Background: an optimization exercise with open tools, aiming at small area. Do not read the settings as production practice.
RTL that was checked went through simulation tests only; none was proved equivalent to the original.
The series may have gaps, and a smaller design here may also do less where the tests do not look.
Function not checked in run 6: the RTL went through the layout flow alone.

File: flow/run.sh
#!/bin/bash
# synth_recipe.tcl (not shown) runs the flow's synth.tcl, then flattens the netlist and writes it again
# the make line also repeats each setting of config.mk as NAME=value (left out here)
make -C /OpenROAD-flow-scripts/flow DESIGN_CONFIG=/design/flow/config.mk WORK_HOME=/design/flow/orfs CLKGATE_MAP_FILE= SYNTH_SCRIPT=/design/flow/synth_recipe.tcl finish
File: flow/config.mk
export PLATFORM = sky130hd
export DESIGN_NAME = FlappyBird
export DESIGN_NICKNAME = FlappyBird
export VERILOG_FILES = /design/flow/design.v
export SDC_FILE = /design/flow/constraint.sdc
export NUM_CORES = 4
export LEC_CHECK = 0
export CAP_MARGIN = 20
export CORE_MARGIN = 2
export CORE_UTILIZATION = 40
export PLACE_DENSITY = 0.6
export SLEW_MARGIN = 20
File: flow/constraint.sdc
create_clock -name core_clock -period 10.0 [get_ports {CLOCK_50}]
set_input_delay 2.0000 -clock core_clock [delete_from_list [all_inputs] [get_ports {CLOCK_50}]]
set_output_delay 2.0000 -clock core_clock [all_outputs]
set_load 0.01 [all_outputs]
File: flow/design.v
module FlappyBird(
	 input CLOCK_50,
	 input rst_n,
    input [1:0] KEY,
    output VGA_HS,
    output VGA_VS,
    output [7:0] VGA_R, VGA_G, VGA_B,
	 output [6:0] HEX2, HEX1, HEX0,
	 output VGA_BLANK_N,
	 output VGA_SYNC_N,
	 output VGA_CLK
    );
	wire [9:0] x;
	wire [9:0] y;
	wire tick10;
	wire [9:0] bird_y_pos;
	wire [9:0] tube1_x_pos;
	wire [9:0] tube1_y_pos;
	wire [9:0] tube2_x_pos;
	wire [9:0] tube2_y_pos;
	wire [9:0] tube3_x_pos;
	wire [9:0] tube3_y_pos;
	wire game_end;
	wire [7:0] score;
	wire bright;
	wire vgaclk;
	wire pix_en;
	assign VGA_CLK=vgaclk;
	assign VGA_BLANK_N=1'b1;
	assign VGA_SYNC_N=1'b1;
	wire isdisplay;
	wire [9:0] drawX,drawY;
	VGA_Controller synchGen(
		.clk(CLOCK_50),
		.rst_n(rst_n),
		.en(pix_en),
		.clr(KEY[1]),
		.vga_HS(VGA_HS),
		.vga_VS(VGA_VS),
		.X(drawX),
		.Y(drawY),
		.display(isdisplay)
		);
	VGA_Bitgen vga_bitgen(
		.clk(CLOCK_50),
		.rst_n(rst_n),
		.en(pix_en),
		.bright(isdisplay),
		.x(drawX),
		.y(drawY),
		.bird_y_pos(bird_y_pos),
	   .tube1_x_pos(tube1_x_pos),
		.tube1_y_pos(tube1_y_pos),
		.tube2_x_pos(tube2_x_pos),
		.tube2_y_pos(tube2_y_pos),
		.tube3_x_pos(tube3_x_pos),
		.tube3_y_pos(tube3_y_pos),
		.game_end(game_end),
		.score(score),
		.red(VGA_R),
		.green(VGA_G),
		.blue(VGA_B)
		);
	VGAFrequency vga_clk(
		.clk(CLOCK_50),
		.rst_n(rst_n),
		.VGAclk(vgaclk),
		.pix_en(pix_en)
		);
	SevenSegScoreDisplay seven_seg_score_display(
		.clk(CLOCK_50),
		.rst_n(rst_n),
		.en(pix_en),
		.score(score),
		.HEX0(HEX0),
		.HEX1(HEX1),
		.HEX2(HEX2)
		);
	SignalFrequency signalfrequency(
		.clk(CLOCK_50),
		.rst_n(rst_n),
		.tick10(tick10)
		);
	Draw_Bird draw_bird(
		.clk(CLOCK_50),
		.rst_n(rst_n),
		.tick10(tick10),
		.clr(KEY[1]),
		.game_end(game_end),
		.up(~KEY[0]),
		.down(KEY[0]),
		.bird_y_pos(bird_y_pos)
		);
	Draw_Tubes draw_tubes(
		.clk(CLOCK_50),
		.rst_n(rst_n),
		.tick10(tick10),
		.clr(KEY[1]),
		.game_end(game_end),
	   .tube1_x_pos(tube1_x_pos),
		.tube1_y_pos(tube1_y_pos),
		.tube2_x_pos(tube2_x_pos),
		.tube2_y_pos(tube2_y_pos),
		.tube3_x_pos(tube3_x_pos),
		.tube3_y_pos(tube3_y_pos),
		.score(score)
		);
	Crash_Detect crash_detect(
		.clr(KEY[1]),
		.bird_y_pos(bird_y_pos),
		.tube1_x_pos(tube1_x_pos),
		.tube1_y_pos(tube1_y_pos),
		.tube2_x_pos(tube2_x_pos),
		.tube2_y_pos(tube2_y_pos),
		.tube3_x_pos(tube3_x_pos),
		.tube3_y_pos(tube3_y_pos),
		.game_end(game_end)
		);
endmodule
module VGA_Controller(
	input clk,
	input rst_n,
	input en,
	input clr,
	output reg vga_HS,
	output reg vga_VS,
	output reg [9:0] X,
	output reg [9:0] Y,
	output reg display
);
	parameter H_color_scan=640;
	parameter H_front_porch=16;
	parameter H_synch_pulse=96;
	parameter H_back_porch=48;
	parameter H_scan_width=800;
	parameter V_color_scan=480;
	parameter V_front_porch=10;
	parameter V_synch_pulse=2;
	parameter V_back_porch=33;
	parameter V_scan_width=525;
	reg [9:0] V_pos,H_pos;
	always @(posedge clk, negedge rst_n) begin
	 if (!rst_n) begin
		H_pos <= 0;
		V_pos <= 0;
		vga_HS <= 1'b1;
		vga_VS <= 1'b1;
		display <= 1'b0;
		X <= 0;
		Y <= 0;
		end
	 else if (!clr) begin
		H_pos <= 0;
		V_pos <= 0;
		end
	 else if (en) begin
		if(H_pos < H_scan_width) begin
			H_pos <= H_pos + 1;
		end else begin  
			H_pos <= 0;
			if(V_pos < V_scan_width) begin
				V_pos <= V_pos + 1;
			end else begin
				V_pos <= 0;
			end
		end
		if(H_pos > H_front_porch && H_pos < (H_front_porch+H_synch_pulse)) begin
			vga_HS <= 1'b0;
		end else begin
			vga_HS <= 1'b1;
		end
		if(V_pos > V_front_porch && V_pos < (V_front_porch+V_synch_pulse)) begin
			vga_VS <= 1'b0;
		end else begin
			vga_VS <= 1'b1;
		end
		if((H_pos > (H_front_porch + H_synch_pulse + H_back_porch))) begin
				display <= 1'b1;
				X <= H_pos - (H_front_porch + H_synch_pulse + H_back_porch -1) + 144;
				Y <= V_pos - (V_front_porch + V_synch_pulse + V_back_porch -1);
		end else begin
				display <= 1'b0;
				X <= 0;
				Y <= 0;
		end
		end
	end
endmodule
module VGA_Bitgen(
	 input clk,
	 input rst_n,
	 input en,
    input bright,
    input [9:0] x,
    input [9:0] y,
	 input [9:0] bird_y_pos,
	 input [9:0] tube1_x_pos,
	 input [9:0] tube1_y_pos,
	 input [9:0] tube2_x_pos,
	 input [9:0] tube2_y_pos,
	 input [9:0] tube3_x_pos,
	 input [9:0] tube3_y_pos,
	 input game_end,
	 input [7:0] score,
    output reg [7:0] red,
	 output reg [7:0] green,
	 output reg [7:0] blue
    );
	wire [9:0] bird_x_pos;
	assign bird_x_pos = 10'd180;
	reg [3:0] dig_2;
	reg [3:0] dig_1;
	reg [3:0] dig_0;
	reg Dig0Seg0, Dig0Seg1, Dig0Seg2, Dig0Seg3, Dig0Seg4, Dig0Seg5, Dig0Seg6;
	reg Dig1Seg0, Dig1Seg1, Dig1Seg2, Dig1Seg3, Dig1Seg4, Dig1Seg5, Dig1Seg6;
	reg Dig2Seg0, Dig2Seg1, Dig2Seg2, Dig2Seg3, Dig2Seg4, Dig2Seg5, Dig2Seg6;
	reg digit_display_2, digit_display_1, digit_display_0;
	always @ (posedge clk, negedge rst_n) begin
		if (!rst_n)
		begin
			red = 8'b0;
			green = 8'b0;
			blue = 8'b0;
		end
		else if (en) begin
		if (~game_end) 
		begin
			if (~bright)
			begin
				red = 8'b0;
				green = 8'b0;
				blue = 8'b0;
			end	
			else if ((x >= bird_x_pos - 10'd15) && (x <= bird_x_pos + 10'd15) && (y >= bird_y_pos - 10'd15) && (y <= bird_y_pos + 10'd15))
			begin
				red = 8'b11111111;
				green = 8'b0;
				blue = 8'b0;
			end	
			else if (
				((x >= tube1_x_pos - 10'd30) && (x <= tube1_x_pos + 10'd30) && ((y >= tube1_y_pos + 10'd35) || (y <= tube1_y_pos - 10'd35))) || 
				((x >= tube2_x_pos - 10'd30) && (x <= tube2_x_pos + 10'd30) && ((y >= tube2_y_pos + 10'd35) || (y <= tube2_y_pos - 10'd35))) || 
				((x >= tube3_x_pos - 10'd30) && (x <= tube3_x_pos + 10'd30) && ((y >= tube3_y_pos + 10'd35) || (y <= tube3_y_pos - 10'd35)))
				)
				begin
				red = 8'b0;
				green = 8'b11111111;
				blue = 8'b0; 
				end
			else
			begin
				red = 8'b0;
				green = 8'b0;
				blue = 8'b11111111;
				end
		end
		else begin
			dig_2 = score / 8'd100;
			dig_1 = (score / 8'd10) % 8'd10;
			dig_0 = score % 8'd10;
			Dig0Seg0 = ((x >= 10'd559) & (x <= 10'd609) & (y >= 10'd160) & (y <= 10'd170));
			Dig0Seg1 = ((x >= 10'd614) & (x <= 10'd624) & (y >= 10'd160) & (y <= 10'd237));
			Dig0Seg2 = ((x >= 10'd614) & (x <= 10'd624) & (y >= 10'd243) & (y <= 10'd320));
			Dig0Seg3 = ((x >= 10'd559) & (x <= 10'd609) & (y >= 10'd310) & (y <= 10'd320));
			Dig0Seg4 = ((x >= 10'd544) & (x <= 10'd554) & (y >= 10'd243) & (y <= 10'd320));
			Dig0Seg5 = ((x >= 10'd544) & (x <= 10'd554) & (y >= 10'd160) & (y <= 10'd237));
			Dig0Seg6 = ((x >= 10'd559) & (x <= 10'd609) & (y >= 10'd235) & (y <= 10'd245));
			Dig1Seg0 = ((x + 10'd120 >= 10'd559) & (x + 10'd120 <= 10'd609) & (y >= 10'd160) & (y <= 10'd170));
			Dig1Seg1 = ((x + 10'd120 >= 10'd614) & (x + 10'd120 <= 10'd624) & (y >= 10'd160) & (y <= 10'd237));
			Dig1Seg2 = ((x + 10'd120 >= 10'd614) & (x + 10'd120 <= 10'd624) & (y >= 10'd243) & (y <= 10'd320));
			Dig1Seg3 = ((x + 10'd120 >= 10'd559) & (x + 10'd120 <= 10'd609) & (y >= 10'd310) & (y <= 10'd320));
			Dig1Seg4 = ((x + 10'd120 >= 10'd544) & (x + 10'd120 <= 10'd554) & (y >= 10'd243) & (y <= 10'd320));
			Dig1Seg5 = ((x + 10'd120 >= 10'd544) & (x + 10'd120 <= 10'd554) & (y >= 10'd160) & (y <= 10'd237));
			Dig1Seg6 = ((x + 10'd120 >= 10'd559) & (x + 10'd120 <= 10'd609) & (y >= 10'd235) & (y <= 10'd245));
			Dig2Seg0 = ((x + 10'd240 >= 10'd559) & (x + 10'd240 <= 10'd609) & (y >= 10'd160) & (y <= 10'd170));
			Dig2Seg1 = ((x + 10'd240 >= 10'd614) & (x + 10'd240 <= 10'd624) & (y >= 10'd160) & (y <= 10'd237));
			Dig2Seg2 = ((x + 10'd240 >= 10'd614) & (x + 10'd240 <= 10'd624) & (y >= 10'd243) & (y <= 10'd320));
			Dig2Seg3 = ((x + 10'd240 >= 10'd559) & (x + 10'd240 <= 10'd609) & (y >= 10'd310) & (y <= 10'd320));
			Dig2Seg4 = ((x + 10'd240 >= 10'd544) & (x + 10'd240 <= 10'd554) & (y >= 10'd243) & (y <= 10'd320));
			Dig2Seg5 = ((x + 10'd240 >= 10'd544) & (x + 10'd240 <= 10'd554) & (y >= 10'd160) & (y <= 10'd237));
			Dig2Seg6 = ((x + 10'd240 >= 10'd559) & (x + 10'd240 <= 10'd609) & (y >= 10'd235) & (y <= 10'd245));
			case (dig_2)
				8'd0: digit_display_2 = (Dig2Seg0 | Dig2Seg1 | Dig2Seg2 | Dig2Seg3 | Dig2Seg4 | Dig2Seg5);
				8'd1: digit_display_2 = (Dig2Seg1 | Dig2Seg2);
				8'd2: digit_display_2 = (Dig2Seg0 | Dig2Seg1 | Dig2Seg6 | Dig2Seg4 | Dig2Seg3);
				8'd3: digit_display_2 = (Dig2Seg0 | Dig2Seg1 | Dig2Seg6 | Dig2Seg2 | Dig2Seg3);
				8'd4: digit_display_2 = (Dig2Seg5 | Dig2Seg6 | Dig2Seg1 | Dig2Seg2);
				8'd5: digit_display_2 = (Dig2Seg0 | Dig2Seg5 | Dig2Seg6 | Dig2Seg2 | Dig2Seg3);
				8'd6: digit_display_2 = (Dig2Seg0 | Dig2Seg5 | Dig2Seg6 | Dig2Seg2 | Dig2Seg3 | Dig2Seg4);
				8'd7: digit_display_2 = (Dig2Seg0 | Dig2Seg1 | Dig2Seg2);
				8'd8: digit_display_2 = (Dig2Seg0 | Dig2Seg1 | Dig2Seg2 | Dig2Seg3 | Dig2Seg4 | Dig2Seg5 | Dig2Seg6);
				8'd9: digit_display_2 = (Dig2Seg0 | Dig2Seg5 | Dig2Seg6 | Dig2Seg1 | Dig2Seg2 | Dig2Seg3);
				default: digit_display_2 = 1'b0;
			endcase
			case (dig_1)
				8'd0: digit_display_1 = (Dig1Seg0 | Dig1Seg1 | Dig1Seg2 | Dig1Seg3 | Dig1Seg4 | Dig1Seg5);
				8'd1: digit_display_1 = (Dig1Seg1 | Dig1Seg2);
				8'd2: digit_display_1 = (Dig1Seg0 | Dig1Seg1 | Dig1Seg6 | Dig1Seg4 | Dig1Seg3);
				8'd3: digit_display_1 = (Dig1Seg0 | Dig1Seg1 | Dig1Seg6 | Dig1Seg2 | Dig1Seg3);
				8'd4: digit_display_1 = (Dig1Seg5 | Dig1Seg6 | Dig1Seg1 | Dig1Seg2);
				8'd5: digit_display_1 = (Dig1Seg0 | Dig1Seg5 | Dig1Seg6 | Dig1Seg2 | Dig1Seg3);
				8'd6: digit_display_1 = (Dig1Seg0 | Dig1Seg5 | Dig1Seg6 | Dig1Seg2 | Dig1Seg3 | Dig1Seg4);
				8'd7: digit_display_1 = (Dig1Seg0 | Dig1Seg1 | Dig1Seg2);
				8'd8: digit_display_1 = (Dig1Seg0 | Dig1Seg1 | Dig1Seg2 | Dig1Seg3 | Dig1Seg4 | Dig1Seg5 | Dig1Seg6);
				8'd9: digit_display_1 = (Dig1Seg0 | Dig1Seg5 | Dig1Seg6 | Dig1Seg1 | Dig1Seg2 | Dig1Seg3);
				default: digit_display_1 = 1'b0;
			endcase
			case (dig_0)
				8'd0: digit_display_0 = (Dig0Seg0 | Dig0Seg1 | Dig0Seg2 | Dig0Seg3 | Dig0Seg4 | Dig0Seg5);
				8'd1: digit_display_0 = (Dig0Seg1 | Dig0Seg2);
				8'd2: digit_display_0 = (Dig0Seg0 | Dig0Seg1 | Dig0Seg6 | Dig0Seg4 | Dig0Seg3);
				8'd3: digit_display_0 = (Dig0Seg0 | Dig0Seg1 | Dig0Seg6 | Dig0Seg2 | Dig0Seg3);
				8'd4: digit_display_0 = (Dig0Seg5 | Dig0Seg6 | Dig0Seg1 | Dig0Seg2);
				8'd5: digit_display_0 = (Dig0Seg0 | Dig0Seg5 | Dig0Seg6 | Dig0Seg2 | Dig0Seg3);
				8'd6: digit_display_0 = (Dig0Seg0 | Dig0Seg5 | Dig0Seg6 | Dig0Seg2 | Dig0Seg3 | Dig0Seg4);
				8'd7: digit_display_0 = (Dig0Seg0 | Dig0Seg1 | Dig0Seg2);
				8'd8: digit_display_0 = (Dig0Seg0 | Dig0Seg1 | Dig0Seg2 | Dig0Seg3 | Dig0Seg4 | Dig0Seg5 | Dig0Seg6);
				8'd9: digit_display_0 = (Dig0Seg0 | Dig0Seg5 | Dig0Seg6 | Dig0Seg1 | Dig0Seg2 | Dig0Seg3);
				default: digit_display_0 = 1'b0;
			endcase
			if (digit_display_2 | digit_display_1 | digit_display_0)
			begin
				red = 8'b11111111;
				green = 8'b11111111;
				blue = 8'b11111111;
			end
			else
			begin
				red = 8'b00000000;
				green = 8'b00000000;
				blue = 8'b00000000;
			end	
		end
	end
	end
endmodule
module VGAFrequency(
	 input clk,
	 input rst_n,
    output reg VGAclk,
    output pix_en
    );
	assign pix_en = ~VGAclk;
	always @ (posedge clk, negedge rst_n) begin
		if (!rst_n)
				VGAclk <= 1;
		else
				VGAclk <= ~VGAclk;  
	end
endmodule
module SevenSegScoreDisplay(
	 input clk,
	 input rst_n,
	 input en,
    input [7:0] score,
	 output [6:0] HEX2, HEX1, HEX0 
    );
	reg [3:0] dig_2;
	reg [3:0] dig_1;
	reg [3:0] dig_0;
	always @ (posedge clk, negedge rst_n)
	begin
		if (!rst_n) begin
				dig_2 <= 4'd0;
				dig_1 <= 4'd0;
				dig_0 <= 4'd0;
		end
		else if (en) begin
				dig_2 <= score / 8'd100;  
				dig_1 <= (score / 8'd10) % 8'd10;   
				dig_0 <= score % 8'd10;  
		end
	end
	dec_decoder D0(
					.dec_digit(dig_0),
					.segments(HEX0)
					);
				dec_decoder D1(
					.dec_digit(dig_1),
					.segments(HEX1)
					);
				dec_decoder D2(
					.dec_digit(dig_2),
					.segments(HEX2)
					);
endmodule
module dec_decoder(dec_digit, segments);
    input [3:0] dec_digit;
    output reg [6:0] segments;
    always @(*)
        case (dec_digit)
            4'd0: segments = 7'b100_0000;
            4'd1: segments = 7'b111_1001;
            4'd2: segments = 7'b010_0100;
            4'd3: segments = 7'b011_0000;
            4'd4: segments = 7'b001_1001;
            4'd5: segments = 7'b001_0010;
            4'd6: segments = 7'b000_0010;
            4'd7: segments = 7'b111_1000;
            4'd8: segments = 7'b000_0000;
            4'd9: segments = 7'b001_1000;
				default: segments = 7'b0;
        endcase
endmodule
module SignalFrequency(
	 input clk,
	 input rst_n,
    output tick10
    );
	reg [7:0] count;
	reg clk10;
	assign tick10 = (count == 8'd250) & ~clk10;
	always @ (posedge clk, negedge rst_n) begin
		if (!rst_n) begin
			count <= 0;
			clk10 <= 1;
		end
		else begin
			count <= count + 1;
			if (count == 8'd250) begin
				count <= 0;
				clk10 <= ~clk10;
			end
		end
	end
endmodule
module Draw_Bird(
    input clk,
    input rst_n,
    input tick10,
    input clr,
	 input game_end,
    input up,
	 input down,
    output reg [9:0] bird_y_pos
    );
	 always @ (posedge clk, negedge rst_n) 
	 begin
		if (!rst_n)
			bird_y_pos <= 10'd70;
		else if (!clr)
			bird_y_pos <= 10'd70;
		else if (tick10 && ~game_end) 
		 begin
			if ((up == 1) && (bird_y_pos >= 10'd15))
				bird_y_pos <= bird_y_pos - 10'd6;
			if ((down == 1) && (bird_y_pos <= 10'd465))
				bird_y_pos <= bird_y_pos + 10'd6;
			else if (bird_y_pos >=10'd466)
				bird_y_pos <= 10'd465;
			else if (bird_y_pos <=10'd14)
				bird_y_pos <= 10'd15;
		end
	 end
endmodule
module Draw_Tubes(
	input clk,
	input rst_n,
	input tick10,
	input clr,
	input game_end,
	output reg [9:0] tube1_y_pos,
	output reg [9:0] tube2_y_pos,
	output reg [9:0] tube3_y_pos,
	output reg [9:0] tube1_x_pos,
	output reg [9:0] tube2_x_pos,
	output reg [9:0] tube3_x_pos,
	output reg [7:0] score
    );
	wire [6:0] rand_out;
	reg [9:0] randconv;
	random_gen pipe_gen(
		.clk(clk),
		.rst_n(rst_n),
		.en(tick10),
		.out(rand_out)
	);
	always @ (posedge clk, negedge rst_n) begin
		if (!rst_n) begin
			score <= 8'b0;
			tube1_x_pos <= 10'd404;
			tube2_x_pos <= 10'd664;
			tube3_x_pos <= 10'd904;
			tube1_y_pos <= 10'd240;
			tube2_y_pos <= 10'd180;
			tube3_y_pos <= 10'd200;
			randconv <= 10'd0;
		end
		else if (!clr) begin
			score <= 8'b0;
			tube1_x_pos <= 10'd404;
			tube2_x_pos <= 10'd664;
			tube3_x_pos <= 10'd904;
			tube1_y_pos <= 10'd240;
			tube2_y_pos <= 10'd180;
			tube3_y_pos <= 10'd200;
		end
		else if (tick10 && ~game_end) begin
			randconv <= rand_out + 10'd150;
			tube1_x_pos <= tube1_x_pos - 10'd5;
			tube2_x_pos <= tube2_x_pos - 10'd5;
			tube3_x_pos <= tube3_x_pos - 10'd5;
			if (tube1_x_pos <= 10'd114) begin
				tube1_x_pos <= 10'd904;
				tube1_y_pos <= randconv;
				score <= score + 8'd1;
			end
			if (tube2_x_pos <= 10'd114) begin
				tube2_x_pos <= 10'd904;
				tube2_y_pos <= randconv;
				score <= score + 8'd1;
			end
			if (tube3_x_pos <= 10'd114) begin
				tube3_x_pos <= 10'd904;
				tube3_y_pos <= randconv;
				score <= score + 8'd1;
			end
		end
	end
endmodule
module random_gen(
	input clk, 
	input rst_n,
	input en,
	output reg [6:0] out
    );
	 reg [20:0] rand_reg;
	 reg [20:0] rand_next;
	 wire feed0;
	 wire feed1;
	 assign feed0 = rand_reg[20] ^ rand_reg[15];
	 assign feed1 = rand_reg[0] ^ rand_reg [8]; 
	 always @ (posedge clk, negedge rst_n)
	 begin
		if (!rst_n) begin
			rand_reg <= ~(20'b0);
			out <= 7'd0;
		end
		else if (en) begin
			rand_reg <= rand_next;
			out <= rand_reg[6:0];
		end
	 end
	 always @ (*)
	 begin
		rand_next = {rand_reg[18:0], feed0, feed1};
	 end
endmodule
module Crash_Detect(
    input clr,
    input [9:0] bird_y_pos,
    input [9:0] tube1_x_pos,
    input [9:0] tube1_y_pos,
    input [9:0] tube2_x_pos,
    input [9:0] tube2_y_pos,
    input [9:0] tube3_x_pos,
    input [9:0] tube3_y_pos,
    output game_end
    );
	wire crash;
	wire [9:0] bird_x_pos;
	assign bird_x_pos = 10'd180; 
	assign crash = (
		(((bird_y_pos + 10'd15 >= tube1_y_pos + 10'd35) | (bird_y_pos - 10'd15 <= tube1_y_pos - 10'd35)) &
			((bird_x_pos + 10'd15 >= tube1_x_pos - 10'd30) & (bird_x_pos - 10'd15 <= tube1_x_pos + 10'd30))) |
		(((bird_y_pos + 10'd15 >= tube2_y_pos + 10'd35) | (bird_y_pos -10'd15 <= tube2_y_pos - 10'd35)) &
			((bird_x_pos + 10'd15 >= tube2_x_pos - 10'd30) & (bird_x_pos - 10'd15 <= tube2_x_pos + 10'd30))) |
		(((bird_y_pos + 10'd15 >= tube3_y_pos + 10'd35) | (bird_y_pos - 10'd15 <= tube3_y_pos - 10'd35)) &
			((bird_x_pos + 10'd15 >= tube3_x_pos - 10'd30) & (bird_x_pos - 10'd15 <= tube3_x_pos + 10'd30)))
		);
	assign game_end = 
		(!clr) ? 0:
		(crash) ? 1:
		0;
endmodule
==> results_dict.tcl, run 1 <==
set metrics [dict create \
    inv_count 108 \
    dominant_combinational_cell_family_by_area_after_synthesis "compound AO/OA/AOI/OAI gates" \
    mappedNetlistArea_um2 18420 \
    drcViolationCount 0 \
    met2RoutedLength_um 23360 \
    route.antenna.remaining_nets 0 \
    hpwlAfterDp_um 38180 \
    area_growth_syn_to_layout_pct 6.799 \
    synth_xor_xnor_area_share_pct 7.173 \
    worst_hold_path_type "reg2reg" \
    postPlaceCellArea_um2 19050 \
    dp.cells 2785 \
    initial_utilization_pct 40.59 \
    critical_path.startpoint "draw_bird.bird_y_pos[1]" \
    path_clk_slew_ns 0.07 \
    buffer_ports.inserted 50 \
    maxClockFrequency_ghz 0.1659 \
    flops_and_latches 176 \
    register_area_um2 4466 \
    critPathMaxStageDelay_ns 0.81 \
    timing.critical_path.buf_inv 1 \
    cts_repair_resize_count 0 \
    adder_cell_area_share_of_the_yosys_netlist_pct 17.39 \
    run_status "complete, no violations" \
    number_of_top_level_design_ports 54 \
    most-common-layout-cells "256 x sky130_fd_sc_hd__nand2_1, 256 x sky130_fd_sc_hd__ha_1, 171 x sky130_fd_sc_hd__o21ai_0" \
    met3RoutedLength_um 2330 \
    holdPathStages 2 \
    routedWlPerCell_um 18.27 \
    drt-pass1-iter-count 5 \
    start_kind "flip-flop" \
    drt_first_iter_violations 1274 \
    fp.dieH_um 218.6 \
    synth.top_cells.by_count "256 x sky130_fd_sc_hd__ha_1, 256 x sky130_fd_sc_hd__nand2_1, 172 x sky130_fd_sc_hd__o21ai_0" \
    taps 600 \
    synth_unique_cells 101 \
    filler_cell_count 4541 \
    drv_cap 0 \
    yosys-top-cells-area "sky130_fd_sc_hd__ha_1 17%, sky130_fd_sc_hd__dfrtp_1 17%, sky130_fd_sc_hd__dfstp_2 7.0%" \
    grt_busiest_layer "met2" \
    synth.mux.area_fraction_pct 1.060 \
    cts-root-buf "sky130_fd_sc_hd__clkbuf_16" \
    worst_hold_path.endpoint "draw_tubes.pipe_gen.rand_reg[15]" \
    worst-r2r-cell-count 18 \
    fin_nets 2465 \
    antenna_violations_before_repair 0 \
    crit_chain "inv_1, ha_1, a21boi_0, nand2b_1, or4b_2, xnor2_1, ha_1, nand3_1, o22ai_1, a211oi_1, o21ai_0, a211o_1, nand3_1, o22ai_1, o21ai_2, nand2_1, or4b_2, a21oi_1" \
    tritoncts "yes" \
    cp.arrival_ns 6.42 \
    ys_async_sr_fraction_pct 100.0 \
    route.detailed.vias_per_inst 5.864 \
    worst-slew-pin-transition_ns 1.043 \
    finalCoreUtilization_pct 43.35 \
    synth_largest_area_cell "sky130_fd_sc_hd__ha_1" \
    final_min_period_over_clock_period_pct 60.26 \
    dominant-cell-class "multi-input gates" \
    ys_dominant_reg_cell "sky130_fd_sc_hd__dfrtp_1" \
    grt_setup_unrepaired "no" \
    period_minus_slack_ns 6.026 \
    grt_first_pass_wirelength_um 84760 \
    final_layout_size_suffix_gt1_share_pct 6.447 \
    final-max-slew-violation-count 0 \
    cts-hold-fix-buffers 0 \
    synth_simple_gate_area_share_pct 19.98 \
    synth_warnings 9 \
    globalRouteOverflowTotal 0 \
    seq_area_share_pct 22.70 \
    timing.critical_path.slowest_stage_cell "sky130_fd_sc_hd__or4b_2" \
    timing.critical_path.depth 18 \
    detail_route.wirelength.met1_um 24370 \
    area_share_nonclk_buffers_pct 3.123 \
    setup_ws_ns 3.974 \
    topRoutingLayerUsed "met4" \
    critical_path_required_ns 10.39 \
    postSynthRegisterBits 176 \
    grt_max_degree 70 \
    timing_hold_violations_final 0 \
    final.signal_buffer_count 65 \
    largest_register_ff_count 19 \
    setup_slack_of_the_worst_register_to_register_path_ns 3.97 \
    reg2reg_to "draw_tubes.tube1_x_pos[6]" \
    routabilityCongestion 0.9185 \
]
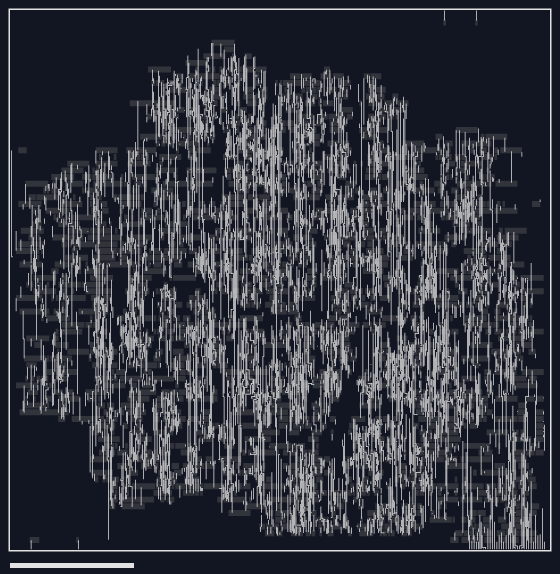
run_1/m2.png
The bar under the picture is 50 µm long. Cells faint in the background.
nets with wire on the layer = 1953
longest straight run = 76.0 µm
main direction = vertical
Total Routed Length: 51470 µm
total vias in the final route: 16526
met2 Usage GRT: 35.42%

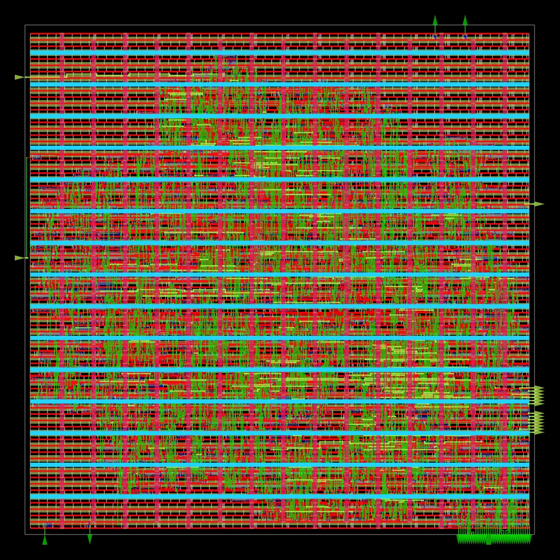
run_1/top_view.png
post-layout instance count excluding filler cells: 2818
post-route cell area: 19670 µm²
row count: 78
die area: 47780 µm²

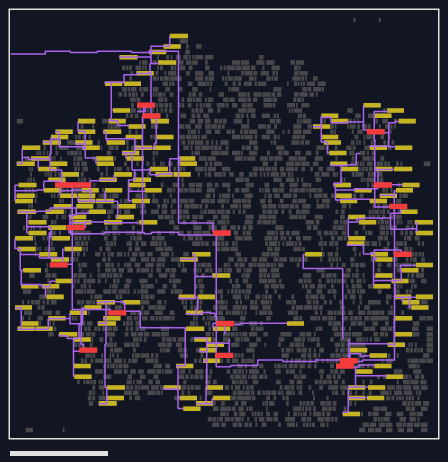
run_1/clock_wires.png
The bar under the picture is 50 µm long.
clock-net drivers -> red  # count 17
flip-flops -> yellow  # count 176
clock wires -> purple  # length 2740 µm
routed clock nets = 18
Clock Skew: 0.01189 ns
later-pin clock latency in the skew report: 0.47 ns

--- run 2 (changed files replaced; the others as in run 1) ---
==> flow/design.v <==
module FlappyBird(
    input CLOCK_50,
    input rst_n,
    input [1:0] KEY,
    output VGA_HS,
    output VGA_VS,
    output [7:0] VGA_R, VGA_G, VGA_B,
    output [6:0] HEX2, HEX1, HEX0,
    output VGA_BLANK_N,
    output VGA_SYNC_N,
    output VGA_CLK
    );
    wire clr_n = KEY[1];
    reg [8:0] tb;
    wire pix_en = ~tb[0];
    wire tick = (tb == 9'd0);
    always @(posedge CLOCK_50, negedge rst_n)
        if (!rst_n) tb <= 9'd1;
        else tb <= (tb == 9'd501) ? 9'd0 : tb + 9'd1;
    assign VGA_CLK = tb[0];
    assign VGA_BLANK_N = 1'b1;
    assign VGA_SYNC_N = 1'b1;
    reg [9:0] hp, vp;
    reg hz;
    wire hwrap = (hp == 10'd800);
    wire vwrap = (vp == 10'd525);
    always @(posedge CLOCK_50, negedge rst_n)
        if (!rst_n) begin
            hp <= 10'd0; vp <= 10'd0; hz <= 1'b1;
        end else if (!clr_n) begin
            hz <= 1'b1;
        end else if (pix_en) begin
            hz <= 1'b0;
            if (hz) begin
                hp <= 10'd0; vp <= 10'd0;
            end else begin
                hp <= hwrap ? 10'd0 : hp + 10'd1;
                if (hwrap) vp <= vwrap ? 10'd0 : vp + 10'd1;
            end
        end
    assign VGA_HS = ~((hp > 10'd16) & (hp < 10'd112));
    assign VGA_VS = ~(vp == 10'd11);
    wire display = (hp > 10'd160);
    reg [20:0] lfsr;
    always @(posedge CLOCK_50, negedge rst_n)
        if (!rst_n) lfsr <= {21{1'b1}};
        else if (tick) lfsr <= {lfsr[18:0], lfsr[20] ^ lfsr[15], lfsr[0] ^ lfsr[8]};
    wire [6:0] newy = lfsr[10:4];
    reg [9:0] bird;
    reg [9:0] x1;
    reg [6:0] ty1, ty2, ty3;
    wire c1 = (x1 >= 10'd135) & (x1 <= 10'd225);
    wire c2 = (x1 >= 10'd670) & (x1 <= 10'd760);
    wire c3 = (x1 >= 10'd430) & (x1 <= 10'd520);
    wire [6:0] tyc = c1 ? ty1 : c2 ? ty2 : ty3;
    wire [10:0] fd = {1'b0, bird} - {4'b0, tyc};
    wire [10:0] fd_u = {~fd[10], fd[9:0]};  
    wire fin = ((fd_u >= 11'd1155)) & ((fd_u <= 11'd1193));
    wire bird_ok = (bird >= 10'd15);
    wire crash = (c1 | c2 | c3) & bird_ok & ~fin;
    wire game_end = clr_n & crash;
    wire active = tick & clr_n & ~crash;
    wire w1 = (x1 <= 10'd114);
    wire w2 = (x1 == 10'd649);
    wire w3 = (x1 == 10'd409);
    always @(posedge CLOCK_50, negedge rst_n)
        if (!rst_n) begin
            bird <= 10'd70; x1 <= 10'd404;
            ty1 <= 7'd90; ty2 <= 7'd30; ty3 <= 7'd50;
        end else if (!clr_n) begin
            bird <= 10'd70; x1 <= 10'd404;
            ty1 <= 7'd90; ty2 <= 7'd30; ty3 <= 7'd50;
        end else if (active) begin
            if (!KEY[0]) begin
                if (bird >= 10'd466) bird <= 10'd465;
                else if (bird >= 10'd15) bird <= bird - 10'd6;
                else bird <= 10'd15;
            end else begin
                if (bird <= 10'd465) bird <= bird + 10'd6;
                else bird <= 10'd465;
            end
            x1 <= w1 ? 10'd904 : x1 - 10'd5;
            if (w1) ty1 <= newy;
            if (w2) ty2 <= newy;
            if (w3) ty3 <= newy;
        end
    reg [1:0] sd2;
    reg [3:0] sd1, sd0;
    reg sc, si;
    wire d0n = (sd0 == 4'd9);
    wire d1n = (sd1 == 4'd9);
    wire top = (sd2 == 2'd2) & (sd1 == 4'd5) & (sd0 == 4'd5);
    wire [1:0] i2 = top ? 2'd0 : (d0n & d1n) ? sd2 + 2'd1 : sd2;
    wire [3:0] i1 = top ? 4'd0 : d0n ? (d1n ? 4'd0 : sd1 + 4'd1) : sd1;
    wire [3:0] i0 = (top | d0n) ? 4'd0 : sd0 + 4'd1;
    wire [1:0] s2 = sc ? 2'd0 : si ? i2 : sd2;
    wire [3:0] s1 = sc ? 4'd0 : si ? i1 : sd1;
    wire [3:0] s0 = sc ? 4'd0 : si ? i0 : sd0;
    always @(posedge CLOCK_50, negedge rst_n)
        if (!rst_n) begin
            sd2 <= 2'd0; sd1 <= 4'd0; sd0 <= 4'd0; sc <= 1'b0; si <= 1'b0;
        end else begin
            if (pix_en) begin
                sd2 <= s2; sd1 <= s1; sd0 <= s0;
            end
            if (!clr_n) begin
                sc <= 1'b1; si <= 1'b0;
            end else if (active & (w1 | w2 | w3)) begin
                sc <= 1'b0; si <= 1'b1;
            end else if (pix_en) begin
                sc <= 1'b0; si <= 1'b0;
            end
        end
    hex_decoder H0(.d(sd0), .seg(HEX0));
    hex_decoder H1(.d(sd1), .seg(HEX1));
    hex_decoder H2(.d({2'b0, sd2}), .seg(HEX2));
    wire [10:0] bd = {1'b0, vp} - {1'b0, bird};
    wire [10:0] bd_u = {~bd[10], bd[9:0]};  
    wire bpix = (hp >= 10'd180) & (hp <= 10'd210) & bird_ok &
                ((bd_u >= 11'd1053)) & ((bd_u <= 11'd1083));
    wire [10:0] w = {1'b0, hp} - {1'b0, x1};
    wire [10:0] w_u = {~w[10], w[9:0]};  
    wire sw = (w_u >= 11'd1009) && (w_u <= 11'd1069);
    wire s2a = (w_u >= 11'd1269) && (w_u <= 11'd1329);
    wire s2b = (w_u >= 11'd474) && (w_u <= 11'd534);
    wire s3a = (w_u >= 11'd1509) && (w_u <= 11'd1569);
    wire s3b = (w_u >= 11'd714) && (w_u <= 11'd774);
    wire t2 = s2a | s2b;
    wire t3 = s3a | s3b;
    wire [6:0] tyb = sw ? ty1 : t2 ? ty2 : ty3;
    wire [10:0] ed = {1'b0, vp} - {4'b0, tyb};
    wire [10:0] ed_u = {~ed[10], ed[9:0]};  
    wire gap = ((ed_u >= 11'd1184)) & ((ed_u <= 11'd1252));
    wire tpix = (sw | t2 | t3) & ~gap;
    wire xl = ((hp >= 10'd559) & (hp <= 10'd569)) | ((hp >= 10'd439) & (hp <= 10'd449)) | ((hp >= 10'd319) & (hp <= 10'd329));
    wire xm = ((hp >= 10'd574) & (hp <= 10'd624)) | ((hp >= 10'd454) & (hp <= 10'd504)) | ((hp >= 10'd334) & (hp <= 10'd384));
    wire xr = ((hp >= 10'd629) & (hp <= 10'd639)) | ((hp >= 10'd509) & (hp <= 10'd519)) | ((hp >= 10'd389) & (hp <= 10'd399));
    wire [3:0] dsel = (hp >= 10'd559) ? s0 : (hp >= 10'd439) ? s1 : {2'b0, s2};
    wire y0 = (vp >= 10'd204) & (vp <= 10'd214);
    wire yu = (vp >= 10'd204) & (vp <= 10'd281);
    wire yd = (vp >= 10'd287) & (vp <= 10'd364);
    wire y3 = (vp >= 10'd354) & (vp <= 10'd364);
    wire y6 = (vp >= 10'd279) & (vp <= 10'd289);
    reg [6:0] sg;  
    always @(*)
        case (dsel)
            4'd0: sg = 7'b0111111;
            4'd1: sg = 7'b0000110;
            4'd2: sg = 7'b1011011;
            4'd3: sg = 7'b1001111;
            4'd4: sg = 7'b1100110;
            4'd5: sg = 7'b1101101;
            4'd6: sg = 7'b1111101;
            4'd7: sg = 7'b0000111;
            4'd8: sg = 7'b1111111;
            4'd9: sg = 7'b1101111;
            default: sg = 7'b0000000;
        endcase
    wire lit = (xm & ((y0 & sg[0]) | (y3 & sg[3]) | (y6 & sg[6]))) |
               (xr & ((yu & sg[1]) | (yd & sg[2]))) |
               (xl & ((yd & sg[4]) | (yu & sg[5])));
    reg pr, pg, pb;
    always @(posedge CLOCK_50, negedge rst_n)
        if (!rst_n) begin
            pr <= 1'b0; pg <= 1'b0; pb <= 1'b0;
        end else if (pix_en) begin
            if (!game_end) begin
                pr <= display & bpix;
                pg <= display & ~bpix & tpix;
                pb <= display & ~bpix & ~tpix;
            end else begin
                pr <= lit; pg <= lit; pb <= lit;
            end
        end
    assign VGA_R = {8{pr}};
    assign VGA_G = {8{pg}};
    assign VGA_B = {8{pb}};
endmodule
module hex_decoder(input [3:0] d, output reg [6:0] seg);
    always @(*)
        case (d)
            4'd0: seg = 7'b100_0000;
            4'd1: seg = 7'b111_1001;
            4'd2: seg = 7'b010_0100;
            4'd3: seg = 7'b011_0000;
            4'd4: seg = 7'b001_1001;
            4'd5: seg = 7'b001_0010;
            4'd6: seg = 7'b000_0010;
            4'd7: seg = 7'b111_1000;
            4'd8: seg = 7'b000_0000;
            4'd9: seg = 7'b001_1000;
            default: seg = 7'b0;
        endcase
endmodule
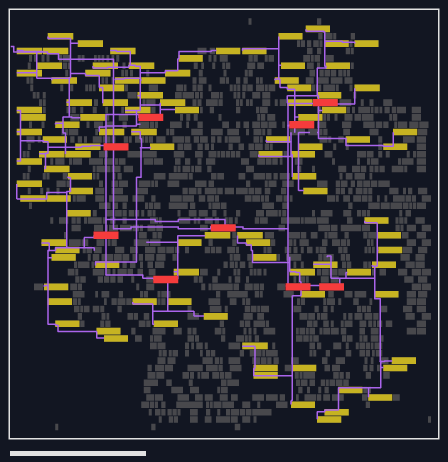
run_2/clock_wires.png
The bar under the picture is 50 µm long.
later-pin clock latency in the skew report: 0.37 ns
Clock Skew: 0.01292 ns

==> run 2 against run 1 <==
Net effect:
- critical path depth up 5
- synthesized cell count shrank 48%
- routed wire length is 52% lower
- first-iteration DRC count fell by 65%
- utilization is 0.76 points higher
- synthesized area shrank 49%
- clock skew increased by 0.0010 ns
- critical endpoint is now pb
- sequential share of layout area is 3.3 points higher
- still clean on timing, DRC and antenna
==> results_dict.tcl, run 2 <==
set metrics [dict create \
    worst-slew-pin-transition_ns 0.9108 \
    synth.top_cells.by_count "164 x sky130_fd_sc_hd__nand2_1, 86 x sky130_fd_sc_hd__o21ai_0, 81 x sky130_fd_sc_hd__nor2_1" \
    tritoncts "yes" \
    drt-pass1-iter-count 5 \
    final.signal_buffer_count 56 \
    setup_ws_ns 3.803 \
    dominant_combinational_cell_family_by_area_after_synthesis "simple AND/OR/NAND/NOR gates" \
    filler_cell_count 2337 \
    synth_unique_cells 98 \
    worst-r2r-cell-count 23 \
    maxClockFrequency_ghz 0.1614 \
    drcViolationCount 0 \
    design_area_um2 10290 \
    setup_slack_of_the_worst_register_to_register_path_ns 3.80 \
    antenna_violations_before_repair 0 \
    timing_hold_violations_final 0 \
    worst_hold_path.endpoint "lfsr[15]" \
    timing.critical_path.buf_inv 1 \
    cts-root-buf "sky130_fd_sc_hd__clkbuf_16" \
    dominant-cell-class "multi-input gates" \
    ys_dominant_reg_cell "sky130_fd_sc_hd__dfrtp_1" \
    crit_chain "inv_1, ha_1, fa_1, nand2b_1, a211oi_1, o22ai_2, xor2_2, a2111oi_1, nor3_1, o22a_1, mux2i_1, o21ai_0, ha_1, fa_1, nor2b_1, o21ai_0, a21boi_0, o21ai_0, a221o_1, mux2_2, a22oi_1, a21boi_1, nand4b_1" \
    synth.mux.area_fraction_pct 5.109 \
    most-common-layout-cells "164 x sky130_fd_sc_hd__nand2_1, 86 x sky130_fd_sc_hd__o21ai_0, 81 x sky130_fd_sc_hd__nor2_1" \
    critical_path.startpoint "hp[0]" \
    path_clk_slew_ns 0.09 \
    cp.arrival_ns 6.45 \
    drv_cap 0 \
    run_status "complete, no violations" \
    holdPathStages 2 \
    inv_count 63 \
    final-max-slew-violation-count 0 \
    seq_area_share_pct 26.00 \
    cts-hold-fix-buffers 0 \
    register_area_um2 2676 \
    synth_xor_xnor_area_share_pct 3.406 \
    grt_first_pass_wirelength_um 40970 \
]
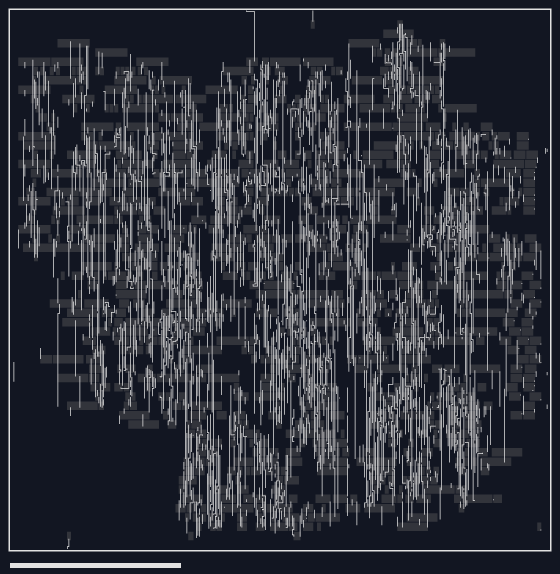
run_2/m2.png
The bar under the picture is 50 µm long. Cells faint in the background.
longest straight run = 58.1 µm
main direction = vertical
total vias in the final route: 8519
met2 Usage GRT: 34.24%
Total Routed Length: 24910 µm

--- run 3 (changed files replaced; the others as in run 2) ---
==> flow/design.v <==
module FlappyBird(
    input CLOCK_50,
    input rst_n,
    input [1:0] KEY,
    output VGA_HS,
    output VGA_VS,
    output [7:0] VGA_R, VGA_G, VGA_B,
    output [6:0] HEX2, HEX1, HEX0,
    output VGA_BLANK_N,
    output VGA_SYNC_N,
    output VGA_CLK
    );
    function ge10(input [9:0] x, input [9:0] c);
        integer i;
        reg r;
        begin
            r = 1'b1;
            for (i = 0; i < 10; i = i + 1)
                r = c[i] ? (x[i] & r) : (x[i] | r);
            ge10 = r;
        end
    endfunction
    function ge11(input [10:0] x, input [10:0] c);
        integer i;
        reg r;
        begin
            r = 1'b1;
            for (i = 0; i < 11; i = i + 1)
                r = c[i] ? (x[i] & r) : (x[i] | r);
            ge11 = r;
        end
    endfunction
    function in10(input [9:0] x, input [9:0] lo, input [9:0] hi1);
        in10 = ge10(x, lo) & ~ge10(x, hi1);
    endfunction
    function in11(input [10:0] x, input [10:0] lo, input [10:0] hi1);
        in11 = ge11(x, lo) & ~ge11(x, hi1);
    endfunction
    function [9:0] addk10(input [9:0] a, input [9:0] k);
        integer i;
        reg c;
        begin
            c = 1'b0;
            for (i = 0; i < 10; i = i + 1) begin
                addk10[i] = a[i] ^ k[i] ^ c;
                c = k[i] ? (a[i] | c) : (a[i] & c);
            end
        end
    endfunction
    function [9:0] inc10(input [9:0] a, input ci);
        integer i;
        reg c;
        begin
            c = ci;
            for (i = 0; i < 10; i = i + 1) begin
                inc10[i] = a[i] ^ c;
                c = a[i] & c;
            end
        end
    endfunction
    function [10:0] sub11(input [10:0] a, input [10:0] b);
        integer i;
        reg c, nb;
        begin
            c = 1'b1;
            for (i = 0; i < 11; i = i + 1) begin
                nb = ~b[i];
                sub11[i] = a[i] ^ nb ^ c;
                c = (a[i] & nb) | (c & (a[i] | nb));
            end
        end
    endfunction
    function [9:0] sub10(input [9:0] a, input [9:0] b);
        integer i;
        reg c, nb;
        begin
            c = 1'b1;
            for (i = 0; i < 10; i = i + 1) begin
                nb = ~b[i];
                sub10[i] = a[i] ^ nb ^ c;
                c = (a[i] & nb) | (c & (a[i] | nb));
            end
        end
    endfunction
    wire clr_n = KEY[1];
    reg [8:0] tb;
    wire pix_en = ~tb[0];
    wire tick = (tb == 9'd0);
    wire [9:0] tb_inc = inc10({1'b0, tb}, 1'b1);
    always @(posedge CLOCK_50, negedge rst_n)
        if (!rst_n) tb <= 9'd1;
        else tb <= (tb == 9'd501) ? 9'd0 : tb_inc[8:0];
    assign VGA_CLK = tb[0];
    assign VGA_BLANK_N = 1'b1;
    assign VGA_SYNC_N = 1'b1;
    reg [9:0] hp, vp;
    reg hz;
    wire hwrap = (hp == 10'd800);
    wire vwrap = (vp == 10'd525);
    wire [9:0] hp_inc = inc10(hp, 1'b1);
    wire [9:0] vp_inc = inc10(vp, 1'b1);
    always @(posedge CLOCK_50, negedge rst_n)
        if (!rst_n) begin
            hp <= 10'd0; vp <= 10'd0; hz <= 1'b1;
        end else if (!clr_n) begin
            hz <= 1'b1;
        end else if (pix_en) begin
            hz <= 1'b0;
            if (hz) begin
                hp <= 10'd0; vp <= 10'd0;
            end else begin
                hp <= hwrap ? 10'd0 : hp_inc;
                if (hwrap) vp <= vwrap ? 10'd0 : vp_inc;
            end
        end
    assign VGA_HS = ~in10(hp, 10'd17, 10'd112);
    assign VGA_VS = ~(vp == 10'd11);
    wire display = ge10(hp, 10'd161);
    reg [20:0] lfsr;
    always @(posedge CLOCK_50, negedge rst_n)
        if (!rst_n) lfsr <= {21{1'b1}};
        else if (tick) lfsr <= {lfsr[18:0], lfsr[20] ^ lfsr[15], lfsr[0] ^ lfsr[8]};
    wire [6:0] newy = lfsr[10:4];
    reg [9:0] bird;
    reg [9:0] x1;
    reg [6:0] ty1, ty2, ty3;
    wire c1 = in10(x1, 10'd135, 10'd226);
    wire c2 = in10(x1, 10'd670, 10'd761);
    wire c3 = in10(x1, 10'd430, 10'd521);
    wire [6:0] tyc = c1 ? ty1 : c2 ? ty2 : ty3;
    wire [9:0] fd = sub10(bird, {3'b0, tyc});
    wire fin = in10(fd, 10'd131, 10'd170);
    wire bird_ok = ge10(bird, 10'd15);
    wire crash = (c1 | c2 | c3) & bird_ok & ~fin;
    wire game_end = clr_n & crash;
    wire active = tick & clr_n & ~crash;
    wire w1 = ~ge10(x1, 10'd115);
    wire w2 = (x1 == 10'd649);
    wire w3 = (x1 == 10'd409);
    wire [9:0] bird_up = addk10(bird, -10'd6);
    wire [9:0] bird_dn = addk10(bird, 10'd6);
    wire [9:0] x1_mv = addk10(x1, -10'd5);
    always @(posedge CLOCK_50, negedge rst_n)
        if (!rst_n) begin
            bird <= 10'd70; x1 <= 10'd404;
            ty1 <= 7'd90; ty2 <= 7'd30; ty3 <= 7'd50;
        end else if (!clr_n) begin
            bird <= 10'd70; x1 <= 10'd404;
            ty1 <= 7'd90; ty2 <= 7'd30; ty3 <= 7'd50;
        end else if (active) begin
            if (!KEY[0]) begin
                if (ge10(bird, 10'd466)) bird <= 10'd465;
                else if (bird_ok) bird <= bird_up;
                else bird <= 10'd15;
            end else begin
                if (ge10(bird, 10'd466)) bird <= 10'd465;
                else bird <= bird_dn;
            end
            x1 <= w1 ? 10'd904 : x1_mv;
            if (w1) ty1 <= newy;
            if (w2) ty2 <= newy;
            if (w3) ty3 <= newy;
        end
    reg [1:0] sd2;
    reg [3:0] sd1, sd0;
    reg sc, si;
    wire d0n = (sd0 == 4'd9);
    wire d1n = (sd1 == 4'd9);
    wire top = (sd2 == 2'd2) & (sd1 == 4'd5) & (sd0 == 4'd5);
    wire [9:0] sd0_inc = inc10({6'b0, sd0}, 1'b1);
    wire [9:0] sd1_inc = inc10({6'b0, sd1}, 1'b1);
    wire [1:0] i2 = top ? 2'd0 : (d0n & d1n) ? {sd2[1] | sd2[0], ~sd2[0]} : sd2;
    wire [3:0] i1 = top ? 4'd0 : d0n ? (d1n ? 4'd0 : sd1_inc[3:0]) : sd1;
    wire [3:0] i0 = (top | d0n) ? 4'd0 : sd0_inc[3:0];
    wire [1:0] s2 = sc ? 2'd0 : si ? i2 : sd2;
    wire [3:0] s1 = sc ? 4'd0 : si ? i1 : sd1;
    wire [3:0] s0 = sc ? 4'd0 : si ? i0 : sd0;
    always @(posedge CLOCK_50, negedge rst_n)
        if (!rst_n) begin
            sd2 <= 2'd0; sd1 <= 4'd0; sd0 <= 4'd0; sc <= 1'b0; si <= 1'b0;
        end else begin
            if (pix_en) begin
                sd2 <= s2; sd1 <= s1; sd0 <= s0;
            end
            if (!clr_n) begin
                sc <= 1'b1; si <= 1'b0;
            end else if (active & (w1 | w2 | w3)) begin
                sc <= 1'b0; si <= 1'b1;
            end else if (pix_en) begin
                sc <= 1'b0; si <= 1'b0;
            end
        end
    hex_decoder H0(.d(sd0), .seg(HEX0));
    hex_decoder H1(.d(sd1), .seg(HEX1));
    hex_decoder H2(.d({2'b0, sd2}), .seg(HEX2));
    wire [9:0] bd = sub10(vp, bird);
    wire bpix = in10(hp, 10'd180, 10'd211) & bird_ok & in10(bd, 10'd29, 10'd60);
    wire [10:0] w = sub11({1'b0, hp}, {1'b0, x1});
    wire [10:0] wu = {~w[10], w[9:0]};
    wire sw = in11(wu, 11'd1009, 11'd1070);    
    wire s2a = in11(wu, 11'd1269, 11'd1330);   
    wire s2b = in11(wu, 11'd474, 11'd535);     
    wire s3a = in11(wu, 11'd1509, 11'd1570);   
    wire s3b = in11(wu, 11'd714, 11'd775);     
    wire t2 = s2a | s2b;
    wire t3 = s3a | s3b;
    wire [6:0] tyb = sw ? ty1 : t2 ? ty2 : ty3;
    wire [9:0] ed = sub10(vp, {3'b0, tyb});
    wire gap = in10(ed, 10'd160, 10'd229);
    wire tpix = (sw | t2 | t3) & ~gap;
    wire xl = in10(hp, 10'd559, 10'd570) | in10(hp, 10'd439, 10'd450) | in10(hp, 10'd319, 10'd330);
    wire xm = in10(hp, 10'd574, 10'd625) | in10(hp, 10'd454, 10'd505) | in10(hp, 10'd334, 10'd385);
    wire xr = in10(hp, 10'd629, 10'd640) | in10(hp, 10'd509, 10'd520) | in10(hp, 10'd389, 10'd400);
    wire [3:0] dsel = ge10(hp, 10'd559) ? s0 : ge10(hp, 10'd439) ? s1 : {2'b0, s2};
    wire y0 = in10(vp, 10'd204, 10'd215);
    wire yu = in10(vp, 10'd204, 10'd282);
    wire yd = in10(vp, 10'd287, 10'd365);
    wire y3 = in10(vp, 10'd354, 10'd365);
    wire y6 = in10(vp, 10'd279, 10'd290);
    reg [6:0] sg;  
    always @(*)
        case (dsel)
            4'd0: sg = 7'b0111111;
            4'd1: sg = 7'b0000110;
            4'd2: sg = 7'b1011011;
            4'd3: sg = 7'b1001111;
            4'd4: sg = 7'b1100110;
            4'd5: sg = 7'b1101101;
            4'd6: sg = 7'b1111101;
            4'd7: sg = 7'b0000111;
            4'd8: sg = 7'b1111111;
            4'd9: sg = 7'b1101111;
            default: sg = 7'b0000000;
        endcase
    wire lit = (xm & ((y0 & sg[0]) | (y3 & sg[3]) | (y6 & sg[6]))) |
               (xr & ((yu & sg[1]) | (yd & sg[2]))) |
               (xl & ((yd & sg[4]) | (yu & sg[5])));
    reg pr, pg, pb;
    always @(posedge CLOCK_50, negedge rst_n)
        if (!rst_n) begin
            pr <= 1'b0; pg <= 1'b0; pb <= 1'b0;
        end else if (pix_en) begin
            if (!game_end) begin
                pr <= display & bpix;
                pg <= display & ~bpix & tpix;
                pb <= display & ~bpix & ~tpix;
            end else begin
                pr <= lit; pg <= lit; pb <= lit;
            end
        end
    assign VGA_R = {8{pr}};
    assign VGA_G = {8{pg}};
    assign VGA_B = {8{pb}};
endmodule
module hex_decoder(input [3:0] d, output reg [6:0] seg);
    always @(*)
        case (d)
            4'd0: seg = 7'b100_0000;
            4'd1: seg = 7'b111_1001;
            4'd2: seg = 7'b010_0100;
            4'd3: seg = 7'b011_0000;
            4'd4: seg = 7'b001_1001;
            4'd5: seg = 7'b001_0010;
            4'd6: seg = 7'b000_0010;
            4'd7: seg = 7'b111_1000;
            4'd8: seg = 7'b000_0000;
            4'd9: seg = 7'b001_1000;
            default: seg = 7'b0;
        endcase
endmodule
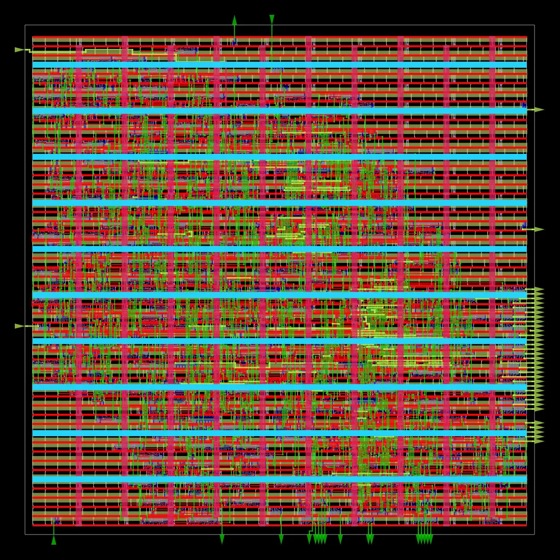
run_3/top_view.png
post-route core utilization: 44.46%
die area: 22640 µm²
post-route cell area: 9345 µm²

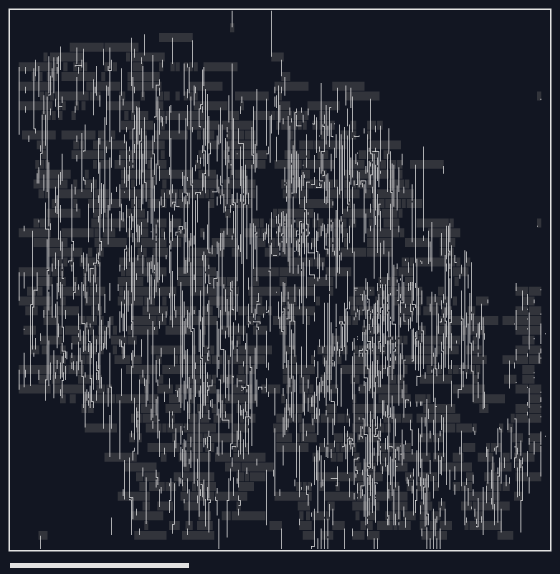
run_3/m2.png
The bar under the picture is 50 µm long. Cells faint in the background.
nets with wire on the layer = 827
longest straight run = 43.2 µm
wire length on this layer = 9050 µm
share of all routed wire = 46%
met2 Usage GRT: 29.32%
Total Routed Length: 19800 µm
total vias in the final route: 6803

==> run 3 against run 2 <==
Net effect:
- register-to-register slack lost 3.2 ns
- routed wire length shrank 21%
- worst setup slack got worse by 3.2 ns
- highest routed layer unchanged
- global-route usage down 2.2 points
- clock skew decreased by 0.0033 ns
==> results_dict.tcl, run 3 <==
set metrics [dict create \
    run_status "complete, no violations" \
    ys_dominant_reg_cell "sky130_fd_sc_hd__dfrtp_1" \
    area_growth_syn_to_layout_pct 8.925 \
    critical_path_required_ns 10.28 \
    met2RoutedLength_um 9045 \
    worst-r2r-cell-count 31 \
    core.rowCount 53 \
    dominant_combinational_cell_family_by_area_after_synthesis "simple AND/OR/NAND/NOR gates" \
    number_of_top_level_design_ports 54 \
    final_layout_size_suffix_gt1_share_pct 9.138 \
    synth.top_cells.by_count "126 x sky130_fd_sc_hd__nand2_1, 84 x sky130_fd_sc_hd__ha_1, 82 x sky130_fd_sc_hd__inv_1" \
    synth_xor_xnor_area_share_pct 0.9188 \
    routabilityCongestion 0.8981 \
    routedWlPerCell_um 15.86 \
    initial_utilization_pct 40.81 \
    timing_hold_violations_final 0 \
    flops_and_latches 105 \
    adder_cell_area_share_of_the_yosys_netlist_pct 19.02 \
    cts_repair_resize_count 0 \
    timing.critical_path.depth 31 \
    critical_path.startpoint "hp[0]" \
    inv_count 84 \
    most-common-layout-cells "126 x sky130_fd_sc_hd__nand2_1, 84 x sky130_fd_sc_hd__ha_1, 82 x sky130_fd_sc_hd__inv_1" \
    area_share_nonclk_buffers_pct 5.811 \
    detail_route.wirelength.met1_um 9673 \
    period_minus_slack_ns 9.393 \
    drt_first_iter_violations 432 \
    clock_insertion_delay_worst_skew_ns 0.36 \
    postPlaceCellArea_um2 9051 \
    buffer_ports.inserted 50 \
    dominant-cell-class "multi-input gates" \
    cts-root-buf "sky130_fd_sc_hd__clkbuf_16" \
    synth_largest_area_cell "sky130_fd_sc_hd__dfrtp_1" \
    synth.mux.area_fraction_pct 3.646 \
    grt_max_degree 56 \
    grt_busiest_layer "met2" \
]
==> run 4: a larger rewrite; changed files in full <==
removed: flow/run.sh
==> flow/design.v <==
module FlappyBird(
    input CLOCK_50,
    input rst_n,
    input [1:0] KEY,
    output VGA_HS,
    output VGA_VS,
    output [7:0] VGA_R, VGA_G, VGA_B,
    output [6:0] HEX2, HEX1, HEX0,
    output VGA_BLANK_N,
    output VGA_SYNC_N,
    output VGA_CLK
    );
    function ge10(input [9:0] x, input [9:0] c);
        integer i;
        reg r;
        begin
            r = 1'b1;
            for (i = 0; i < 10; i = i + 1)
                r = c[i] ? (x[i] & r) : (x[i] | r);
            ge10 = r;
        end
    endfunction
    function ge11(input [10:0] x, input [10:0] c);
        integer i;
        reg r;
        begin
            r = 1'b1;
            for (i = 0; i < 11; i = i + 1)
                r = c[i] ? (x[i] & r) : (x[i] | r);
            ge11 = r;
        end
    endfunction
    function in10(input [9:0] x, input [9:0] lo, input [9:0] hi1);
        in10 = ge10(x, lo) & ~ge10(x, hi1);
    endfunction
    function in11(input [10:0] x, input [10:0] lo, input [10:0] hi1);
        in11 = ge11(x, lo) & ~ge11(x, hi1);
    endfunction
    function [9:0] addk10(input [9:0] a, input [9:0] k);
        integer i;
        reg c;
        begin
            c = 1'b0;
            for (i = 0; i < 10; i = i + 1) begin
                addk10[i] = a[i] ^ k[i] ^ c;
                c = k[i] ? (a[i] | c) : (a[i] & c);
            end
        end
    endfunction
    function [9:0] inc10(input [9:0] a, input ci);
        integer i;
        reg c;
        begin
            c = ci;
            for (i = 0; i < 10; i = i + 1) begin
                inc10[i] = a[i] ^ c;
                c = a[i] & c;
            end
        end
    endfunction
    function [10:0] sub11(input [10:0] a, input [10:0] b);
        integer i;
        reg c, nb;
        begin
            c = 1'b1;
            for (i = 0; i < 11; i = i + 1) begin
                nb = ~b[i];
                sub11[i] = a[i] ^ nb ^ c;
                c = (a[i] & nb) | (c & (a[i] | nb));
            end
        end
    endfunction
    function [9:0] sub10(input [9:0] a, input [9:0] b);
        integer i;
        reg c, nb;
        begin
            c = 1'b1;
            for (i = 0; i < 10; i = i + 1) begin
                nb = ~b[i];
                sub10[i] = a[i] ^ nb ^ c;
                c = (a[i] & nb) | (c & (a[i] | nb));
            end
        end
    endfunction
    wire clr_n = KEY[1];
    reg [8:0] tb;
    wire pix_en = ~tb[0];
    wire tick = (tb == 9'd0);
    wire [9:0] tb_inc = inc10({1'b0, tb}, 1'b1);
    always @(posedge CLOCK_50, negedge rst_n)
        if (!rst_n) tb <= 9'd1;
        else tb <= (tb[8] & tb[7] & tb[6] & tb[5] & tb[4] & tb[2] & tb[0]) ? 9'd0 : tb_inc[8:0];
    assign VGA_CLK = tb[0];
    assign VGA_BLANK_N = 1'b1;
    assign VGA_SYNC_N = 1'b1;
    reg [9:0] hp, vp;
    reg hz;
    wire hwrap = hp[9] & hp[8] & hp[5];               
    wire vwrap = vp[9] & vp[3] & vp[2] & vp[0];       
    wire ce = pix_en & clr_n;
    wire [9:0] hp_inc = inc10(hp, ce);
    wire [9:0] vp_inc = inc10(vp, ce & hwrap & ~hz);
    wire hclr = ce & (hz | hwrap);
    wire vclr = ce & (hz | (hwrap & vwrap));
    always @(posedge CLOCK_50, negedge rst_n)
        if (!rst_n) begin
            hp <= 10'd0; vp <= 10'd0; hz <= 1'b1;
        end else begin
            hp <= hclr ? 10'd0 : hp_inc;
            vp <= vclr ? 10'd0 : vp_inc;
            if (!clr_n) hz <= 1'b1;
            else if (pix_en) hz <= 1'b0;
        end
    assign VGA_HS = ~in10(hp, 10'd17, 10'd112);
    assign VGA_VS = ~(vp == 10'd11);
    wire display = ge10(hp, 10'd161);
    reg [20:0] lfsr;
    always @(posedge CLOCK_50, negedge rst_n)
        if (!rst_n) lfsr <= {21{1'b1}};
        else if (tick) lfsr <= {lfsr[18:0], lfsr[20] ^ lfsr[15], lfsr[0] ^ lfsr[8]};
    wire [6:0] newy = lfsr[10:4];
    reg [9:0] bird;
    reg [9:0] x1;
    reg [6:0] ty1, ty2, ty3;
    wire c1 = in10(x1, 10'd136, 10'd228);
    wire c2 = in10(x1, 10'd672, 10'd760);
    wire c3 = in10(x1, 10'd432, 10'd520);
    wire bird_ok = ge10(bird, 10'd12);   
    wire sw, t2, t3;
    wire sel1 = pix_en ? sw : c1;
    wire sel2 = pix_en ? t2 : c2;
    wire [6:0] tys = sel1 ? ty1 : sel2 ? ty2 : ty3;
    wire [9:0] sd_a = pix_en ? vp : bird;
    wire [9:0] dif = sub10(sd_a, {3'b0, tys});
    wire fin = in10(dif, 10'd131, 10'd170);
    wire crash_now = (c1 | c2 | c3) & bird_ok & ~fin;
    reg crash_r;
    always @(posedge CLOCK_50, negedge rst_n)
        if (!rst_n) crash_r <= 1'b0;
        else if (!clr_n) crash_r <= 1'b0;
        else if (!pix_en) crash_r <= crash_now;
    wire crash = crash_r;
    wire game_end = clr_n & crash;
    wire active = tick & clr_n & ~crash;
    wire w1 = ~x1[9] & ~x1[8] & ~x1[7] & ~x1[2];                
    wire w2 = x1[9] & x1[7] & ~x1[4] & ~x1[2] & ~x1[1] & x1[0];   
    wire w3 = x1[8] & ~x1[6] & x1[4] & ~x1[2] & ~x1[1] & x1[0];   
    wire [9:0] bird_up = addk10(bird, -10'd6);
    wire [9:0] bird_dn = addk10(bird, 10'd6);
    wire [9:0] x1_mv = addk10(x1, -10'd5);
    always @(posedge CLOCK_50, negedge rst_n)
        if (!rst_n) begin
            bird <= 10'd70; x1 <= 10'd404;
            ty1 <= 7'd90; ty2 <= 7'd30; ty3 <= 7'd50;
        end else if (!clr_n) begin
            bird <= 10'd70; x1 <= 10'd404;
            ty1 <= 7'd90; ty2 <= 7'd30; ty3 <= 7'd50;
        end else if (active) begin
            if (!KEY[0]) begin
                if (ge10(bird, 10'd466)) bird <= 10'd465;
                else if (bird_ok) bird <= bird_up;
                else bird <= 10'd15;
            end else begin
                if (ge10(bird, 10'd466)) bird <= 10'd465;
                else bird <= bird_dn;
            end
            x1 <= w1 ? 10'd904 : x1_mv;
            if (w1) ty1 <= newy;
            if (w2) ty2 <= newy;
            if (w3) ty3 <= newy;
        end
    reg [1:0] sd2;
    reg [3:0] sd1, sd0;
    reg sc, si;
    wire d0n = sd0[3] & sd0[0];
    wire d1n = sd1[3] & sd1[0];
    wire top = sd2[1] & sd1[2] & ~sd1[1] & sd1[0] & sd0[2] & ~sd0[1] & sd0[0];  
    wire k0 = pix_en & si;
    wire k1 = k0 & d0n;
    wire k2 = k1 & d1n;
    wire zall = pix_en & sc | k0 & top;
    wire [9:0] sd0_inc = inc10({6'b0, sd0}, k0);
    wire [9:0] sd1_inc = inc10({6'b0, sd1}, k1);
    wire [9:0] sd2_inc = inc10({8'b0, sd2}, k2);
    always @(posedge CLOCK_50, negedge rst_n)
        if (!rst_n) begin
            sd2 <= 2'd0; sd1 <= 4'd0; sd0 <= 4'd0; sc <= 1'b0; si <= 1'b0;
        end else begin
            sd0 <= (zall | k1) ? 4'd0 : sd0_inc[3:0];
            sd1 <= (zall | k2) ? 4'd0 : sd1_inc[3:0];
            sd2 <= zall ? 2'd0 : sd2_inc[1:0];
            if (!clr_n) begin
                sc <= 1'b1; si <= 1'b0;
            end else if (active & (w1 | w2 | w3)) begin
                sc <= 1'b0; si <= 1'b1;
            end else if (pix_en) begin
                sc <= 1'b0; si <= 1'b0;
            end
        end
    hex_decoder H0(.d(sd0), .seg(HEX0));
    hex_decoder H1(.d(sd1), .seg(HEX1));
    assign HEX2 = {~sd2[1], sd2[0] | sd2[1], sd2[0], sd2[0], sd2[1], 1'b0, sd2[0]};
    wire [9:0] bd = sub10(vp, bird);
    wire bpix = in10(hp, 10'd180, 10'd211) & bird_ok & in10(bd, 10'd29, 10'd60);
    wire [10:0] w = sub11({1'b0, hp}, {1'b0, x1});
    wire [10:0] wu = {~w[10], w[9:0]};
    assign sw = in11(wu, 11'd1009, 11'd1070);    
    wire s2a = in11(wu, 11'd1269, 11'd1330);   
    wire s2b = in11(wu, 11'd474, 11'd535);     
    wire s3a = in11(wu, 11'd1509, 11'd1570);   
    wire s3b = in11(wu, 11'd714, 11'd775);     
    assign t2 = s2a | s2b;
    assign t3 = s3a | s3b;
    wire gap = in10(dif, 10'd160, 10'd229);
    wire tpix = (sw | t2 | t3) & ~gap;
    wire xl = in10(hp, 10'd559, 10'd570) | in10(hp, 10'd439, 10'd450) | in10(hp, 10'd319, 10'd330);
    wire xm = in10(hp, 10'd574, 10'd625) | in10(hp, 10'd454, 10'd505) | in10(hp, 10'd334, 10'd385);
    wire xr = in10(hp, 10'd629, 10'd640) | in10(hp, 10'd509, 10'd520) | in10(hp, 10'd389, 10'd400);
    wire [3:0] d = ge10(hp, 10'd559) ? sd0 : ge10(hp, 10'd439) ? sd1 : {2'b0, sd2};
    wire y0 = in10(vp, 10'd204, 10'd215);
    wire yu = in10(vp, 10'd204, 10'd282);
    wire yd = in10(vp, 10'd287, 10'd365);
    wire y3 = in10(vp, 10'd354, 10'd365);
    wire y6 = in10(vp, 10'd279, 10'd290);
    wire [6:0] sg;  
    assign sg[0] = d[3] | (d[2] & d[0]) | (~d[2] & ~d[0]) | d[1];
    assign sg[1] = (~d[1] & ~d[0]) | ~d[2] | (d[1] & d[0]);
    assign sg[2] = ~d[1] | d[2] | d[0];
    assign sg[3] = ~((d[2] & ~d[1] & ~d[0]) | (~d[3] & ~d[2] & ~d[1] & d[0]) | (d[2] & d[1] & d[0]));
    assign sg[4] = (~d[2] & ~d[0]) | (d[1] & ~d[0]);
    assign sg[5] = (d[2] & ~d[1]) | (d[2] & ~d[0]) | (~d[1] & ~d[0]) | d[3];
    assign sg[6] = (d[2] & ~d[0]) | (~d[2] & d[1]) | (d[2] & ~d[1]) | d[3];
    wire lit = (xm & ((y0 & sg[0]) | (y3 & sg[3]) | (y6 & sg[6]))) |
               (xr & ((yu & sg[1]) | (yd & sg[2]))) |
               (xl & ((yd & sg[4]) | (yu & sg[5])));
    reg pr, pg, pb;
    always @(posedge CLOCK_50, negedge rst_n)
        if (!rst_n) begin
            pr <= 1'b0; pg <= 1'b0; pb <= 1'b0;
        end else if (pix_en) begin
            if (!game_end) begin
                pr <= display & bpix;
                pg <= display & ~bpix & tpix;
                pb <= display & ~bpix & ~tpix;
            end else begin
                pr <= lit; pg <= lit; pb <= lit;
            end
        end
    assign VGA_R = {8{pr}};
    assign VGA_G = {8{pg}};
    assign VGA_B = {8{pb}};
endmodule
module hex_decoder(input [3:0] d, output [6:0] seg);
    assign seg[0] = (~d[3] & ~d[2] & ~d[1] & d[0]) | (d[2] & ~d[1] & ~d[0]);
    assign seg[1] = (d[2] & d[1] & ~d[0]) | (d[2] & ~d[1] & d[0]);
    assign seg[2] = ~d[2] & d[1] & ~d[0];
    assign seg[3] = (d[2] & ~d[1] & ~d[0]) | (~d[2] & ~d[1] & d[0]) | (d[2] & d[1] & d[0]);
    assign seg[4] = (d[2] & ~d[1]) | d[0];
    assign seg[5] = (~d[2] & d[1]) | (~d[3] & ~d[2] & d[0]) | (d[1] & d[0]);
    assign seg[6] = (~d[3] & ~d[2] & ~d[1]) | (d[2] & d[1] & d[0]);
endmodule
==> flow/flow/run.sh <==
#!/bin/bash
set -euo pipefail
W=$(pwd)
# synthesis script: the standard flow's, sourcing a copy of ORFS's synth.tcl whose abc
# call uses our script
sed -e "s#^  log_cmd abc {\*}\$abc_args#  log_cmd abc {*}[lreplace \$abc_args 1 1 $W/flow/abc_area.script]#" \
    "$FLOW_HOME/scripts/synth.tcl" > "$W/synth_area.tcl"
grep -q "abc_area.script" "$W/synth_area.tcl"
sed -e "s#source \$::env(SCRIPTS_DIR)/synth.tcl#source $W/synth_area.tcl#" \
    "$W/synth_recipe.tcl" > "$W/synth_recipe_area.tcl"
grep -q "synth_area.tcl" "$W/synth_recipe_area.tcl"
# standard.sh with our synthesis script and no adder cell mapping
sed -e "s#SYNTH_SCRIPT=[^ ]*#SYNTH_SCRIPT=$W/synth_recipe_area.tcl ADDER_MAP_FILE=#" \
    "$W/standard.sh" > "$W/standard_area.sh"
grep -q "synth_recipe_area.tcl" "$W/standard_area.sh"
export BUFFER_PORTS_ARGS="-buffer_cell sky130_fd_sc_hd__buf_1"
bash "$W/standard_area.sh" > "$W/flow.log" 2>&1
==> flow/flow/abc_area.script <==
&get -n
&st
&dch -f
&nf -a -R 1000
&put
==> flow/standard.sh <==
#!/bin/bash
# synth_recipe.tcl (not shown) runs the flow's synth.tcl, then flattens the netlist and writes it again
# the make line also repeats each setting of config.mk as NAME=value (left out here)
make -C /OpenROAD-flow-scripts/flow DESIGN_CONFIG=/design/flow/config.mk WORK_HOME=/design/flow/orfs CLKGATE_MAP_FILE= SYNTH_SCRIPT=/design/flow/synth_recipe.tcl "${@:-finish}"
==> flow/config.mk <==
export PLATFORM = sky130hd
export DESIGN_NAME = FlappyBird
export DESIGN_NICKNAME = FlappyBird
export VERILOG_FILES = /design/flow/design.v
export SDC_FILE = /design/flow/constraint.sdc
export NUM_CORES = 4
export LEC_CHECK = 0
export CAP_MARGIN = 20
export CORE_MARGIN = 2
export CORE_UTILIZATION = 60
export CTS_BUF_LIST = sky130_fd_sc_hd__clkbuf_8
export PLACE_DENSITY = 0.75
export SLEW_MARGIN = 20
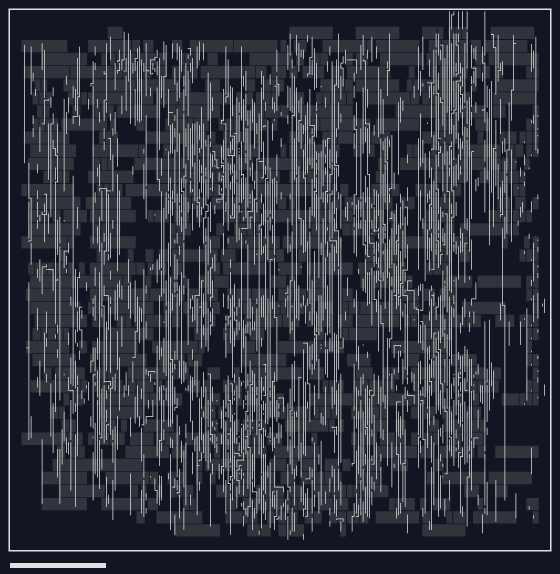
run_4/m2.png
The bar under the picture is 20 µm long. Cells faint in the background.
longest straight run = 43.5 µm
nets with wire on the layer = 760
main direction = vertical
share of all routed wire = 48%
wire length on this layer = 8490 µm
Total Routed Length: 17670 µm
met2 Usage GRT: 47.59%
total vias in the final route: 6646

==> run 4 against run 3 <==
Net effect:
- still clean on timing, DRC and antenna
- critical path depth grew 4
- final area is 21% lower
- final cell count is 14% lower
- synthesized area is 18% lower
- sequential share of layout area increased by 7.8 points
- clock-buffer cell count is the same
- clock skew about the same
- non-clock buffer count is 1 lower
- routed wire length down 11%
==> results_dict.tcl, run 4 <==
set metrics [dict create \
    critPathMaxStageDelay_ns 0.70 \
    synth_unique_cells 55 \
    final.signal_buffer_count 55 \
    timing.critical_path.buf_inv 1 \
    setup_ws_ns 1.308 \
    grt_max_degree 77 \
    yosys-top-cells-area "sky130_fd_sc_hd__dfrtp_1 24%, sky130_fd_sc_hd__dfstp_2 15%, sky130_fd_sc_hd__nand2_1 9.0%" \
    finalCoreUtilization_pct 64.91 \
    path_clk_slew_ns 0.11 \
    postSynthRegisterBits 106 \
    final_layout_size_suffix_gt1_share_pct 6.573 \
    final_min_period_over_clock_period_pct 86.92 \
    taps 143 \
    critical_path_required_ns 10.27 \
    grt_busiest_layer "met2" \
    dominant-cell-class "multi-input gates" \
    buffer_ports.inserted 50 \
    synth.mux.area_fraction_pct 2.422 \
    maxClockFrequency_ghz 0.1151 \
    cts_repair_resize_count 0 \
    ys_async_sr_fraction_pct 100.0 \
    globalRouteOverflowTotal 0 \
    dominant_combinational_cell_family_by_area_after_synthesis "simple AND/OR/NAND/NOR gates" \
    largest_register_ff_count 19 \
    most-common-layout-cells "169 x sky130_fd_sc_hd__nand2_1, 88 x sky130_fd_sc_hd__o21ai_0, 87 x sky130_fd_sc_hd__nor2_1" \
    antenna_violations_before_repair 0 \
    holdPathStages 2 \
    critical_path.startpoint "hp[0]" \
    postPlaceCellArea_um2 7219 \
    combined_area_of_the_multi_input_logic_cells_um2 4018 \
    worst_hold_path_type "reg2reg" \
    worst-slew-pin-transition_ns 0.9462 \
    cts-root-buf "sky130_fd_sc_hd__clkbuf_8" \
    timing.critical_path.depth 35 \
    register_area_um2 2701 \
    filler_cell_count 1009 \
    period_minus_slack_ns 8.692 \
    setup_slack_of_the_worst_register_to_register_path_ns 1.31 \
    timing.critical_path.slowest_stage_cell "sky130_fd_sc_hd__a21oi_1" \
    hpwlAfterDp_um 12860 \
    ys_dominant_reg_cell "sky130_fd_sc_hd__dfrtp_1" \
    final-max-slew-violation-count 0 \
    topRoutingLayerUsed "met4" \
    cp.arrival_ns 8.96 \
    fin_nets 927 \
    cts-hold-fix-buffers 0 \
    seq_area_share_pct 36.44 \
    met3RoutedLength_um 1030 \
    grt_first_pass_wirelength_um 29770 \
    run_status "complete, no violations" \
    drt_first_iter_violations 706 \
    adder_cell_area_share_of_the_yosys_netlist_pct 0.9973 \
    grt_setup_unrepaired "no" \
    synth_simple_gate_area_share_pct 26.13 \
    flops_and_latches 106 \
    worst_hold_path.endpoint "lfsr[16]" \
    routedWlPerCell_um 16.50 \
    detail_route.wirelength.met1_um 7684 \
    synth_largest_area_cell "sky130_fd_sc_hd__dfrtp_1" \
    initial_utilization_pct 61.53 \
    synth_xor_xnor_area_share_pct 7.106 \
    area_share_nonclk_buffers_pct 3.089 \
    drt-pass1-iter-count 5 \
    start_kind "flip-flop" \
    dp.cells 1055 \
    routabilityCongestion 0.9106 \
    reg2reg_to "pg" \
    met2RoutedLength_um 8491 \
    drv_cap 0 \
    clock_insertion_delay_worst_skew_ns 0.40 \
    area_growth_syn_to_layout_pct 5.503 \
    drcViolationCount 0 \
    timing_hold_violations_final 0 \
]
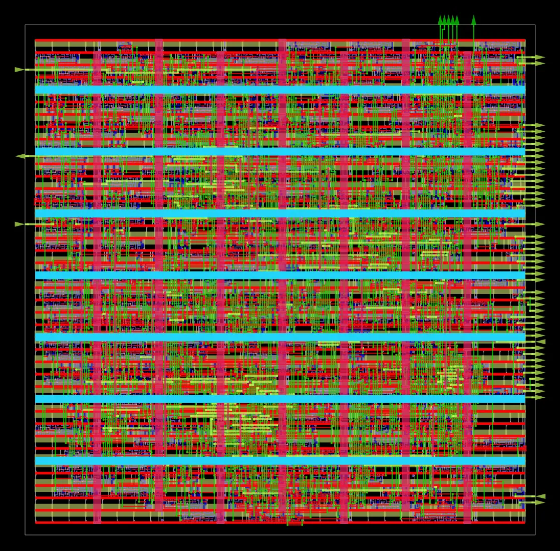
run_4/top_view.png
y dimension of the die: 112.2 µm
width of the die: 112.2 µm
row count: 39
post-layout instance count excluding filler cells: 1071
die area: 12590 µm²

==> inputs of run 5 (changes only) <==
--- a/flow/config.mk
+++ b/flow/config.mk
@@ -7,7 +7,6 @@
 export LEC_CHECK = 0
 export CAP_MARGIN = 20
 export CORE_MARGIN = 2
-export CORE_UTILIZATION = 60
-export CTS_BUF_LIST = sky130_fd_sc_hd__clkbuf_8
-export PLACE_DENSITY = 0.75
+export CORE_UTILIZATION = 40
+export PLACE_DENSITY = 0.6
 export SLEW_MARGIN = 20
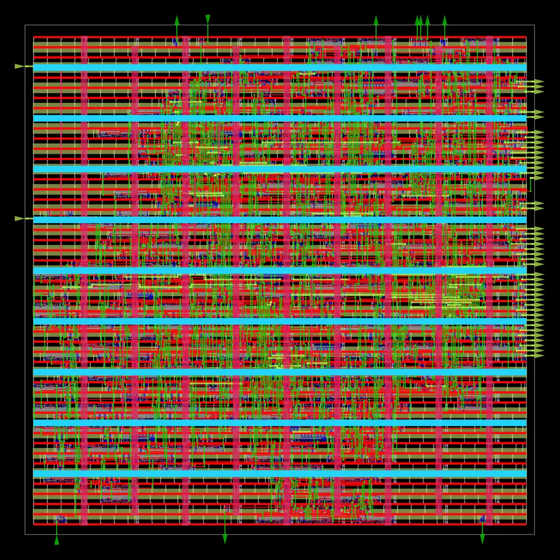
run_5/top_view.png
Total Routed Length: 17640 µm
number of top-level design ports: 54
post-route cell area: 7652 µm²

==> run 5 against run 4 <==
Net effect:
- final area up 3.2%
- clock skew down 0.00097 ns
- first-iteration DRC count down 52%
- critical path type unchanged
- highest routed layer unchanged
==> results_dict.tcl, run 5 <==
set metrics [dict create \
    synth_unique_cells 55 \
    worst_hold_path.endpoint "ty3[5]" \
    buffer_ports.inserted 50 \
    drcViolationCount 0 \
    combined_area_of_the_multi_input_logic_cells_um2 4018 \
    synth.top_cells.by_count "169 x sky130_fd_sc_hd__nand2_1, 88 x sky130_fd_sc_hd__o21ai_0, 87 x sky130_fd_sc_hd__nor2_1" \
    critical_path_required_ns 10.24 \
    routabilityCongestion 0.8891 \
    drv_cap 0 \
    mappedNetlistArea_um2 7025 \
    synth_largest_area_cell "sky130_fd_sc_hd__dfrtp_1" \
    synth_warnings 1 \
    path_clk_slew_ns 0.08 \
    dominant-cell-class "multi-input gates" \
    tritoncts "yes" \
    dp.cells 1138 \
    yosys-top-cells-area "sky130_fd_sc_hd__dfrtp_1 24%, sky130_fd_sc_hd__dfstp_2 15%, sky130_fd_sc_hd__nand2_1 9.0%" \
    setup_slack_of_the_worst_register_to_register_path_ns 1.39 \
    vias 6379 \
    hpwlAfterDp_um 12600 \
    drt-pass1-iter-count 5 \
    clock_insertion_delay_worst_skew_ns 0.36 \
    cp.arrival_ns 8.85 \
    reg2reg_to "pg" \
    setup_ws_ns 1.393 \
    run_status "complete, no violations" \
    worst-r2r-cell-count 36 \
    fp.dieH_um 136.5 \
    start_kind "flip-flop" \
    timing.critical_path.buf_inv 1 \
    route.antenna.remaining_nets 0 \
    antenna_violations_before_repair 0 \
    die_x_um 136.5 \
    finalCoreUtilization_pct 44.40 \
    most-common-layout-cells "169 x sky130_fd_sc_hd__nand2_1, 88 x sky130_fd_sc_hd__o21ai_0, 87 x sky130_fd_sc_hd__nor2_1" \
    final-max-slew-violation-count 0 \
]
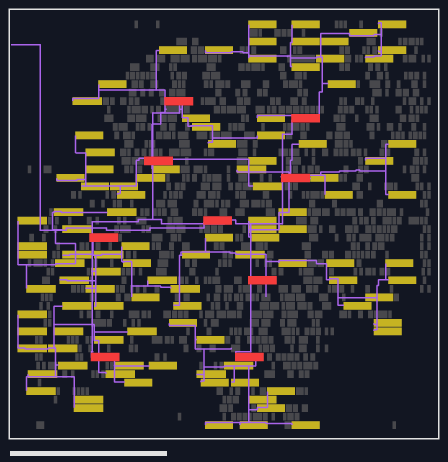
run_5/clock_wires.png
The bar under the picture is 50 µm long.
flip-flops -> yellow  # count 106
clock-net drivers -> red  # count 9
clock wires -> purple  # length 1480 µm
routed clock nets = 10

run_5/ff_map.png
The bar under the picture is 50 µm long. Other sequential cells in the stronger gray, the rest of the logic in the fainter gray.
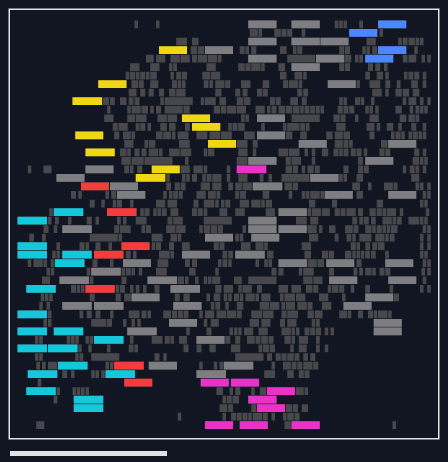

==> inputs of run 6 (changes only) <==
--- a/flow/design.v
+++ b/flow/design.v
@@ -93,46 +93,47 @@
     assign VGA_CLK = tb[0];
     assign VGA_BLANK_N = 1'b1;
     assign VGA_SYNC_N = 1'b1;
-    reg [9:0] hp, vp;
+    reg [9:0] hp, vq;
     reg hz;
     wire hwrap = hp[9] & hp[8] & hp[5];               
-    wire vwrap = vp[9] & vp[3] & vp[2] & vp[0];       
+    wire vwrap = ~vq[9] & vq[8] & vq[6] & vq[5] & vq[3] & vq[2] & vq[0];   
     wire ce = pix_en & clr_n;
     wire [9:0] hp_inc = inc10(hp, ce);
-    wire [9:0] vp_inc = inc10(vp, ce & hwrap & ~hz);
+    wire [9:0] vq_inc = inc10(vq, ce & hwrap & ~hz);
     wire hclr = ce & (hz | hwrap);
     wire vclr = ce & (hz | (hwrap & vwrap));
     always @(posedge CLOCK_50, negedge rst_n)
         if (!rst_n) begin
-            hp <= 10'd0; vp <= 10'd0; hz <= 1'b1;
+            hp <= 10'd0; vq <= 10'd864; hz <= 1'b1;
         end else begin
             hp <= hclr ? 10'd0 : hp_inc;
-            vp <= vclr ? 10'd0 : vp_inc;
+            vq <= vclr ? 10'd864 : vq_inc;
             if (!clr_n) hz <= 1'b1;
             else if (pix_en) hz <= 1'b0;
         end
     assign VGA_HS = ~in10(hp, 10'd17, 10'd112);
-    assign VGA_VS = ~(vp == 10'd11);
+    assign VGA_VS = ~(vq[9] & ~vq[7] & ~vq[4] & vq[3] & ~vq[2] & vq[1] & vq[0]);   
     wire display = ge10(hp, 10'd161);
     reg [20:0] lfsr;
     always @(posedge CLOCK_50, negedge rst_n)
         if (!rst_n) lfsr <= {21{1'b1}};
         else if (tick) lfsr <= {lfsr[18:0], lfsr[20] ^ lfsr[15], lfsr[0] ^ lfsr[8]};
     wire [6:0] newy = lfsr[10:4];
-    reg [9:0] bird;
-    reg [9:0] x1;
+    reg [9:0] bq;
+    reg [9:0] xq;
     reg [6:0] ty1, ty2, ty3;
-    wire c1 = in10(x1, 10'd136, 10'd228);
-    wire c2 = in10(x1, 10'd672, 10'd760);
-    wire c3 = in10(x1, 10'd432, 10'd520);
-    wire bird_ok = ge10(bird, 10'd12);   
+    wire c1 = in10(xq, 10'd120, 10'd212);    
+    wire c2 = in10(xq, 10'd656, 10'd748);    
+    wire c3 = in10(xq, 10'd416, 10'd508);    
+    wire blow = bq[9] & ~bq[5] & ~bq[3] & bq[2] & bq[1];    
+    wire bird_ok = ~blow;                                   
     wire sw, t2, t3;
     wire sel1 = pix_en ? sw : c1;
     wire sel2 = pix_en ? t2 : c2;
     wire [6:0] tys = sel1 ? ty1 : sel2 ? ty2 : ty3;
-    wire [9:0] sd_a = pix_en ? vp : bird;
+    wire [9:0] sd_a = pix_en ? vq : bq;
     wire [9:0] dif = sub10(sd_a, {3'b0, tys});
-    wire fin = in10(dif, 10'd131, 10'd170);
+    wire fin = ~ge10(dif, 10'd39);      
     wire crash_now = (c1 | c2 | c3) & bird_ok & ~fin;
     reg crash_r;
     always @(posedge CLOCK_50, negedge rst_n)
@@ -142,29 +143,30 @@
     wire crash = crash_r;
     wire game_end = clr_n & crash;
     wire active = tick & clr_n & ~crash;
-    wire w1 = ~x1[9] & ~x1[8] & ~x1[7] & ~x1[2];                
-    wire w2 = x1[9] & x1[7] & ~x1[4] & ~x1[2] & ~x1[1] & x1[0];   
-    wire w3 = x1[8] & ~x1[6] & x1[4] & ~x1[2] & ~x1[1] & x1[0];   
-    wire [9:0] bird_up = addk10(bird, -10'd6);
-    wire [9:0] bird_dn = addk10(bird, 10'd6);
-    wire [9:0] x1_mv = addk10(x1, -10'd5);
-    always @(posedge CLOCK_50, negedge rst_n)
-        if (!rst_n) begin
-            bird <= 10'd70; x1 <= 10'd404;
+    wire w1 = ~xq[9] & ~xq[8] & ~xq[7] & ~xq[2] & xq[0];       
+    wire w2 = ~xq[7] & xq[6] & xq[4] & xq[3] & xq[1] & ~xq[0];   
+    wire w3 = xq[8] & ~xq[6] & ~xq[4] & ~xq[2] & xq[1] & ~xq[0];  
+    wire btop = bq[8] & ~bq[7] & bq[6] & (bq[4] | bq[2] & bq[0]);  
+    wire [9:0] bird_up = addk10(bq, -10'd6);
+    wire [9:0] bird_dn = addk10(bq, 10'd6);
+    wire [9:0] x1_mv = addk10(xq, -10'd5);
+    always @(posedge CLOCK_50, negedge rst_n)
+        if (!rst_n) begin
+            bq <= 10'd963; xq <= 10'd389;
             ty1 <= 7'd90; ty2 <= 7'd30; ty3 <= 7'd50;
         end else if (!clr_n) begin
-            bird <= 10'd70; x1 <= 10'd404;
+            bq <= 10'd963; xq <= 10'd389;
             ty1 <= 7'd90; ty2 <= 7'd30; ty3 <= 7'd50;
         end else if (active) begin
             if (!KEY[0]) begin
-                if (ge10(bird, 10'd466)) bird <= 10'd465;
-                else if (bird_ok) bird <= bird_up;
-                else bird <= 10'd15;
+                if (btop) bq <= 10'd334;
+                else if (bird_ok) bq <= bird_up;
+                else bq <= 10'd908;
             end else begin
-                if (ge10(bird, 10'd466)) bird <= 10'd465;
-                else bird <= bird_dn;
-            end
-            x1 <= w1 ? 10'd904 : x1_mv;
+                if (btop) bq <= 10'd334;
+                else bq <= bird_dn;
+            end
+            xq <= w1 ? 10'd889 : x1_mv;
             if (w1) ty1 <= newy;
             if (w2) ty2 <= newy;
             if (w3) ty3 <= newy;
@@ -200,28 +202,28 @@
     hex_decoder H0(.d(sd0), .seg(HEX0));
     hex_decoder H1(.d(sd1), .seg(HEX1));
     assign HEX2 = {~sd2[1], sd2[0] | sd2[1], sd2[0], sd2[0], sd2[1], 1'b0, sd2[0]};
-    wire [9:0] bd = sub10(vp, bird);
-    wire bpix = in10(hp, 10'd180, 10'd211) & bird_ok & in10(bd, 10'd29, 10'd60);
-    wire [10:0] w = sub11({1'b0, hp}, {1'b0, x1});
+    wire [9:0] bd = sub10(vq, bq);
+    wire bpix = in10(hp, 10'd180, 10'd211) & bird_ok & ~ge10(bd, 10'd31);
+    wire [10:0] w = sub11({1'b0, hp}, {1'b0, xq});
     wire [10:0] wu = {~w[10], w[9:0]};
-    assign sw = in11(wu, 11'd1009, 11'd1070);    
-    wire s2a = in11(wu, 11'd1269, 11'd1330);   
-    wire s2b = in11(wu, 11'd474, 11'd535);     
-    wire s3a = in11(wu, 11'd1509, 11'd1570);   
-    wire s3b = in11(wu, 11'd714, 11'd775);     
+    assign sw = in11(wu, 11'd1024, 11'd1085);    
+    wire s2a = in11(wu, 11'd1284, 11'd1345);   
+    wire s2b = in11(wu, 11'd489, 11'd550);     
+    wire s3a = in11(wu, 11'd1524, 11'd1585);   
+    wire s3b = in11(wu, 11'd729, 11'd790);     
     assign t2 = s2a | s2b;
     assign t3 = s3a | s3b;
-    wire gap = in10(dif, 10'd160, 10'd229);
+    wire gap = ~ge10(dif, 10'd69);      
     wire tpix = (sw | t2 | t3) & ~gap;
     wire xl = in10(hp, 10'd559, 10'd570) | in10(hp, 10'd439, 10'd450) | in10(hp, 10'd319, 10'd330);
     wire xm = in10(hp, 10'd574, 10'd625) | in10(hp, 10'd454, 10'd505) | in10(hp, 10'd334, 10'd385);
     wire xr = in10(hp, 10'd629, 10'd640) | in10(hp, 10'd509, 10'd520) | in10(hp, 10'd389, 10'd400);
     wire [3:0] d = ge10(hp, 10'd559) ? sd0 : ge10(hp, 10'd439) ? sd1 : {2'b0, sd2};
-    wire y0 = in10(vp, 10'd204, 10'd215);
-    wire yu = in10(vp, 10'd204, 10'd282);
-    wire yd = in10(vp, 10'd287, 10'd365);
-    wire y3 = in10(vp, 10'd354, 10'd365);
-    wire y6 = in10(vp, 10'd279, 10'd290);
+    wire y0 = in10(vq, 10'd44, 10'd55);      
+    wire yu = in10(vq, 10'd44, 10'd122);     
+    wire yd = in10(vq, 10'd127, 10'd205);    
+    wire y3 = in10(vq, 10'd194, 10'd205);    
+    wire y6 = in10(vq, 10'd119, 10'd130);    
     wire [6:0] sg;  
     assign sg[0] = d[3] | (d[2] & d[0]) | (~d[2] & ~d[0]) | d[1];
     assign sg[1] = (~d[1] & ~d[0]) | ~d[2] | (d[1] & d[0]);
==> flow/flow/abc_area.script (replaced) <==
strash
dc2
&get -n
&deepsyn -T 120
&put
strash
dc2
&get -n
&dch -f
&nf -a -R 1000
&put
--- a/flow/config.mk
+++ b/flow/config.mk
@@ -7,6 +7,7 @@
 export LEC_CHECK = 0
 export CAP_MARGIN = 20
 export CORE_MARGIN = 2
-export CORE_UTILIZATION = 40
-export PLACE_DENSITY = 0.6
+export CORE_UTILIZATION = 60
+export CTS_BUF_LIST = sky130_fd_sc_hd__clkbuf_8
+export PLACE_DENSITY = 0.75
 export SLEW_MARGIN = 20
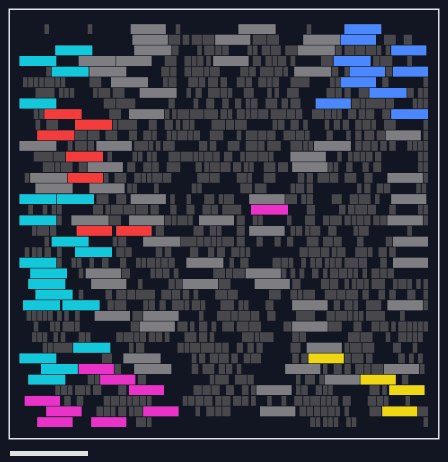
run_6/ff_map.png
The bar under the picture is 20 µm long. Other sequential cells in the stronger gray, the rest of the logic in the fainter gray.
vq -> blue  # sequential cells 10, where top right
tb -> magenta  # sequential cells 9, where bottom left
sd1 -> yellow  # sequential cells 4, where bottom right
lfsr -> cyan  # sequential cells 19
ty2 -> red  # sequential cells 7
not colored = 57

==> run 6 against run 5 <==
Net effect:
- still clean
- utilization increased by 21 points
- first-iteration DRC count increased by 26%
- hold slack improved by 0.0057 ns
- via count decreased by 4.0%
- routed wire length decreased by 6.1%
- maximum frequency increased by 19%
- final area decreased by 7.7%
- die area decreased by 36%
- final cell count decreased by 14%
- critical endpoint is now crash_r
==> results_dict.tcl, run 6 <==
set metrics [dict create \
    period_minus_slack_ns 7.239 \
    finalCoreUtilization_pct 65.17 \
    mappedNetlistArea_um2 6694 \
    worst_hold_path.endpoint "lfsr[5]" \
    filler_cell_count 928 \
    critical_path_required_ns 10.29 \
    vias 6122 \
    area_share_nonclk_buffers_pct 3.029 \
    taps 140 \
    seq_area_share_pct 38.36 \
    routabilityCongestion 0.9306 \
    timing.critical_path.buf_inv 0 \
    cts-root-buf "sky130_fd_sc_hd__clkbuf_8" \
    yosys-top-cells-area "sky130_fd_sc_hd__dfrtp_1 22%, sky130_fd_sc_hd__dfstp_2 18%, sky130_fd_sc_hd__nand2_1 6.8%" \
    design_area_um2 7064 \
    maxClockFrequency_ghz 0.1381 \
    hpwlAfterDp_um 12070 \
    cts-hold-fix-buffers 0 \
    fp.dieH_um 109.6 \
    postPlaceCellArea_um2 6869 \
    critPathMaxStageDelay_ns 0.75 \
    most-common-layout-cells "122 x sky130_fd_sc_hd__nand2_1, 83 x sky130_fd_sc_hd__nor2_1, 67 x sky130_fd_sc_hd__o21ai_0" \
    route.antenna.remaining_nets 0 \
    die_area_um2 12020 \
    met2RoutedLength_um 7873 \
    adder_cell_area_share_of_the_yosys_netlist_pct 0.4486 \
    holdPathStages 2 \
    grt_max_degree 79 \
    synth_xor_xnor_area_share_pct 5.626 \
    drcViolationCount 0 \
    final_layout_size_suffix_gt1_share_pct 7.756 \
    final.signal_buffer_count 53 \
    route.detailed.vias_per_inst 6.178 \
    ys_dominant_reg_cell "sky130_fd_sc_hd__dfrtp_1" \
    run_status "complete, no violations" \
    setup_slack_of_the_worst_register_to_register_path_ns 2.76 \
    area_growth_syn_to_layout_pct 5.533 \
    grt_setup_unrepaired "no" \
    largest_register_ff_count 19 \
    setup_ws_ns 2.761 \
    synth.top_cells.by_count "122 x sky130_fd_sc_hd__nand2_1, 83 x sky130_fd_sc_hd__nor2_1, 67 x sky130_fd_sc_hd__o21ai_0" \
    timing_hold_violations_final 0 \
    grt_busiest_layer "met2" \
    timing.critical_path.slowest_stage_cell "sky130_fd_sc_hd__o21ai_0" \
    final_min_period_over_clock_period_pct 72.39 \
    flops_and_latches 106 \
    synth_simple_gate_area_share_pct 26.36 \
    drt-pass1-iter-count 5 \
    postSynthRegisterBits 106 \
    final-max-slew-violation-count 0 \
    dp.cells 975 \
    drt_first_iter_violations 430 \
    clock_insertion_delay_worst_skew_ns 0.40 \
    die_x_um 109.6 \
    path_clk_slew_ns 0.10 \
    core.rowCount 38 \
]
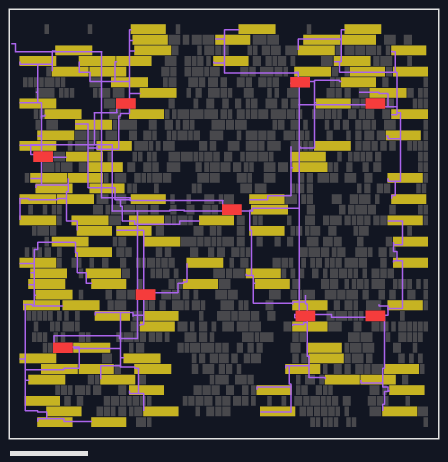
run_6/clock_wires.png
The bar under the picture is 20 µm long.
Clock Skew: 0.008497 ns

==> inputs of run 7 (changes only) <==
--- a/flow/design.v
+++ b/flow/design.v
@@ -114,14 +114,14 @@
     assign VGA_HS = ~in10(hp, 10'd17, 10'd112);
     assign VGA_VS = ~(vq[9] & ~vq[7] & ~vq[4] & vq[3] & ~vq[2] & vq[1] & vq[0]);   
     wire display = ge10(hp, 10'd161);
-    reg [20:0] lfsr;
-    always @(posedge CLOCK_50, negedge rst_n)
-        if (!rst_n) lfsr <= {21{1'b1}};
-        else if (tick) lfsr <= {lfsr[18:0], lfsr[20] ^ lfsr[15], lfsr[0] ^ lfsr[8]};
-    wire [6:0] newy = lfsr[10:4];
+    reg [20:0] nl;     
+    always @(posedge CLOCK_50, negedge rst_n)
+        if (!rst_n) nl <= 21'd0;
+        else if (tick) nl <= {nl[18:0], ~(nl[20] ^ nl[15]), ~(nl[0] ^ nl[8])};
+    wire [6:0] newny = nl[10:4];
     reg [9:0] bq;
     reg [9:0] xq;
-    reg [6:0] ty1, ty2, ty3;
+    reg [6:0] ny1, ny2, ny3;
     wire c1 = in10(xq, 10'd120, 10'd212);    
     wire c2 = in10(xq, 10'd656, 10'd748);    
     wire c3 = in10(xq, 10'd416, 10'd508);    
@@ -130,16 +130,14 @@
     wire sw, t2, t3;
     wire sel1 = pix_en ? sw : c1;
     wire sel2 = pix_en ? t2 : c2;
-    wire [6:0] tys = sel1 ? ty1 : sel2 ? ty2 : ty3;
+    wire [6:0] nys = sel1 ? ny1 : sel2 ? ny2 : ny3;
     wire [9:0] sd_a = pix_en ? vq : bq;
-    wire [9:0] dif = sub10(sd_a, {3'b0, tys});
+    wire [9:0] dif = sub10(sd_a, ~{3'b111, nys});
     wire fin = ~ge10(dif, 10'd39);      
     wire crash_now = (c1 | c2 | c3) & bird_ok & ~fin;
     reg crash_r;
-    always @(posedge CLOCK_50, negedge rst_n)
-        if (!rst_n) crash_r <= 1'b0;
-        else if (!clr_n) crash_r <= 1'b0;
-        else if (!pix_en) crash_r <= crash_now;
+    always @(posedge CLOCK_50)
+        crash_r <= clr_n & crash_now;
     wire crash = crash_r;
     wire game_end = clr_n & crash;
     wire active = tick & clr_n & ~crash;
@@ -153,10 +151,10 @@
     always @(posedge CLOCK_50, negedge rst_n)
         if (!rst_n) begin
             bq <= 10'd963; xq <= 10'd389;
-            ty1 <= 7'd90; ty2 <= 7'd30; ty3 <= 7'd50;
+            ny1 <= ~7'd90; ny2 <= ~7'd30; ny3 <= ~7'd50;
         end else if (!clr_n) begin
             bq <= 10'd963; xq <= 10'd389;
-            ty1 <= 7'd90; ty2 <= 7'd30; ty3 <= 7'd50;
+            ny1 <= ~7'd90; ny2 <= ~7'd30; ny3 <= ~7'd50;
         end else if (active) begin
             if (!KEY[0]) begin
                 if (btop) bq <= 10'd334;
@@ -167,9 +165,9 @@
                 else bq <= bird_dn;
             end
             xq <= w1 ? 10'd889 : x1_mv;
-            if (w1) ty1 <= newy;
-            if (w2) ty2 <= newy;
-            if (w3) ty3 <= newy;
+            if (w1) ny1 <= newny;
+            if (w2) ny2 <= newny;
+            if (w3) ny3 <= newny;
         end
     reg [1:0] sd2;
     reg [3:0] sd1, sd0;
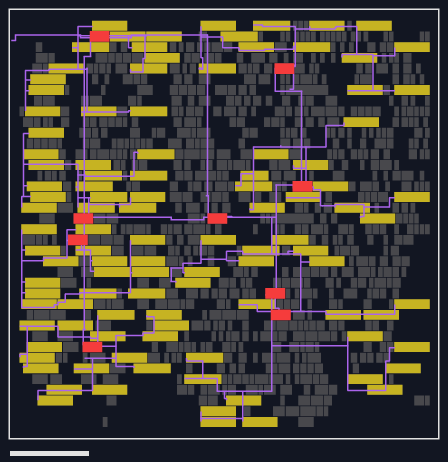
run_7/clock_wires.png
The bar under the picture is 20 µm long.
later-pin clock latency in the skew report: 0.38 ns
Clock Skew: 0.01074 ns

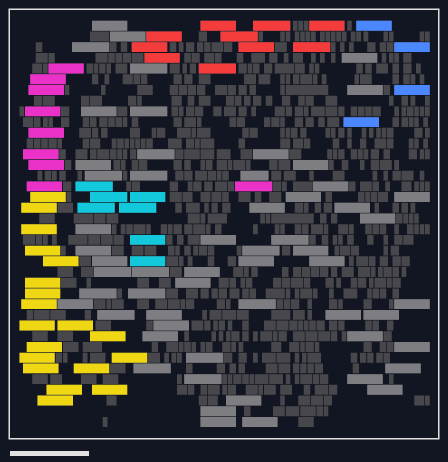
run_7/ff_map.png
The bar under the picture is 20 µm long. Other sequential cells in the stronger gray, the rest of the logic in the fainter gray.
tb -> magenta  # sequential cells 9
ny3 -> cyan  # sequential cells 7
sd1 -> blue  # sequential cells 4, where top right
vq -> red  # sequential cells 10, where top middle
nl -> yellow  # sequential cells 19
not colored = 57

==> run 7 against run 6 <==
Net effect:
- critical endpoint is now pg
- highest routed layer unchanged
- utilization decreased by 0.62 points
- register-to-register slack got worse by 0.64 ns
- critical path type unchanged
- still clean on timing, DRC and antenna
- final cell count decreased by 4.9%
- sequential cell count unchanged
- routed wire length decreased by 4.6%
- sequential share of layout area increased by 0.11 points
- hold slack improved by 0.012 ns
- critical path depth unchanged
==> results_dict.tcl, run 7 <==
set metrics [dict create \
    run_status "complete, no violations" \
    vias 5880 \
    antenna_violations_before_repair 0 \
    largest_register_ff_count 19 \
    final-max-slew-violation-count 0 \
    grt_max_degree 66 \
    critPathMaxStageDelay_ns 0.60 \
    register_area_um2 2680 \
    grt_busiest_layer "met2" \
    met2RoutedLength_um 7673 \
    die_area_um2 11820 \
    number_of_top_level_design_ports 54 \
    ys_dominant_reg_cell "sky130_fd_sc_hd__dfrtp_1" \
    fin_nets 801 \
    buffer_ports.inserted 50 \
    worst-r2r-cell-count 29 \
    timing.critical_path.buf_inv 0 \
    routabilityCongestion 0.9867 \
    synth.mux.area_fraction_pct 4.621 \
    synth_simple_gate_area_share_pct 23.67 \
    topRoutingLayerUsed "met4" \
    drt-pass1-iter-count 6 \
    cts_repair_resize_count 0 \
    postPlaceCellArea_um2 6755 \
    detail_route.wirelength.met1_um 6941 \
    flops_and_latches 106 \
    met2_usage_pct 45.04 \
    inv_count 19 \
    grt_setup_unrepaired "no" \
    combined_area_of_the_multi_input_logic_cells_um2 3615 \
    synth_unique_cells 60 \
    maxClockFrequency_ghz 0.1270 \
    final.signal_buffer_count 53 \
    dominant_combinational_cell_family_by_area_after_synthesis "simple AND/OR/NAND/NOR gates" \
    taps 140 \
    setup_slack_of_the_worst_register_to_register_path_ns 2.12 \
    initial_utilization_pct 60.97 \
    cts-root-buf "sky130_fd_sc_hd__clkbuf_8" \
    tritoncts "yes" \
    holdPathStages 1 \
    adder_cell_area_share_of_the_yosys_netlist_pct 0.6085 \
    cts-hold-fix-buffers 0 \
    fp.dieH_um 108.7 \
    reg2reg_to "pg" \
    finalCoreUtilization_pct 64.55 \
    synth.top_cells.by_count "91 x sky130_fd_sc_hd__nor2_1, 79 x sky130_fd_sc_hd__dfrtp_1, 67 x sky130_fd_sc_hd__a21oi_1" \
    seq_area_share_pct 38.47 \
    grt_first_pass_wirelength_um 25990 \
    worst_hold_path.endpoint "nl[0]" \
    post_layout_nonfiller_instances 942 \
    synth_warnings 1 \
    filler_cell_count 884 \
    globalRouteOverflowTotal 0 \
    hpwlAfterDp_um 11400 \
    timing.critical_path.slowest_stage_cell "sky130_fd_sc_hd__dfstp_2" \
    design_area_um2 6967 \
    dominant-cell-class "multi-input gates" \
    critical_path.startpoint "xq[0]" \
    critical_path_required_ns 10.28 \
    setup_ws_ns 2.125 \
    final_layout_size_suffix_gt1_share_pct 5.486 \
    timing.critical_path.depth 29 \
    core.rowCount 38 \
    dp.cells 926 \
    cp.arrival_ns 8.16 \
    routedWlPerCell_um 16.77 \
    area_share_nonclk_buffers_pct 3.071 \
    drt_first_iter_violations 518 \
    synth_xor_xnor_area_share_pct 5.724 \
]
run_7/sizing.png
The bar under the picture is 20 µm long.
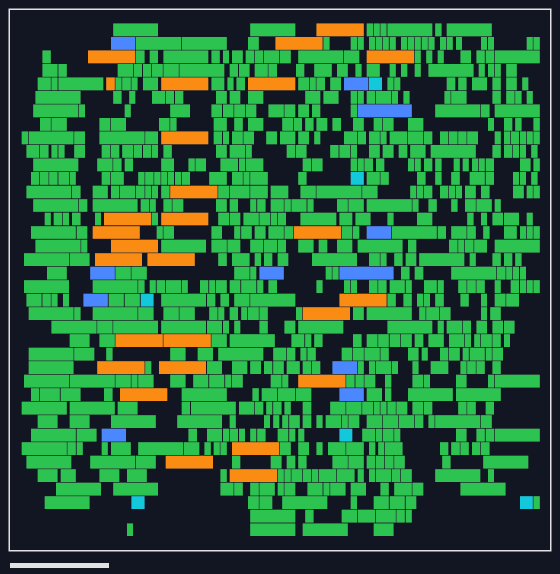

==> inputs of run 8 (changes only) <==
--- a/flow/config.mk
+++ b/flow/config.mk
@@ -7,7 +7,7 @@
 export LEC_CHECK = 0
 export CAP_MARGIN = 20
 export CORE_MARGIN = 2
-export CORE_UTILIZATION = 60
-export CTS_BUF_LIST = sky130_fd_sc_hd__clkbuf_8
-export PLACE_DENSITY = 0.75
+export CORE_UTILIZATION = 70
+export CTS_BUF_LIST = sky130_fd_sc_hd__clkbuf_4 sky130_fd_sc_hd__clkbuf_8
+export PLACE_DENSITY = 0.8
 export SLEW_MARGIN = 20
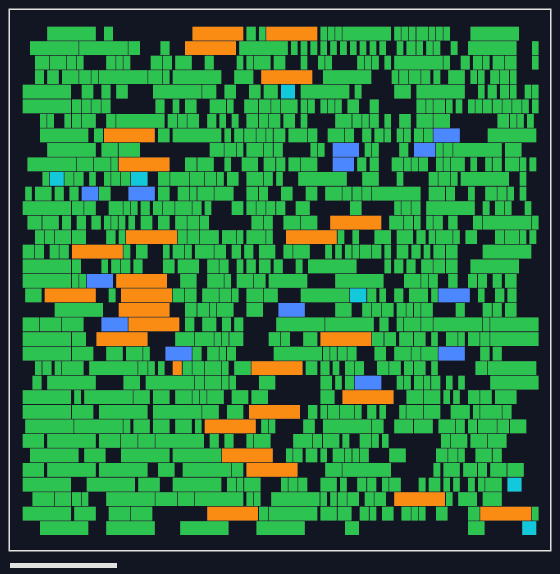
run_8/sizing.png
The bar under the picture is 20 µm long.
x2 -> orange  # cells 27, share 3.4%, most used dfstp_2
x6 and larger -> blue  # cells 13, share 1.6%, most used clkbuf_8
x3 and x4 -> cyan  # cells 6, share 0.75%, most used buf_4
x1 and smaller -> green  # cells 756, share 94%, most used nor2_1
synthesis-to-finish area growth: 5.058%
Worst Slack Setup Final: 2.264 ns
post-route cell area: 6913 µm²
number of ordinary and repair buffers in the finished layout: 53

==> run 8 against run 7 <==
Net effect:
- still clean on timing, DRC and antenna
- synthesized cell count is the same
- utilization is 11 points higher
- sequential cell count did not move
- hold slack worse by 0.0034 ns
- critical path depth did not move
- clock skew down 0.00089 ns
- critical path type unchanged
- critical endpoint unchanged
- largest cell class unchanged
==> results_dict.tcl, run 8 <==
set metrics [dict create \
    grt_first_pass_wirelength_um 25920 \
    mappedNetlistArea_um2 6580 \
    timing.critical_path.depth 29 \
    start_kind "flip-flop" \
    area_share_nonclk_buffers_pct 3.095 \
    most-common-layout-cells "91 x sky130_fd_sc_hd__nor2_1, 79 x sky130_fd_sc_hd__dfrtp_1, 67 x sky130_fd_sc_hd__a21oi_1" \
    filler_cell_count 702 \
    run_status "complete, no violations" \
    synth.mux.area_fraction_pct 4.621 \
    routabilityCongestion 0.8941 \
    core.rowCount 35 \
    path_clk_slew_ns 0.11 \
    adder_cell_area_share_of_the_yosys_netlist_pct 0.6085 \
    drv_cap 0 \
    ys_async_sr_fraction_pct 99.06 \
    final_layout_size_suffix_gt1_share_pct 5.736 \
    flops_and_latches 106 \
    largest_register_ff_count 19 \
    period_minus_slack_ns 7.736 \
    timing.clock.skew_ns 0.009856 \
    register_area_um2 2680 \
    maxClockFrequency_ghz 0.1293 \
    critical_path.startpoint "xq[0]" \
    detail_route.wirelength.met1_um 6494 \
    synth_xor_xnor_area_share_pct 5.724 \
    buffer_ports.inserted 50 \
    route.detailed.vias_per_inst 6.455 \
    met2_usage_pct 53.13 \
    topRoutingLayerUsed "met4" \
    cp.arrival_ns 8.02 \
    critical_path_required_ns 10.28 \
    worst_hold_path.endpoint "nl[0]" \
    vias 5893 \
    timing.critical_path.slowest_stage_cell "sky130_fd_sc_hd__dfstp_2" \
    tritoncts "yes" \
    yosys-top-cells-area "sky130_fd_sc_hd__dfrtp_1 30%, sky130_fd_sc_hd__dfstp_2 10%, sky130_fd_sc_hd__nor2_1 5.2%" \
    holdPathStages 1 \
    timing.critical_path.buf_inv 0 \
    dominant-cell-class "multi-input gates" \
    seq_area_share_pct 38.77 \
    synth_largest_area_cell "sky130_fd_sc_hd__dfrtp_1" \
    grt_setup_unrepaired "no" \
    hpwlAfterDp_um 11350 \
    total_routed_length_um 15550 \
    worst-slew-pin-transition_ns 1.004 \
    die_area_um2 10190 \
    post_layout_nonfiller_instances 913 \
    combined_area_of_the_multi_input_logic_cells_um2 3615 \
    timing_hold_violations_final 0 \
    met2RoutedLength_um 7606 \
    antenna_violations_before_repair 0 \
    routedWlPerCell_um 17.03 \
    grt_max_degree 70 \
    reg2reg_to "pg" \
    dominant_combinational_cell_family_by_area_after_synthesis "simple AND/OR/NAND/NOR gates" \
    cts-root-buf "sky130_fd_sc_hd__clkbuf_8" \
    number_of_top_level_design_ports 54 \
    clock_insertion_delay_worst_skew_ns 0.38 \
]
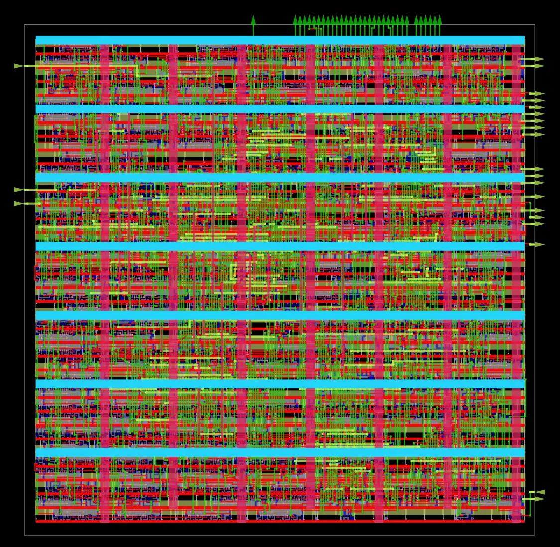
run_8/top_view.png
width of the die: 101.0 µm
y dimension of the die: 101.0 µm

run_8/ff_map.png
The bar under the picture is 20 µm long. Other sequential cells in the stronger gray, the rest of the logic in the fainter gray.
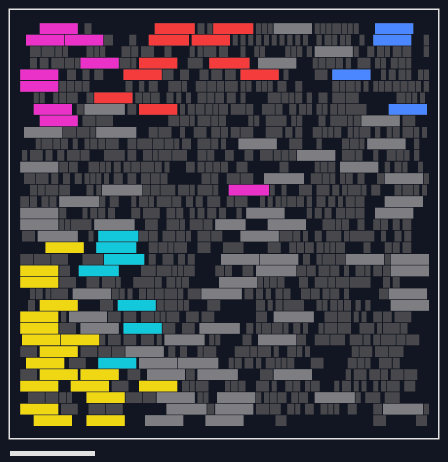

==> inputs of run 9 (changes only) <==
--- a/flow/design.v
+++ b/flow/design.v
@@ -171,30 +171,30 @@
         end
     reg [1:0] sd2;
     reg [3:0] sd1, sd0;
-    reg sc, si;
+    reg si;
     wire d0n = sd0[3] & sd0[0];
     wire d1n = sd1[3] & sd1[0];
     wire top = sd2[1] & sd1[2] & ~sd1[1] & sd1[0] & sd0[2] & ~sd0[1] & sd0[0];  
     wire k0 = pix_en & si;
     wire k1 = k0 & d0n;
     wire k2 = k1 & d1n;
-    wire zall = pix_en & sc | k0 & top;
+    wire zall = pix_en & hz | k0 & top;
     wire [9:0] sd0_inc = inc10({6'b0, sd0}, k0);
     wire [9:0] sd1_inc = inc10({6'b0, sd1}, k1);
     wire [9:0] sd2_inc = inc10({8'b0, sd2}, k2);
     always @(posedge CLOCK_50, negedge rst_n)
         if (!rst_n) begin
-            sd2 <= 2'd0; sd1 <= 4'd0; sd0 <= 4'd0; sc <= 1'b0; si <= 1'b0;
+            sd2 <= 2'd0; sd1 <= 4'd0; sd0 <= 4'd0; si <= 1'b0;
         end else begin
             sd0 <= (zall | k1) ? 4'd0 : sd0_inc[3:0];
             sd1 <= (zall | k2) ? 4'd0 : sd1_inc[3:0];
             sd2 <= zall ? 2'd0 : sd2_inc[1:0];
             if (!clr_n) begin
-                sc <= 1'b1; si <= 1'b0;
+                si <= 1'b0;
             end else if (active & (w1 | w2 | w3)) begin
-                sc <= 1'b0; si <= 1'b1;
+                si <= 1'b1;
             end else if (pix_en) begin
-                sc <= 1'b0; si <= 1'b0;
+                si <= 1'b0;
             end
         end
     hex_decoder H0(.d(sd0), .seg(HEX0));
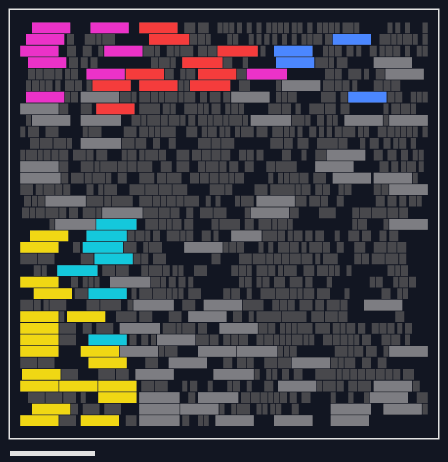
run_9/ff_map.png
The bar under the picture is 20 µm long. Other sequential cells in the stronger gray, the rest of the logic in the fainter gray.
sd1 -> blue  # sequential cells 4, where top right
tb -> magenta  # sequential cells 9, where top left
ny3 -> cyan  # sequential cells 7, where left middle
nl -> yellow  # sequential cells 19, where bottom left
vq -> red  # sequential cells 10
not colored = 56

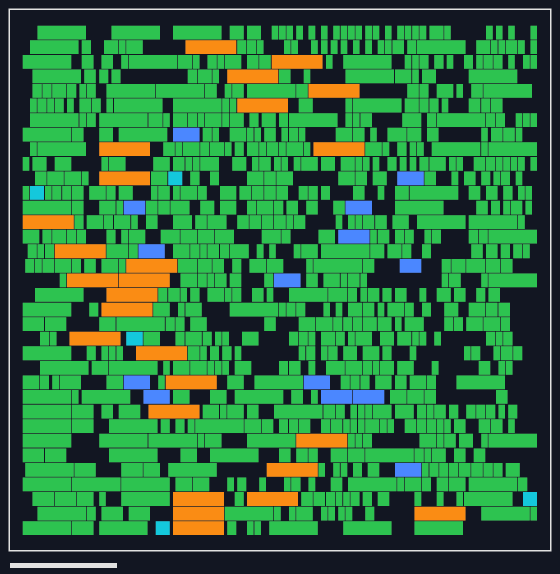
run_9/sizing.png
The bar under the picture is 20 µm long.
x3 and x4 -> cyan  # cells 5, share 0.62%, most used buf_4
x1 and smaller -> green  # cells 756, share 94%, most used nor2_1
x2 -> orange  # cells 26, share 3.2%, most used dfstp_2
x6 and larger -> blue  # cells 14, share 1.7%, most used clkbuf_8
post-route cell area: 6900 µm²
Worst Slack Setup Final: 2.954 ns
synthesis-to-finish area growth: 5.228%
number of ordinary and repair buffers in the finished layout: 52

==> run 9 against run 8 <==
Net effect:
- synthesized cell count is the same
- critical path type unchanged
- highest routed layer unchanged
- still clean
- critical path depth grew 5
==> results_dict.tcl, run 9 <==
set metrics [dict create \
    ys_dominant_reg_cell "sky130_fd_sc_hd__dfrtp_1" \
    drv_cap 0 \
    period_minus_slack_ns 7.046 \
    synth_xor_xnor_area_share_pct 5.610 \
    inv_count 18 \
    route.detailed.vias_per_inst 6.498 \
    timing_hold_violations_final 0 \
    path_clk_slew_ns 0.11 \
    dominant-cell-class "multi-input gates" \
    grt_max_degree 69 \
    synth_largest_area_cell "sky130_fd_sc_hd__dfrtp_1" \
    detail_route.wirelength.met1_um 6619 \
    combined_area_of_the_multi_input_logic_cells_um2 3621 \
    yosys-top-cells-area "sky130_fd_sc_hd__dfrtp_1 30%, sky130_fd_sc_hd__dfstp_2 10%, sky130_fd_sc_hd__nor2_1 5.3%" \
    worst_hold_path.endpoint "hz" \
    final_layout_size_suffix_gt1_share_pct 5.618 \
    drt-pass1-iter-count 5 \
    cts_htree_levels 3 \
    number_of_top_level_design_ports 54 \
    adder_cell_area_share_of_the_yosys_netlist_pct 0.4579 \
    seq_area_share_pct 38.48 \
    timing.critical_path.depth 34 \
    flops_and_latches 105 \
    setup_slack_of_the_worst_register_to_register_path_ns 2.95 \
    finalCoreUtilization_pct 75.39 \
    run_status "complete, no violations" \
    synth_simple_gate_area_share_pct 25.32 \
    dominant_combinational_cell_family_by_area_after_synthesis "simple AND/OR/NAND/NOR gates" \
    timing.clock.skew_ns 0.01585 \
    start_kind "flip-flop" \
    core.rowCount 35 \
    holdPathStages 2 \
    area_share_nonclk_buffers_pct 2.992 \
    taps 111 \
    worst_hold_path_type "reg2reg" \
    initial_utilization_pct 71.65 \
    post_layout_nonfiller_instances 912 \
    synth.mux.area_fraction_pct 4.255 \
    synth_warnings 1 \
    grt_first_pass_wirelength_um 25720 \
    grt_busiest_layer "met2" \
    ys_async_sr_fraction_pct 99.05 \
    final_min_period_over_clock_period_pct 70.46 \
    die_x_um 100.8 \
    clock_insertion_delay_worst_skew_ns 0.40 \
    total_routed_length_um 15640 \
    largest_register_ff_count 19 \
    clock_area_share_pct 3.064 \
    mappedNetlistArea_um2 6558 \
    grt_pass1_vias 5387 \
    routedWlPerCell_um 17.15 \
    antenna_violations_before_repair 0 \
    cts-hold-fix-buffers 0 \
    grt_setup_unrepaired "no" \
    reg2reg_to "pg" \
    buffer_ports.inserted 50 \
    worst-r2r-cell-count 34 \
    maxClockFrequency_ghz 0.1419 \
    final-max-slew-violation-count 0 \
    dp.cells 896 \
    most-common-layout-cells "92 x sky130_fd_sc_hd__nor2_1, 78 x sky130_fd_sc_hd__dfrtp_1, 74 x sky130_fd_sc_hd__nand2_1" \
    drcViolationCount 0 \
    timing.critical_path.slowest_stage_cell "sky130_fd_sc_hd__dfstp_2" \
    globalRouteOverflowTotal 0 \
    critical_path_required_ns 10.31 \
    cts_repair_resize_count 0 \
    postSynthRegisterBits 105 \
    filler_cell_count 671 \
    register_area_um2 2655 \
    vias 5926 \
    met2RoutedLength_um 7754 \
    synth_unique_cells 55 \
    timing.critical_path.buf_inv 0 \
    drt_first_iter_violations 429 \
    cp.arrival_ns 7.36 \
]
==> inputs of run 10 (changes only) <==
--- a/flow/design.v
+++ b/flow/design.v
@@ -84,13 +84,13 @@
     endfunction
     wire clr_n = KEY[1];
     reg [8:0] tb;
-    wire pix_en = ~tb[0];
-    wire tick = (tb == 9'd0);
+    wire pix_en = tb[0];
+    wire tick = tb[8] & tb[7] & tb[6] & tb[5] & tb[4] & tb[2] & tb[0];   
     wire [9:0] tb_inc = inc10({1'b0, tb}, 1'b1);
     always @(posedge CLOCK_50, negedge rst_n)
-        if (!rst_n) tb <= 9'd1;
-        else tb <= (tb[8] & tb[7] & tb[6] & tb[5] & tb[4] & tb[2] & tb[0]) ? 9'd0 : tb_inc[8:0];
-    assign VGA_CLK = tb[0];
+        if (!rst_n) tb <= 9'd0;
+        else tb <= tick ? 9'd0 : tb_inc[8:0];
+    assign VGA_CLK = ~tb[0];
     assign VGA_BLANK_N = 1'b1;
     assign VGA_SYNC_N = 1'b1;
     reg [9:0] hp, vq;
@@ -184,19 +184,16 @@
     wire [9:0] sd2_inc = inc10({8'b0, sd2}, k2);
     always @(posedge CLOCK_50, negedge rst_n)
         if (!rst_n) begin
-            sd2 <= 2'd0; sd1 <= 4'd0; sd0 <= 4'd0; si <= 1'b0;
+            sd2 <= 2'd0; sd1 <= 4'd0; sd0 <= 4'd0;
         end else begin
             sd0 <= (zall | k1) ? 4'd0 : sd0_inc[3:0];
             sd1 <= (zall | k2) ? 4'd0 : sd1_inc[3:0];
             sd2 <= zall ? 2'd0 : sd2_inc[1:0];
-            if (!clr_n) begin
-                si <= 1'b0;
-            end else if (active & (w1 | w2 | w3)) begin
-                si <= 1'b1;
-            end else if (pix_en) begin
-                si <= 1'b0;
-            end
-        end
+        end
+    always @(posedge CLOCK_50)
+        if (!clr_n) si <= 1'b0;
+        else if (active & (w1 | w2 | w3)) si <= 1'b1;
+        else if (pix_en) si <= 1'b0;
     hex_decoder H0(.d(sd0), .seg(HEX0));
     hex_decoder H1(.d(sd1), .seg(HEX1));
     assign HEX2 = {~sd2[1], sd2[0] | sd2[1], sd2[0], sd2[0], sd2[1], 1'b0, sd2[0]};
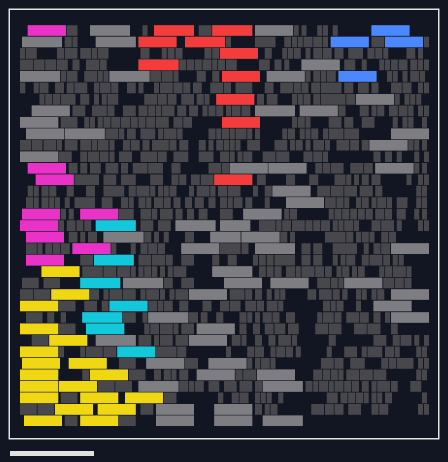
run_10/ff_map.png
The bar under the picture is 20 µm long. Other sequential cells in the stronger gray, the rest of the logic in the fainter gray.
ny3 -> cyan  # sequential cells 7
vq -> red  # sequential cells 10, where top middle
nl -> yellow  # sequential cells 19, where bottom left
sd1 -> blue  # sequential cells 4, where top right
tb -> magenta  # sequential cells 9, where left middle
not colored = 56
sequential cell area: 2649 µm²
post-route core utilization: 76.15%
register share of the cell area: 37.64%

==> run 10 against run 9 <==
Net effect:
- utilization up 0.76 points
- routed wire length increased by 5.6%
- die area increased by 1.3%
- highest routed layer unchanged
- final cell count grew 4.1%
- clock skew hardly changed
- synthesized area rose by 1.3%
- sequential share of layout area is 0.83 points lower
- non-clock buffer count rose by 3
- first-iteration DRC count increased by 42%
- synthesized cell count grew 2.1%
- critical path type unchanged
==> results_dict.tcl, run 10 <==
set metrics [dict create \
    run_status "complete, no violations" \
    drcViolationCount 0 \
    cp.arrival_ns 8.01 \
    grt_pass1_vias 5619 \
    final_layout_size_suffix_gt1_share_pct 5.854 \
    setup_ws_ns 2.303 \
    yosys-top-cells-area "sky130_fd_sc_hd__dfrtp_1 29%, sky130_fd_sc_hd__dfstp_2 9.9%, sky130_fd_sc_hd__nor2_1 4.7%" \
    synth_xor_xnor_area_share_pct 5.933 \
    combined_area_of_the_multi_input_logic_cells_um2 3691 \
    timing_hold_violations_final 0 \
    route.detailed.vias_per_inst 6.486 \
    synth_unique_cells 60 \
    routedWlPerCell_um 17.41 \
    timing.critical_path.slowest_stage_cell "sky130_fd_sc_hd__dfrtp_1" \
    buffer_ports.inserted 50 \
    total_routed_length_um 16520 \
    routabilityCongestion 0.9573 \
    synth_simple_gate_area_share_pct 24.20 \
    adder_cell_area_share_of_the_yosys_netlist_pct 0.4521 \
    inv_count 25 \
    cts-hold-fix-buffers 0 \
    globalRouteOverflowTotal 0 \
    r2r_start "hp[1]" \
    synth_warnings 1 \
    dominant_combinational_cell_family_by_area_after_synthesis "simple AND/OR/NAND/NOR gates" \
    met2RoutedLength_um 7837 \
    synth_largest_area_cell "sky130_fd_sc_hd__dfrtp_1" \
    timing_worst_setup_path_type "reg2reg" \
    number_of_top_level_design_ports 54 \
    maxClockFrequency_ghz 0.1299 \
    die_x_um 101.4 \
    dominant-cell-class "multi-input gates" \
    most-common-layout-cells "83 x sky130_fd_sc_hd__nor2_1, 78 x sky130_fd_sc_hd__dfrtp_1, 76 x sky130_fd_sc_hd__nand2_1" \
    hpwlAfterDp_um 11770 \
    grt_max_degree 67 \
    clock_insertion_delay_worst_skew_ns 0.40 \
    worst_hold_path_type "reg2reg" \
    die_area_um2 10290 \
    grt_first_pass_wirelength_um 27300 \
    post_layout_nonfiller_instances 949 \
    drt_first_iter_violations 611 \
    drv_cap 0 \
    flops_and_latches 105 \
    path_clk_slew_ns 0.12 \
    met3RoutedLength_um 1155 \
    initial_utilization_pct 71.89 \
    postPlaceCellArea_um2 6824 \
    ys_dominant_reg_cell "sky130_fd_sc_hd__dfrtp_1" \
    cts_htree_levels 3 \
    core.rowCount 35 \
    start_kind "flip-flop" \
    period_minus_slack_ns 7.697 \
    cts-root-buf "sky130_fd_sc_hd__clkbuf_8" \
    critical_path.startpoint "hp[1]" \
    antenna_violations_before_repair 0 \
    reg2reg_to "pg" \
    clock_area_share_pct 3.023 \
    dp.cells 933 \
    endpoint "pg" \
    taps 129 \
    setup_slack_of_the_worst_register_to_register_path_ns 2.30 \
    final_min_period_over_clock_period_pct 76.97 \
    critPathMaxStageDelay_ns 0.57 \
    cts_repair_resize_count 0 \
    route.antenna.remaining_nets 0 \
    area_growth_syn_to_layout_pct 5.933 \
    final-max-slew-violation-count 0 \
    timing.critical_path.depth 34 \
    final.signal_buffer_count 55 \
    tritoncts "yes" \
    ys_async_sr_fraction_pct 98.10 \
    fin_nets 819 \
    worst-slew-pin-transition_ns 0.8642 \
    postSynthRegisterBits 105 \
    synth.mux.area_fraction_pct 4.426 \
    timing.critical_path.buf_inv 0 \
    worst-r2r-cell-count 34 \
    topRoutingLayerUsed "met4" \
    filler_cell_count 650 \
    largest_register_ff_count 19 \
    grt_setup_unrepaired "no" \
    synth.most_common_cell "sky130_fd_sc_hd__nor2_1" \
    drt-pass1-iter-count 7 \
    holdPathStages 1 \
    vias 6155 \
    groute.layer.met1.usage_pct 45.76 \
    met2_usage_pct 55.17 \
    area_share_nonclk_buffers_pct 3.254 \
    fp.dieH_um 101.4 \
]
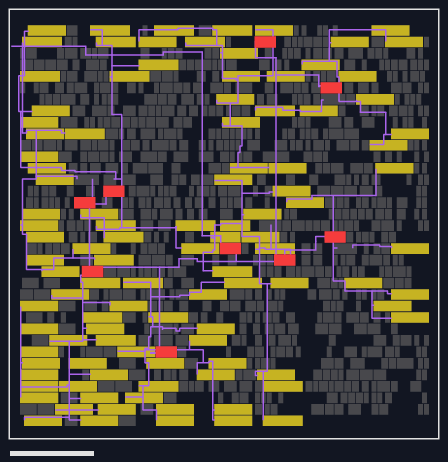
run_10/clock_wires.png
The bar under the picture is 20 µm long.
clock wires -> purple  # length 1250 µm
flip-flops -> yellow  # count 105
clock-net drivers -> red  # count 9
routed clock nets = 10
flops lie = all over the die
Clock Skew: 0.01612 ns

==> what the ideal ports hide <==
The results above use ideal ports. As a check the final layouts listed here were re-extracted and re-timed, cells and wires unchanged. Step 1, drivers: a clkbuf_16 drives CLOCK_50 and a buf_2 each remaining input, both assumed. Step 2, shift: input delay + t, output delay - t, t = (earliest + latest rising clock arrival at the registers) / 2. This alone moves slack from input paths to output paths. a / b / c = no drivers / after step 1 / after step 2; a / b = the first two.
| run | shift t [ns] | setup WS [ns] | pins driven straight from the clock port |
|---|---|---|---|
| run 1 | 0.524 | 3.974 / 3.974 / 3.974 | 1 |
| run 2 | 0.412 | 3.803 / 3.803 / 3.803 | 1 |
| run 3 | 0.398 | 0.607 / 0.607 / 0.607 | 1 |
| run 4 | 0.426 | 1.308 / 1.308 / 1.308 | 1 |
| run 5 | 0.397 | 1.393 / 1.393 / 1.393 | 1 |
| run 6 | 0.429 | 2.761 / 2.761 / 2.761 | 1 |
| run 7 | 0.407 | 2.125 / 2.125 / 2.125 | 1 |
| run 8 | 0.411 | 2.264 / 2.264 / 2.264 | 1 |
| run 9 | 0.425 | 2.954 / 2.954 / 2.954 | 1 |
| run 10 | 0.424 | 2.303 / 2.303 / 2.303 | 1 |
After both steps setup and hold are still met in every run listed.
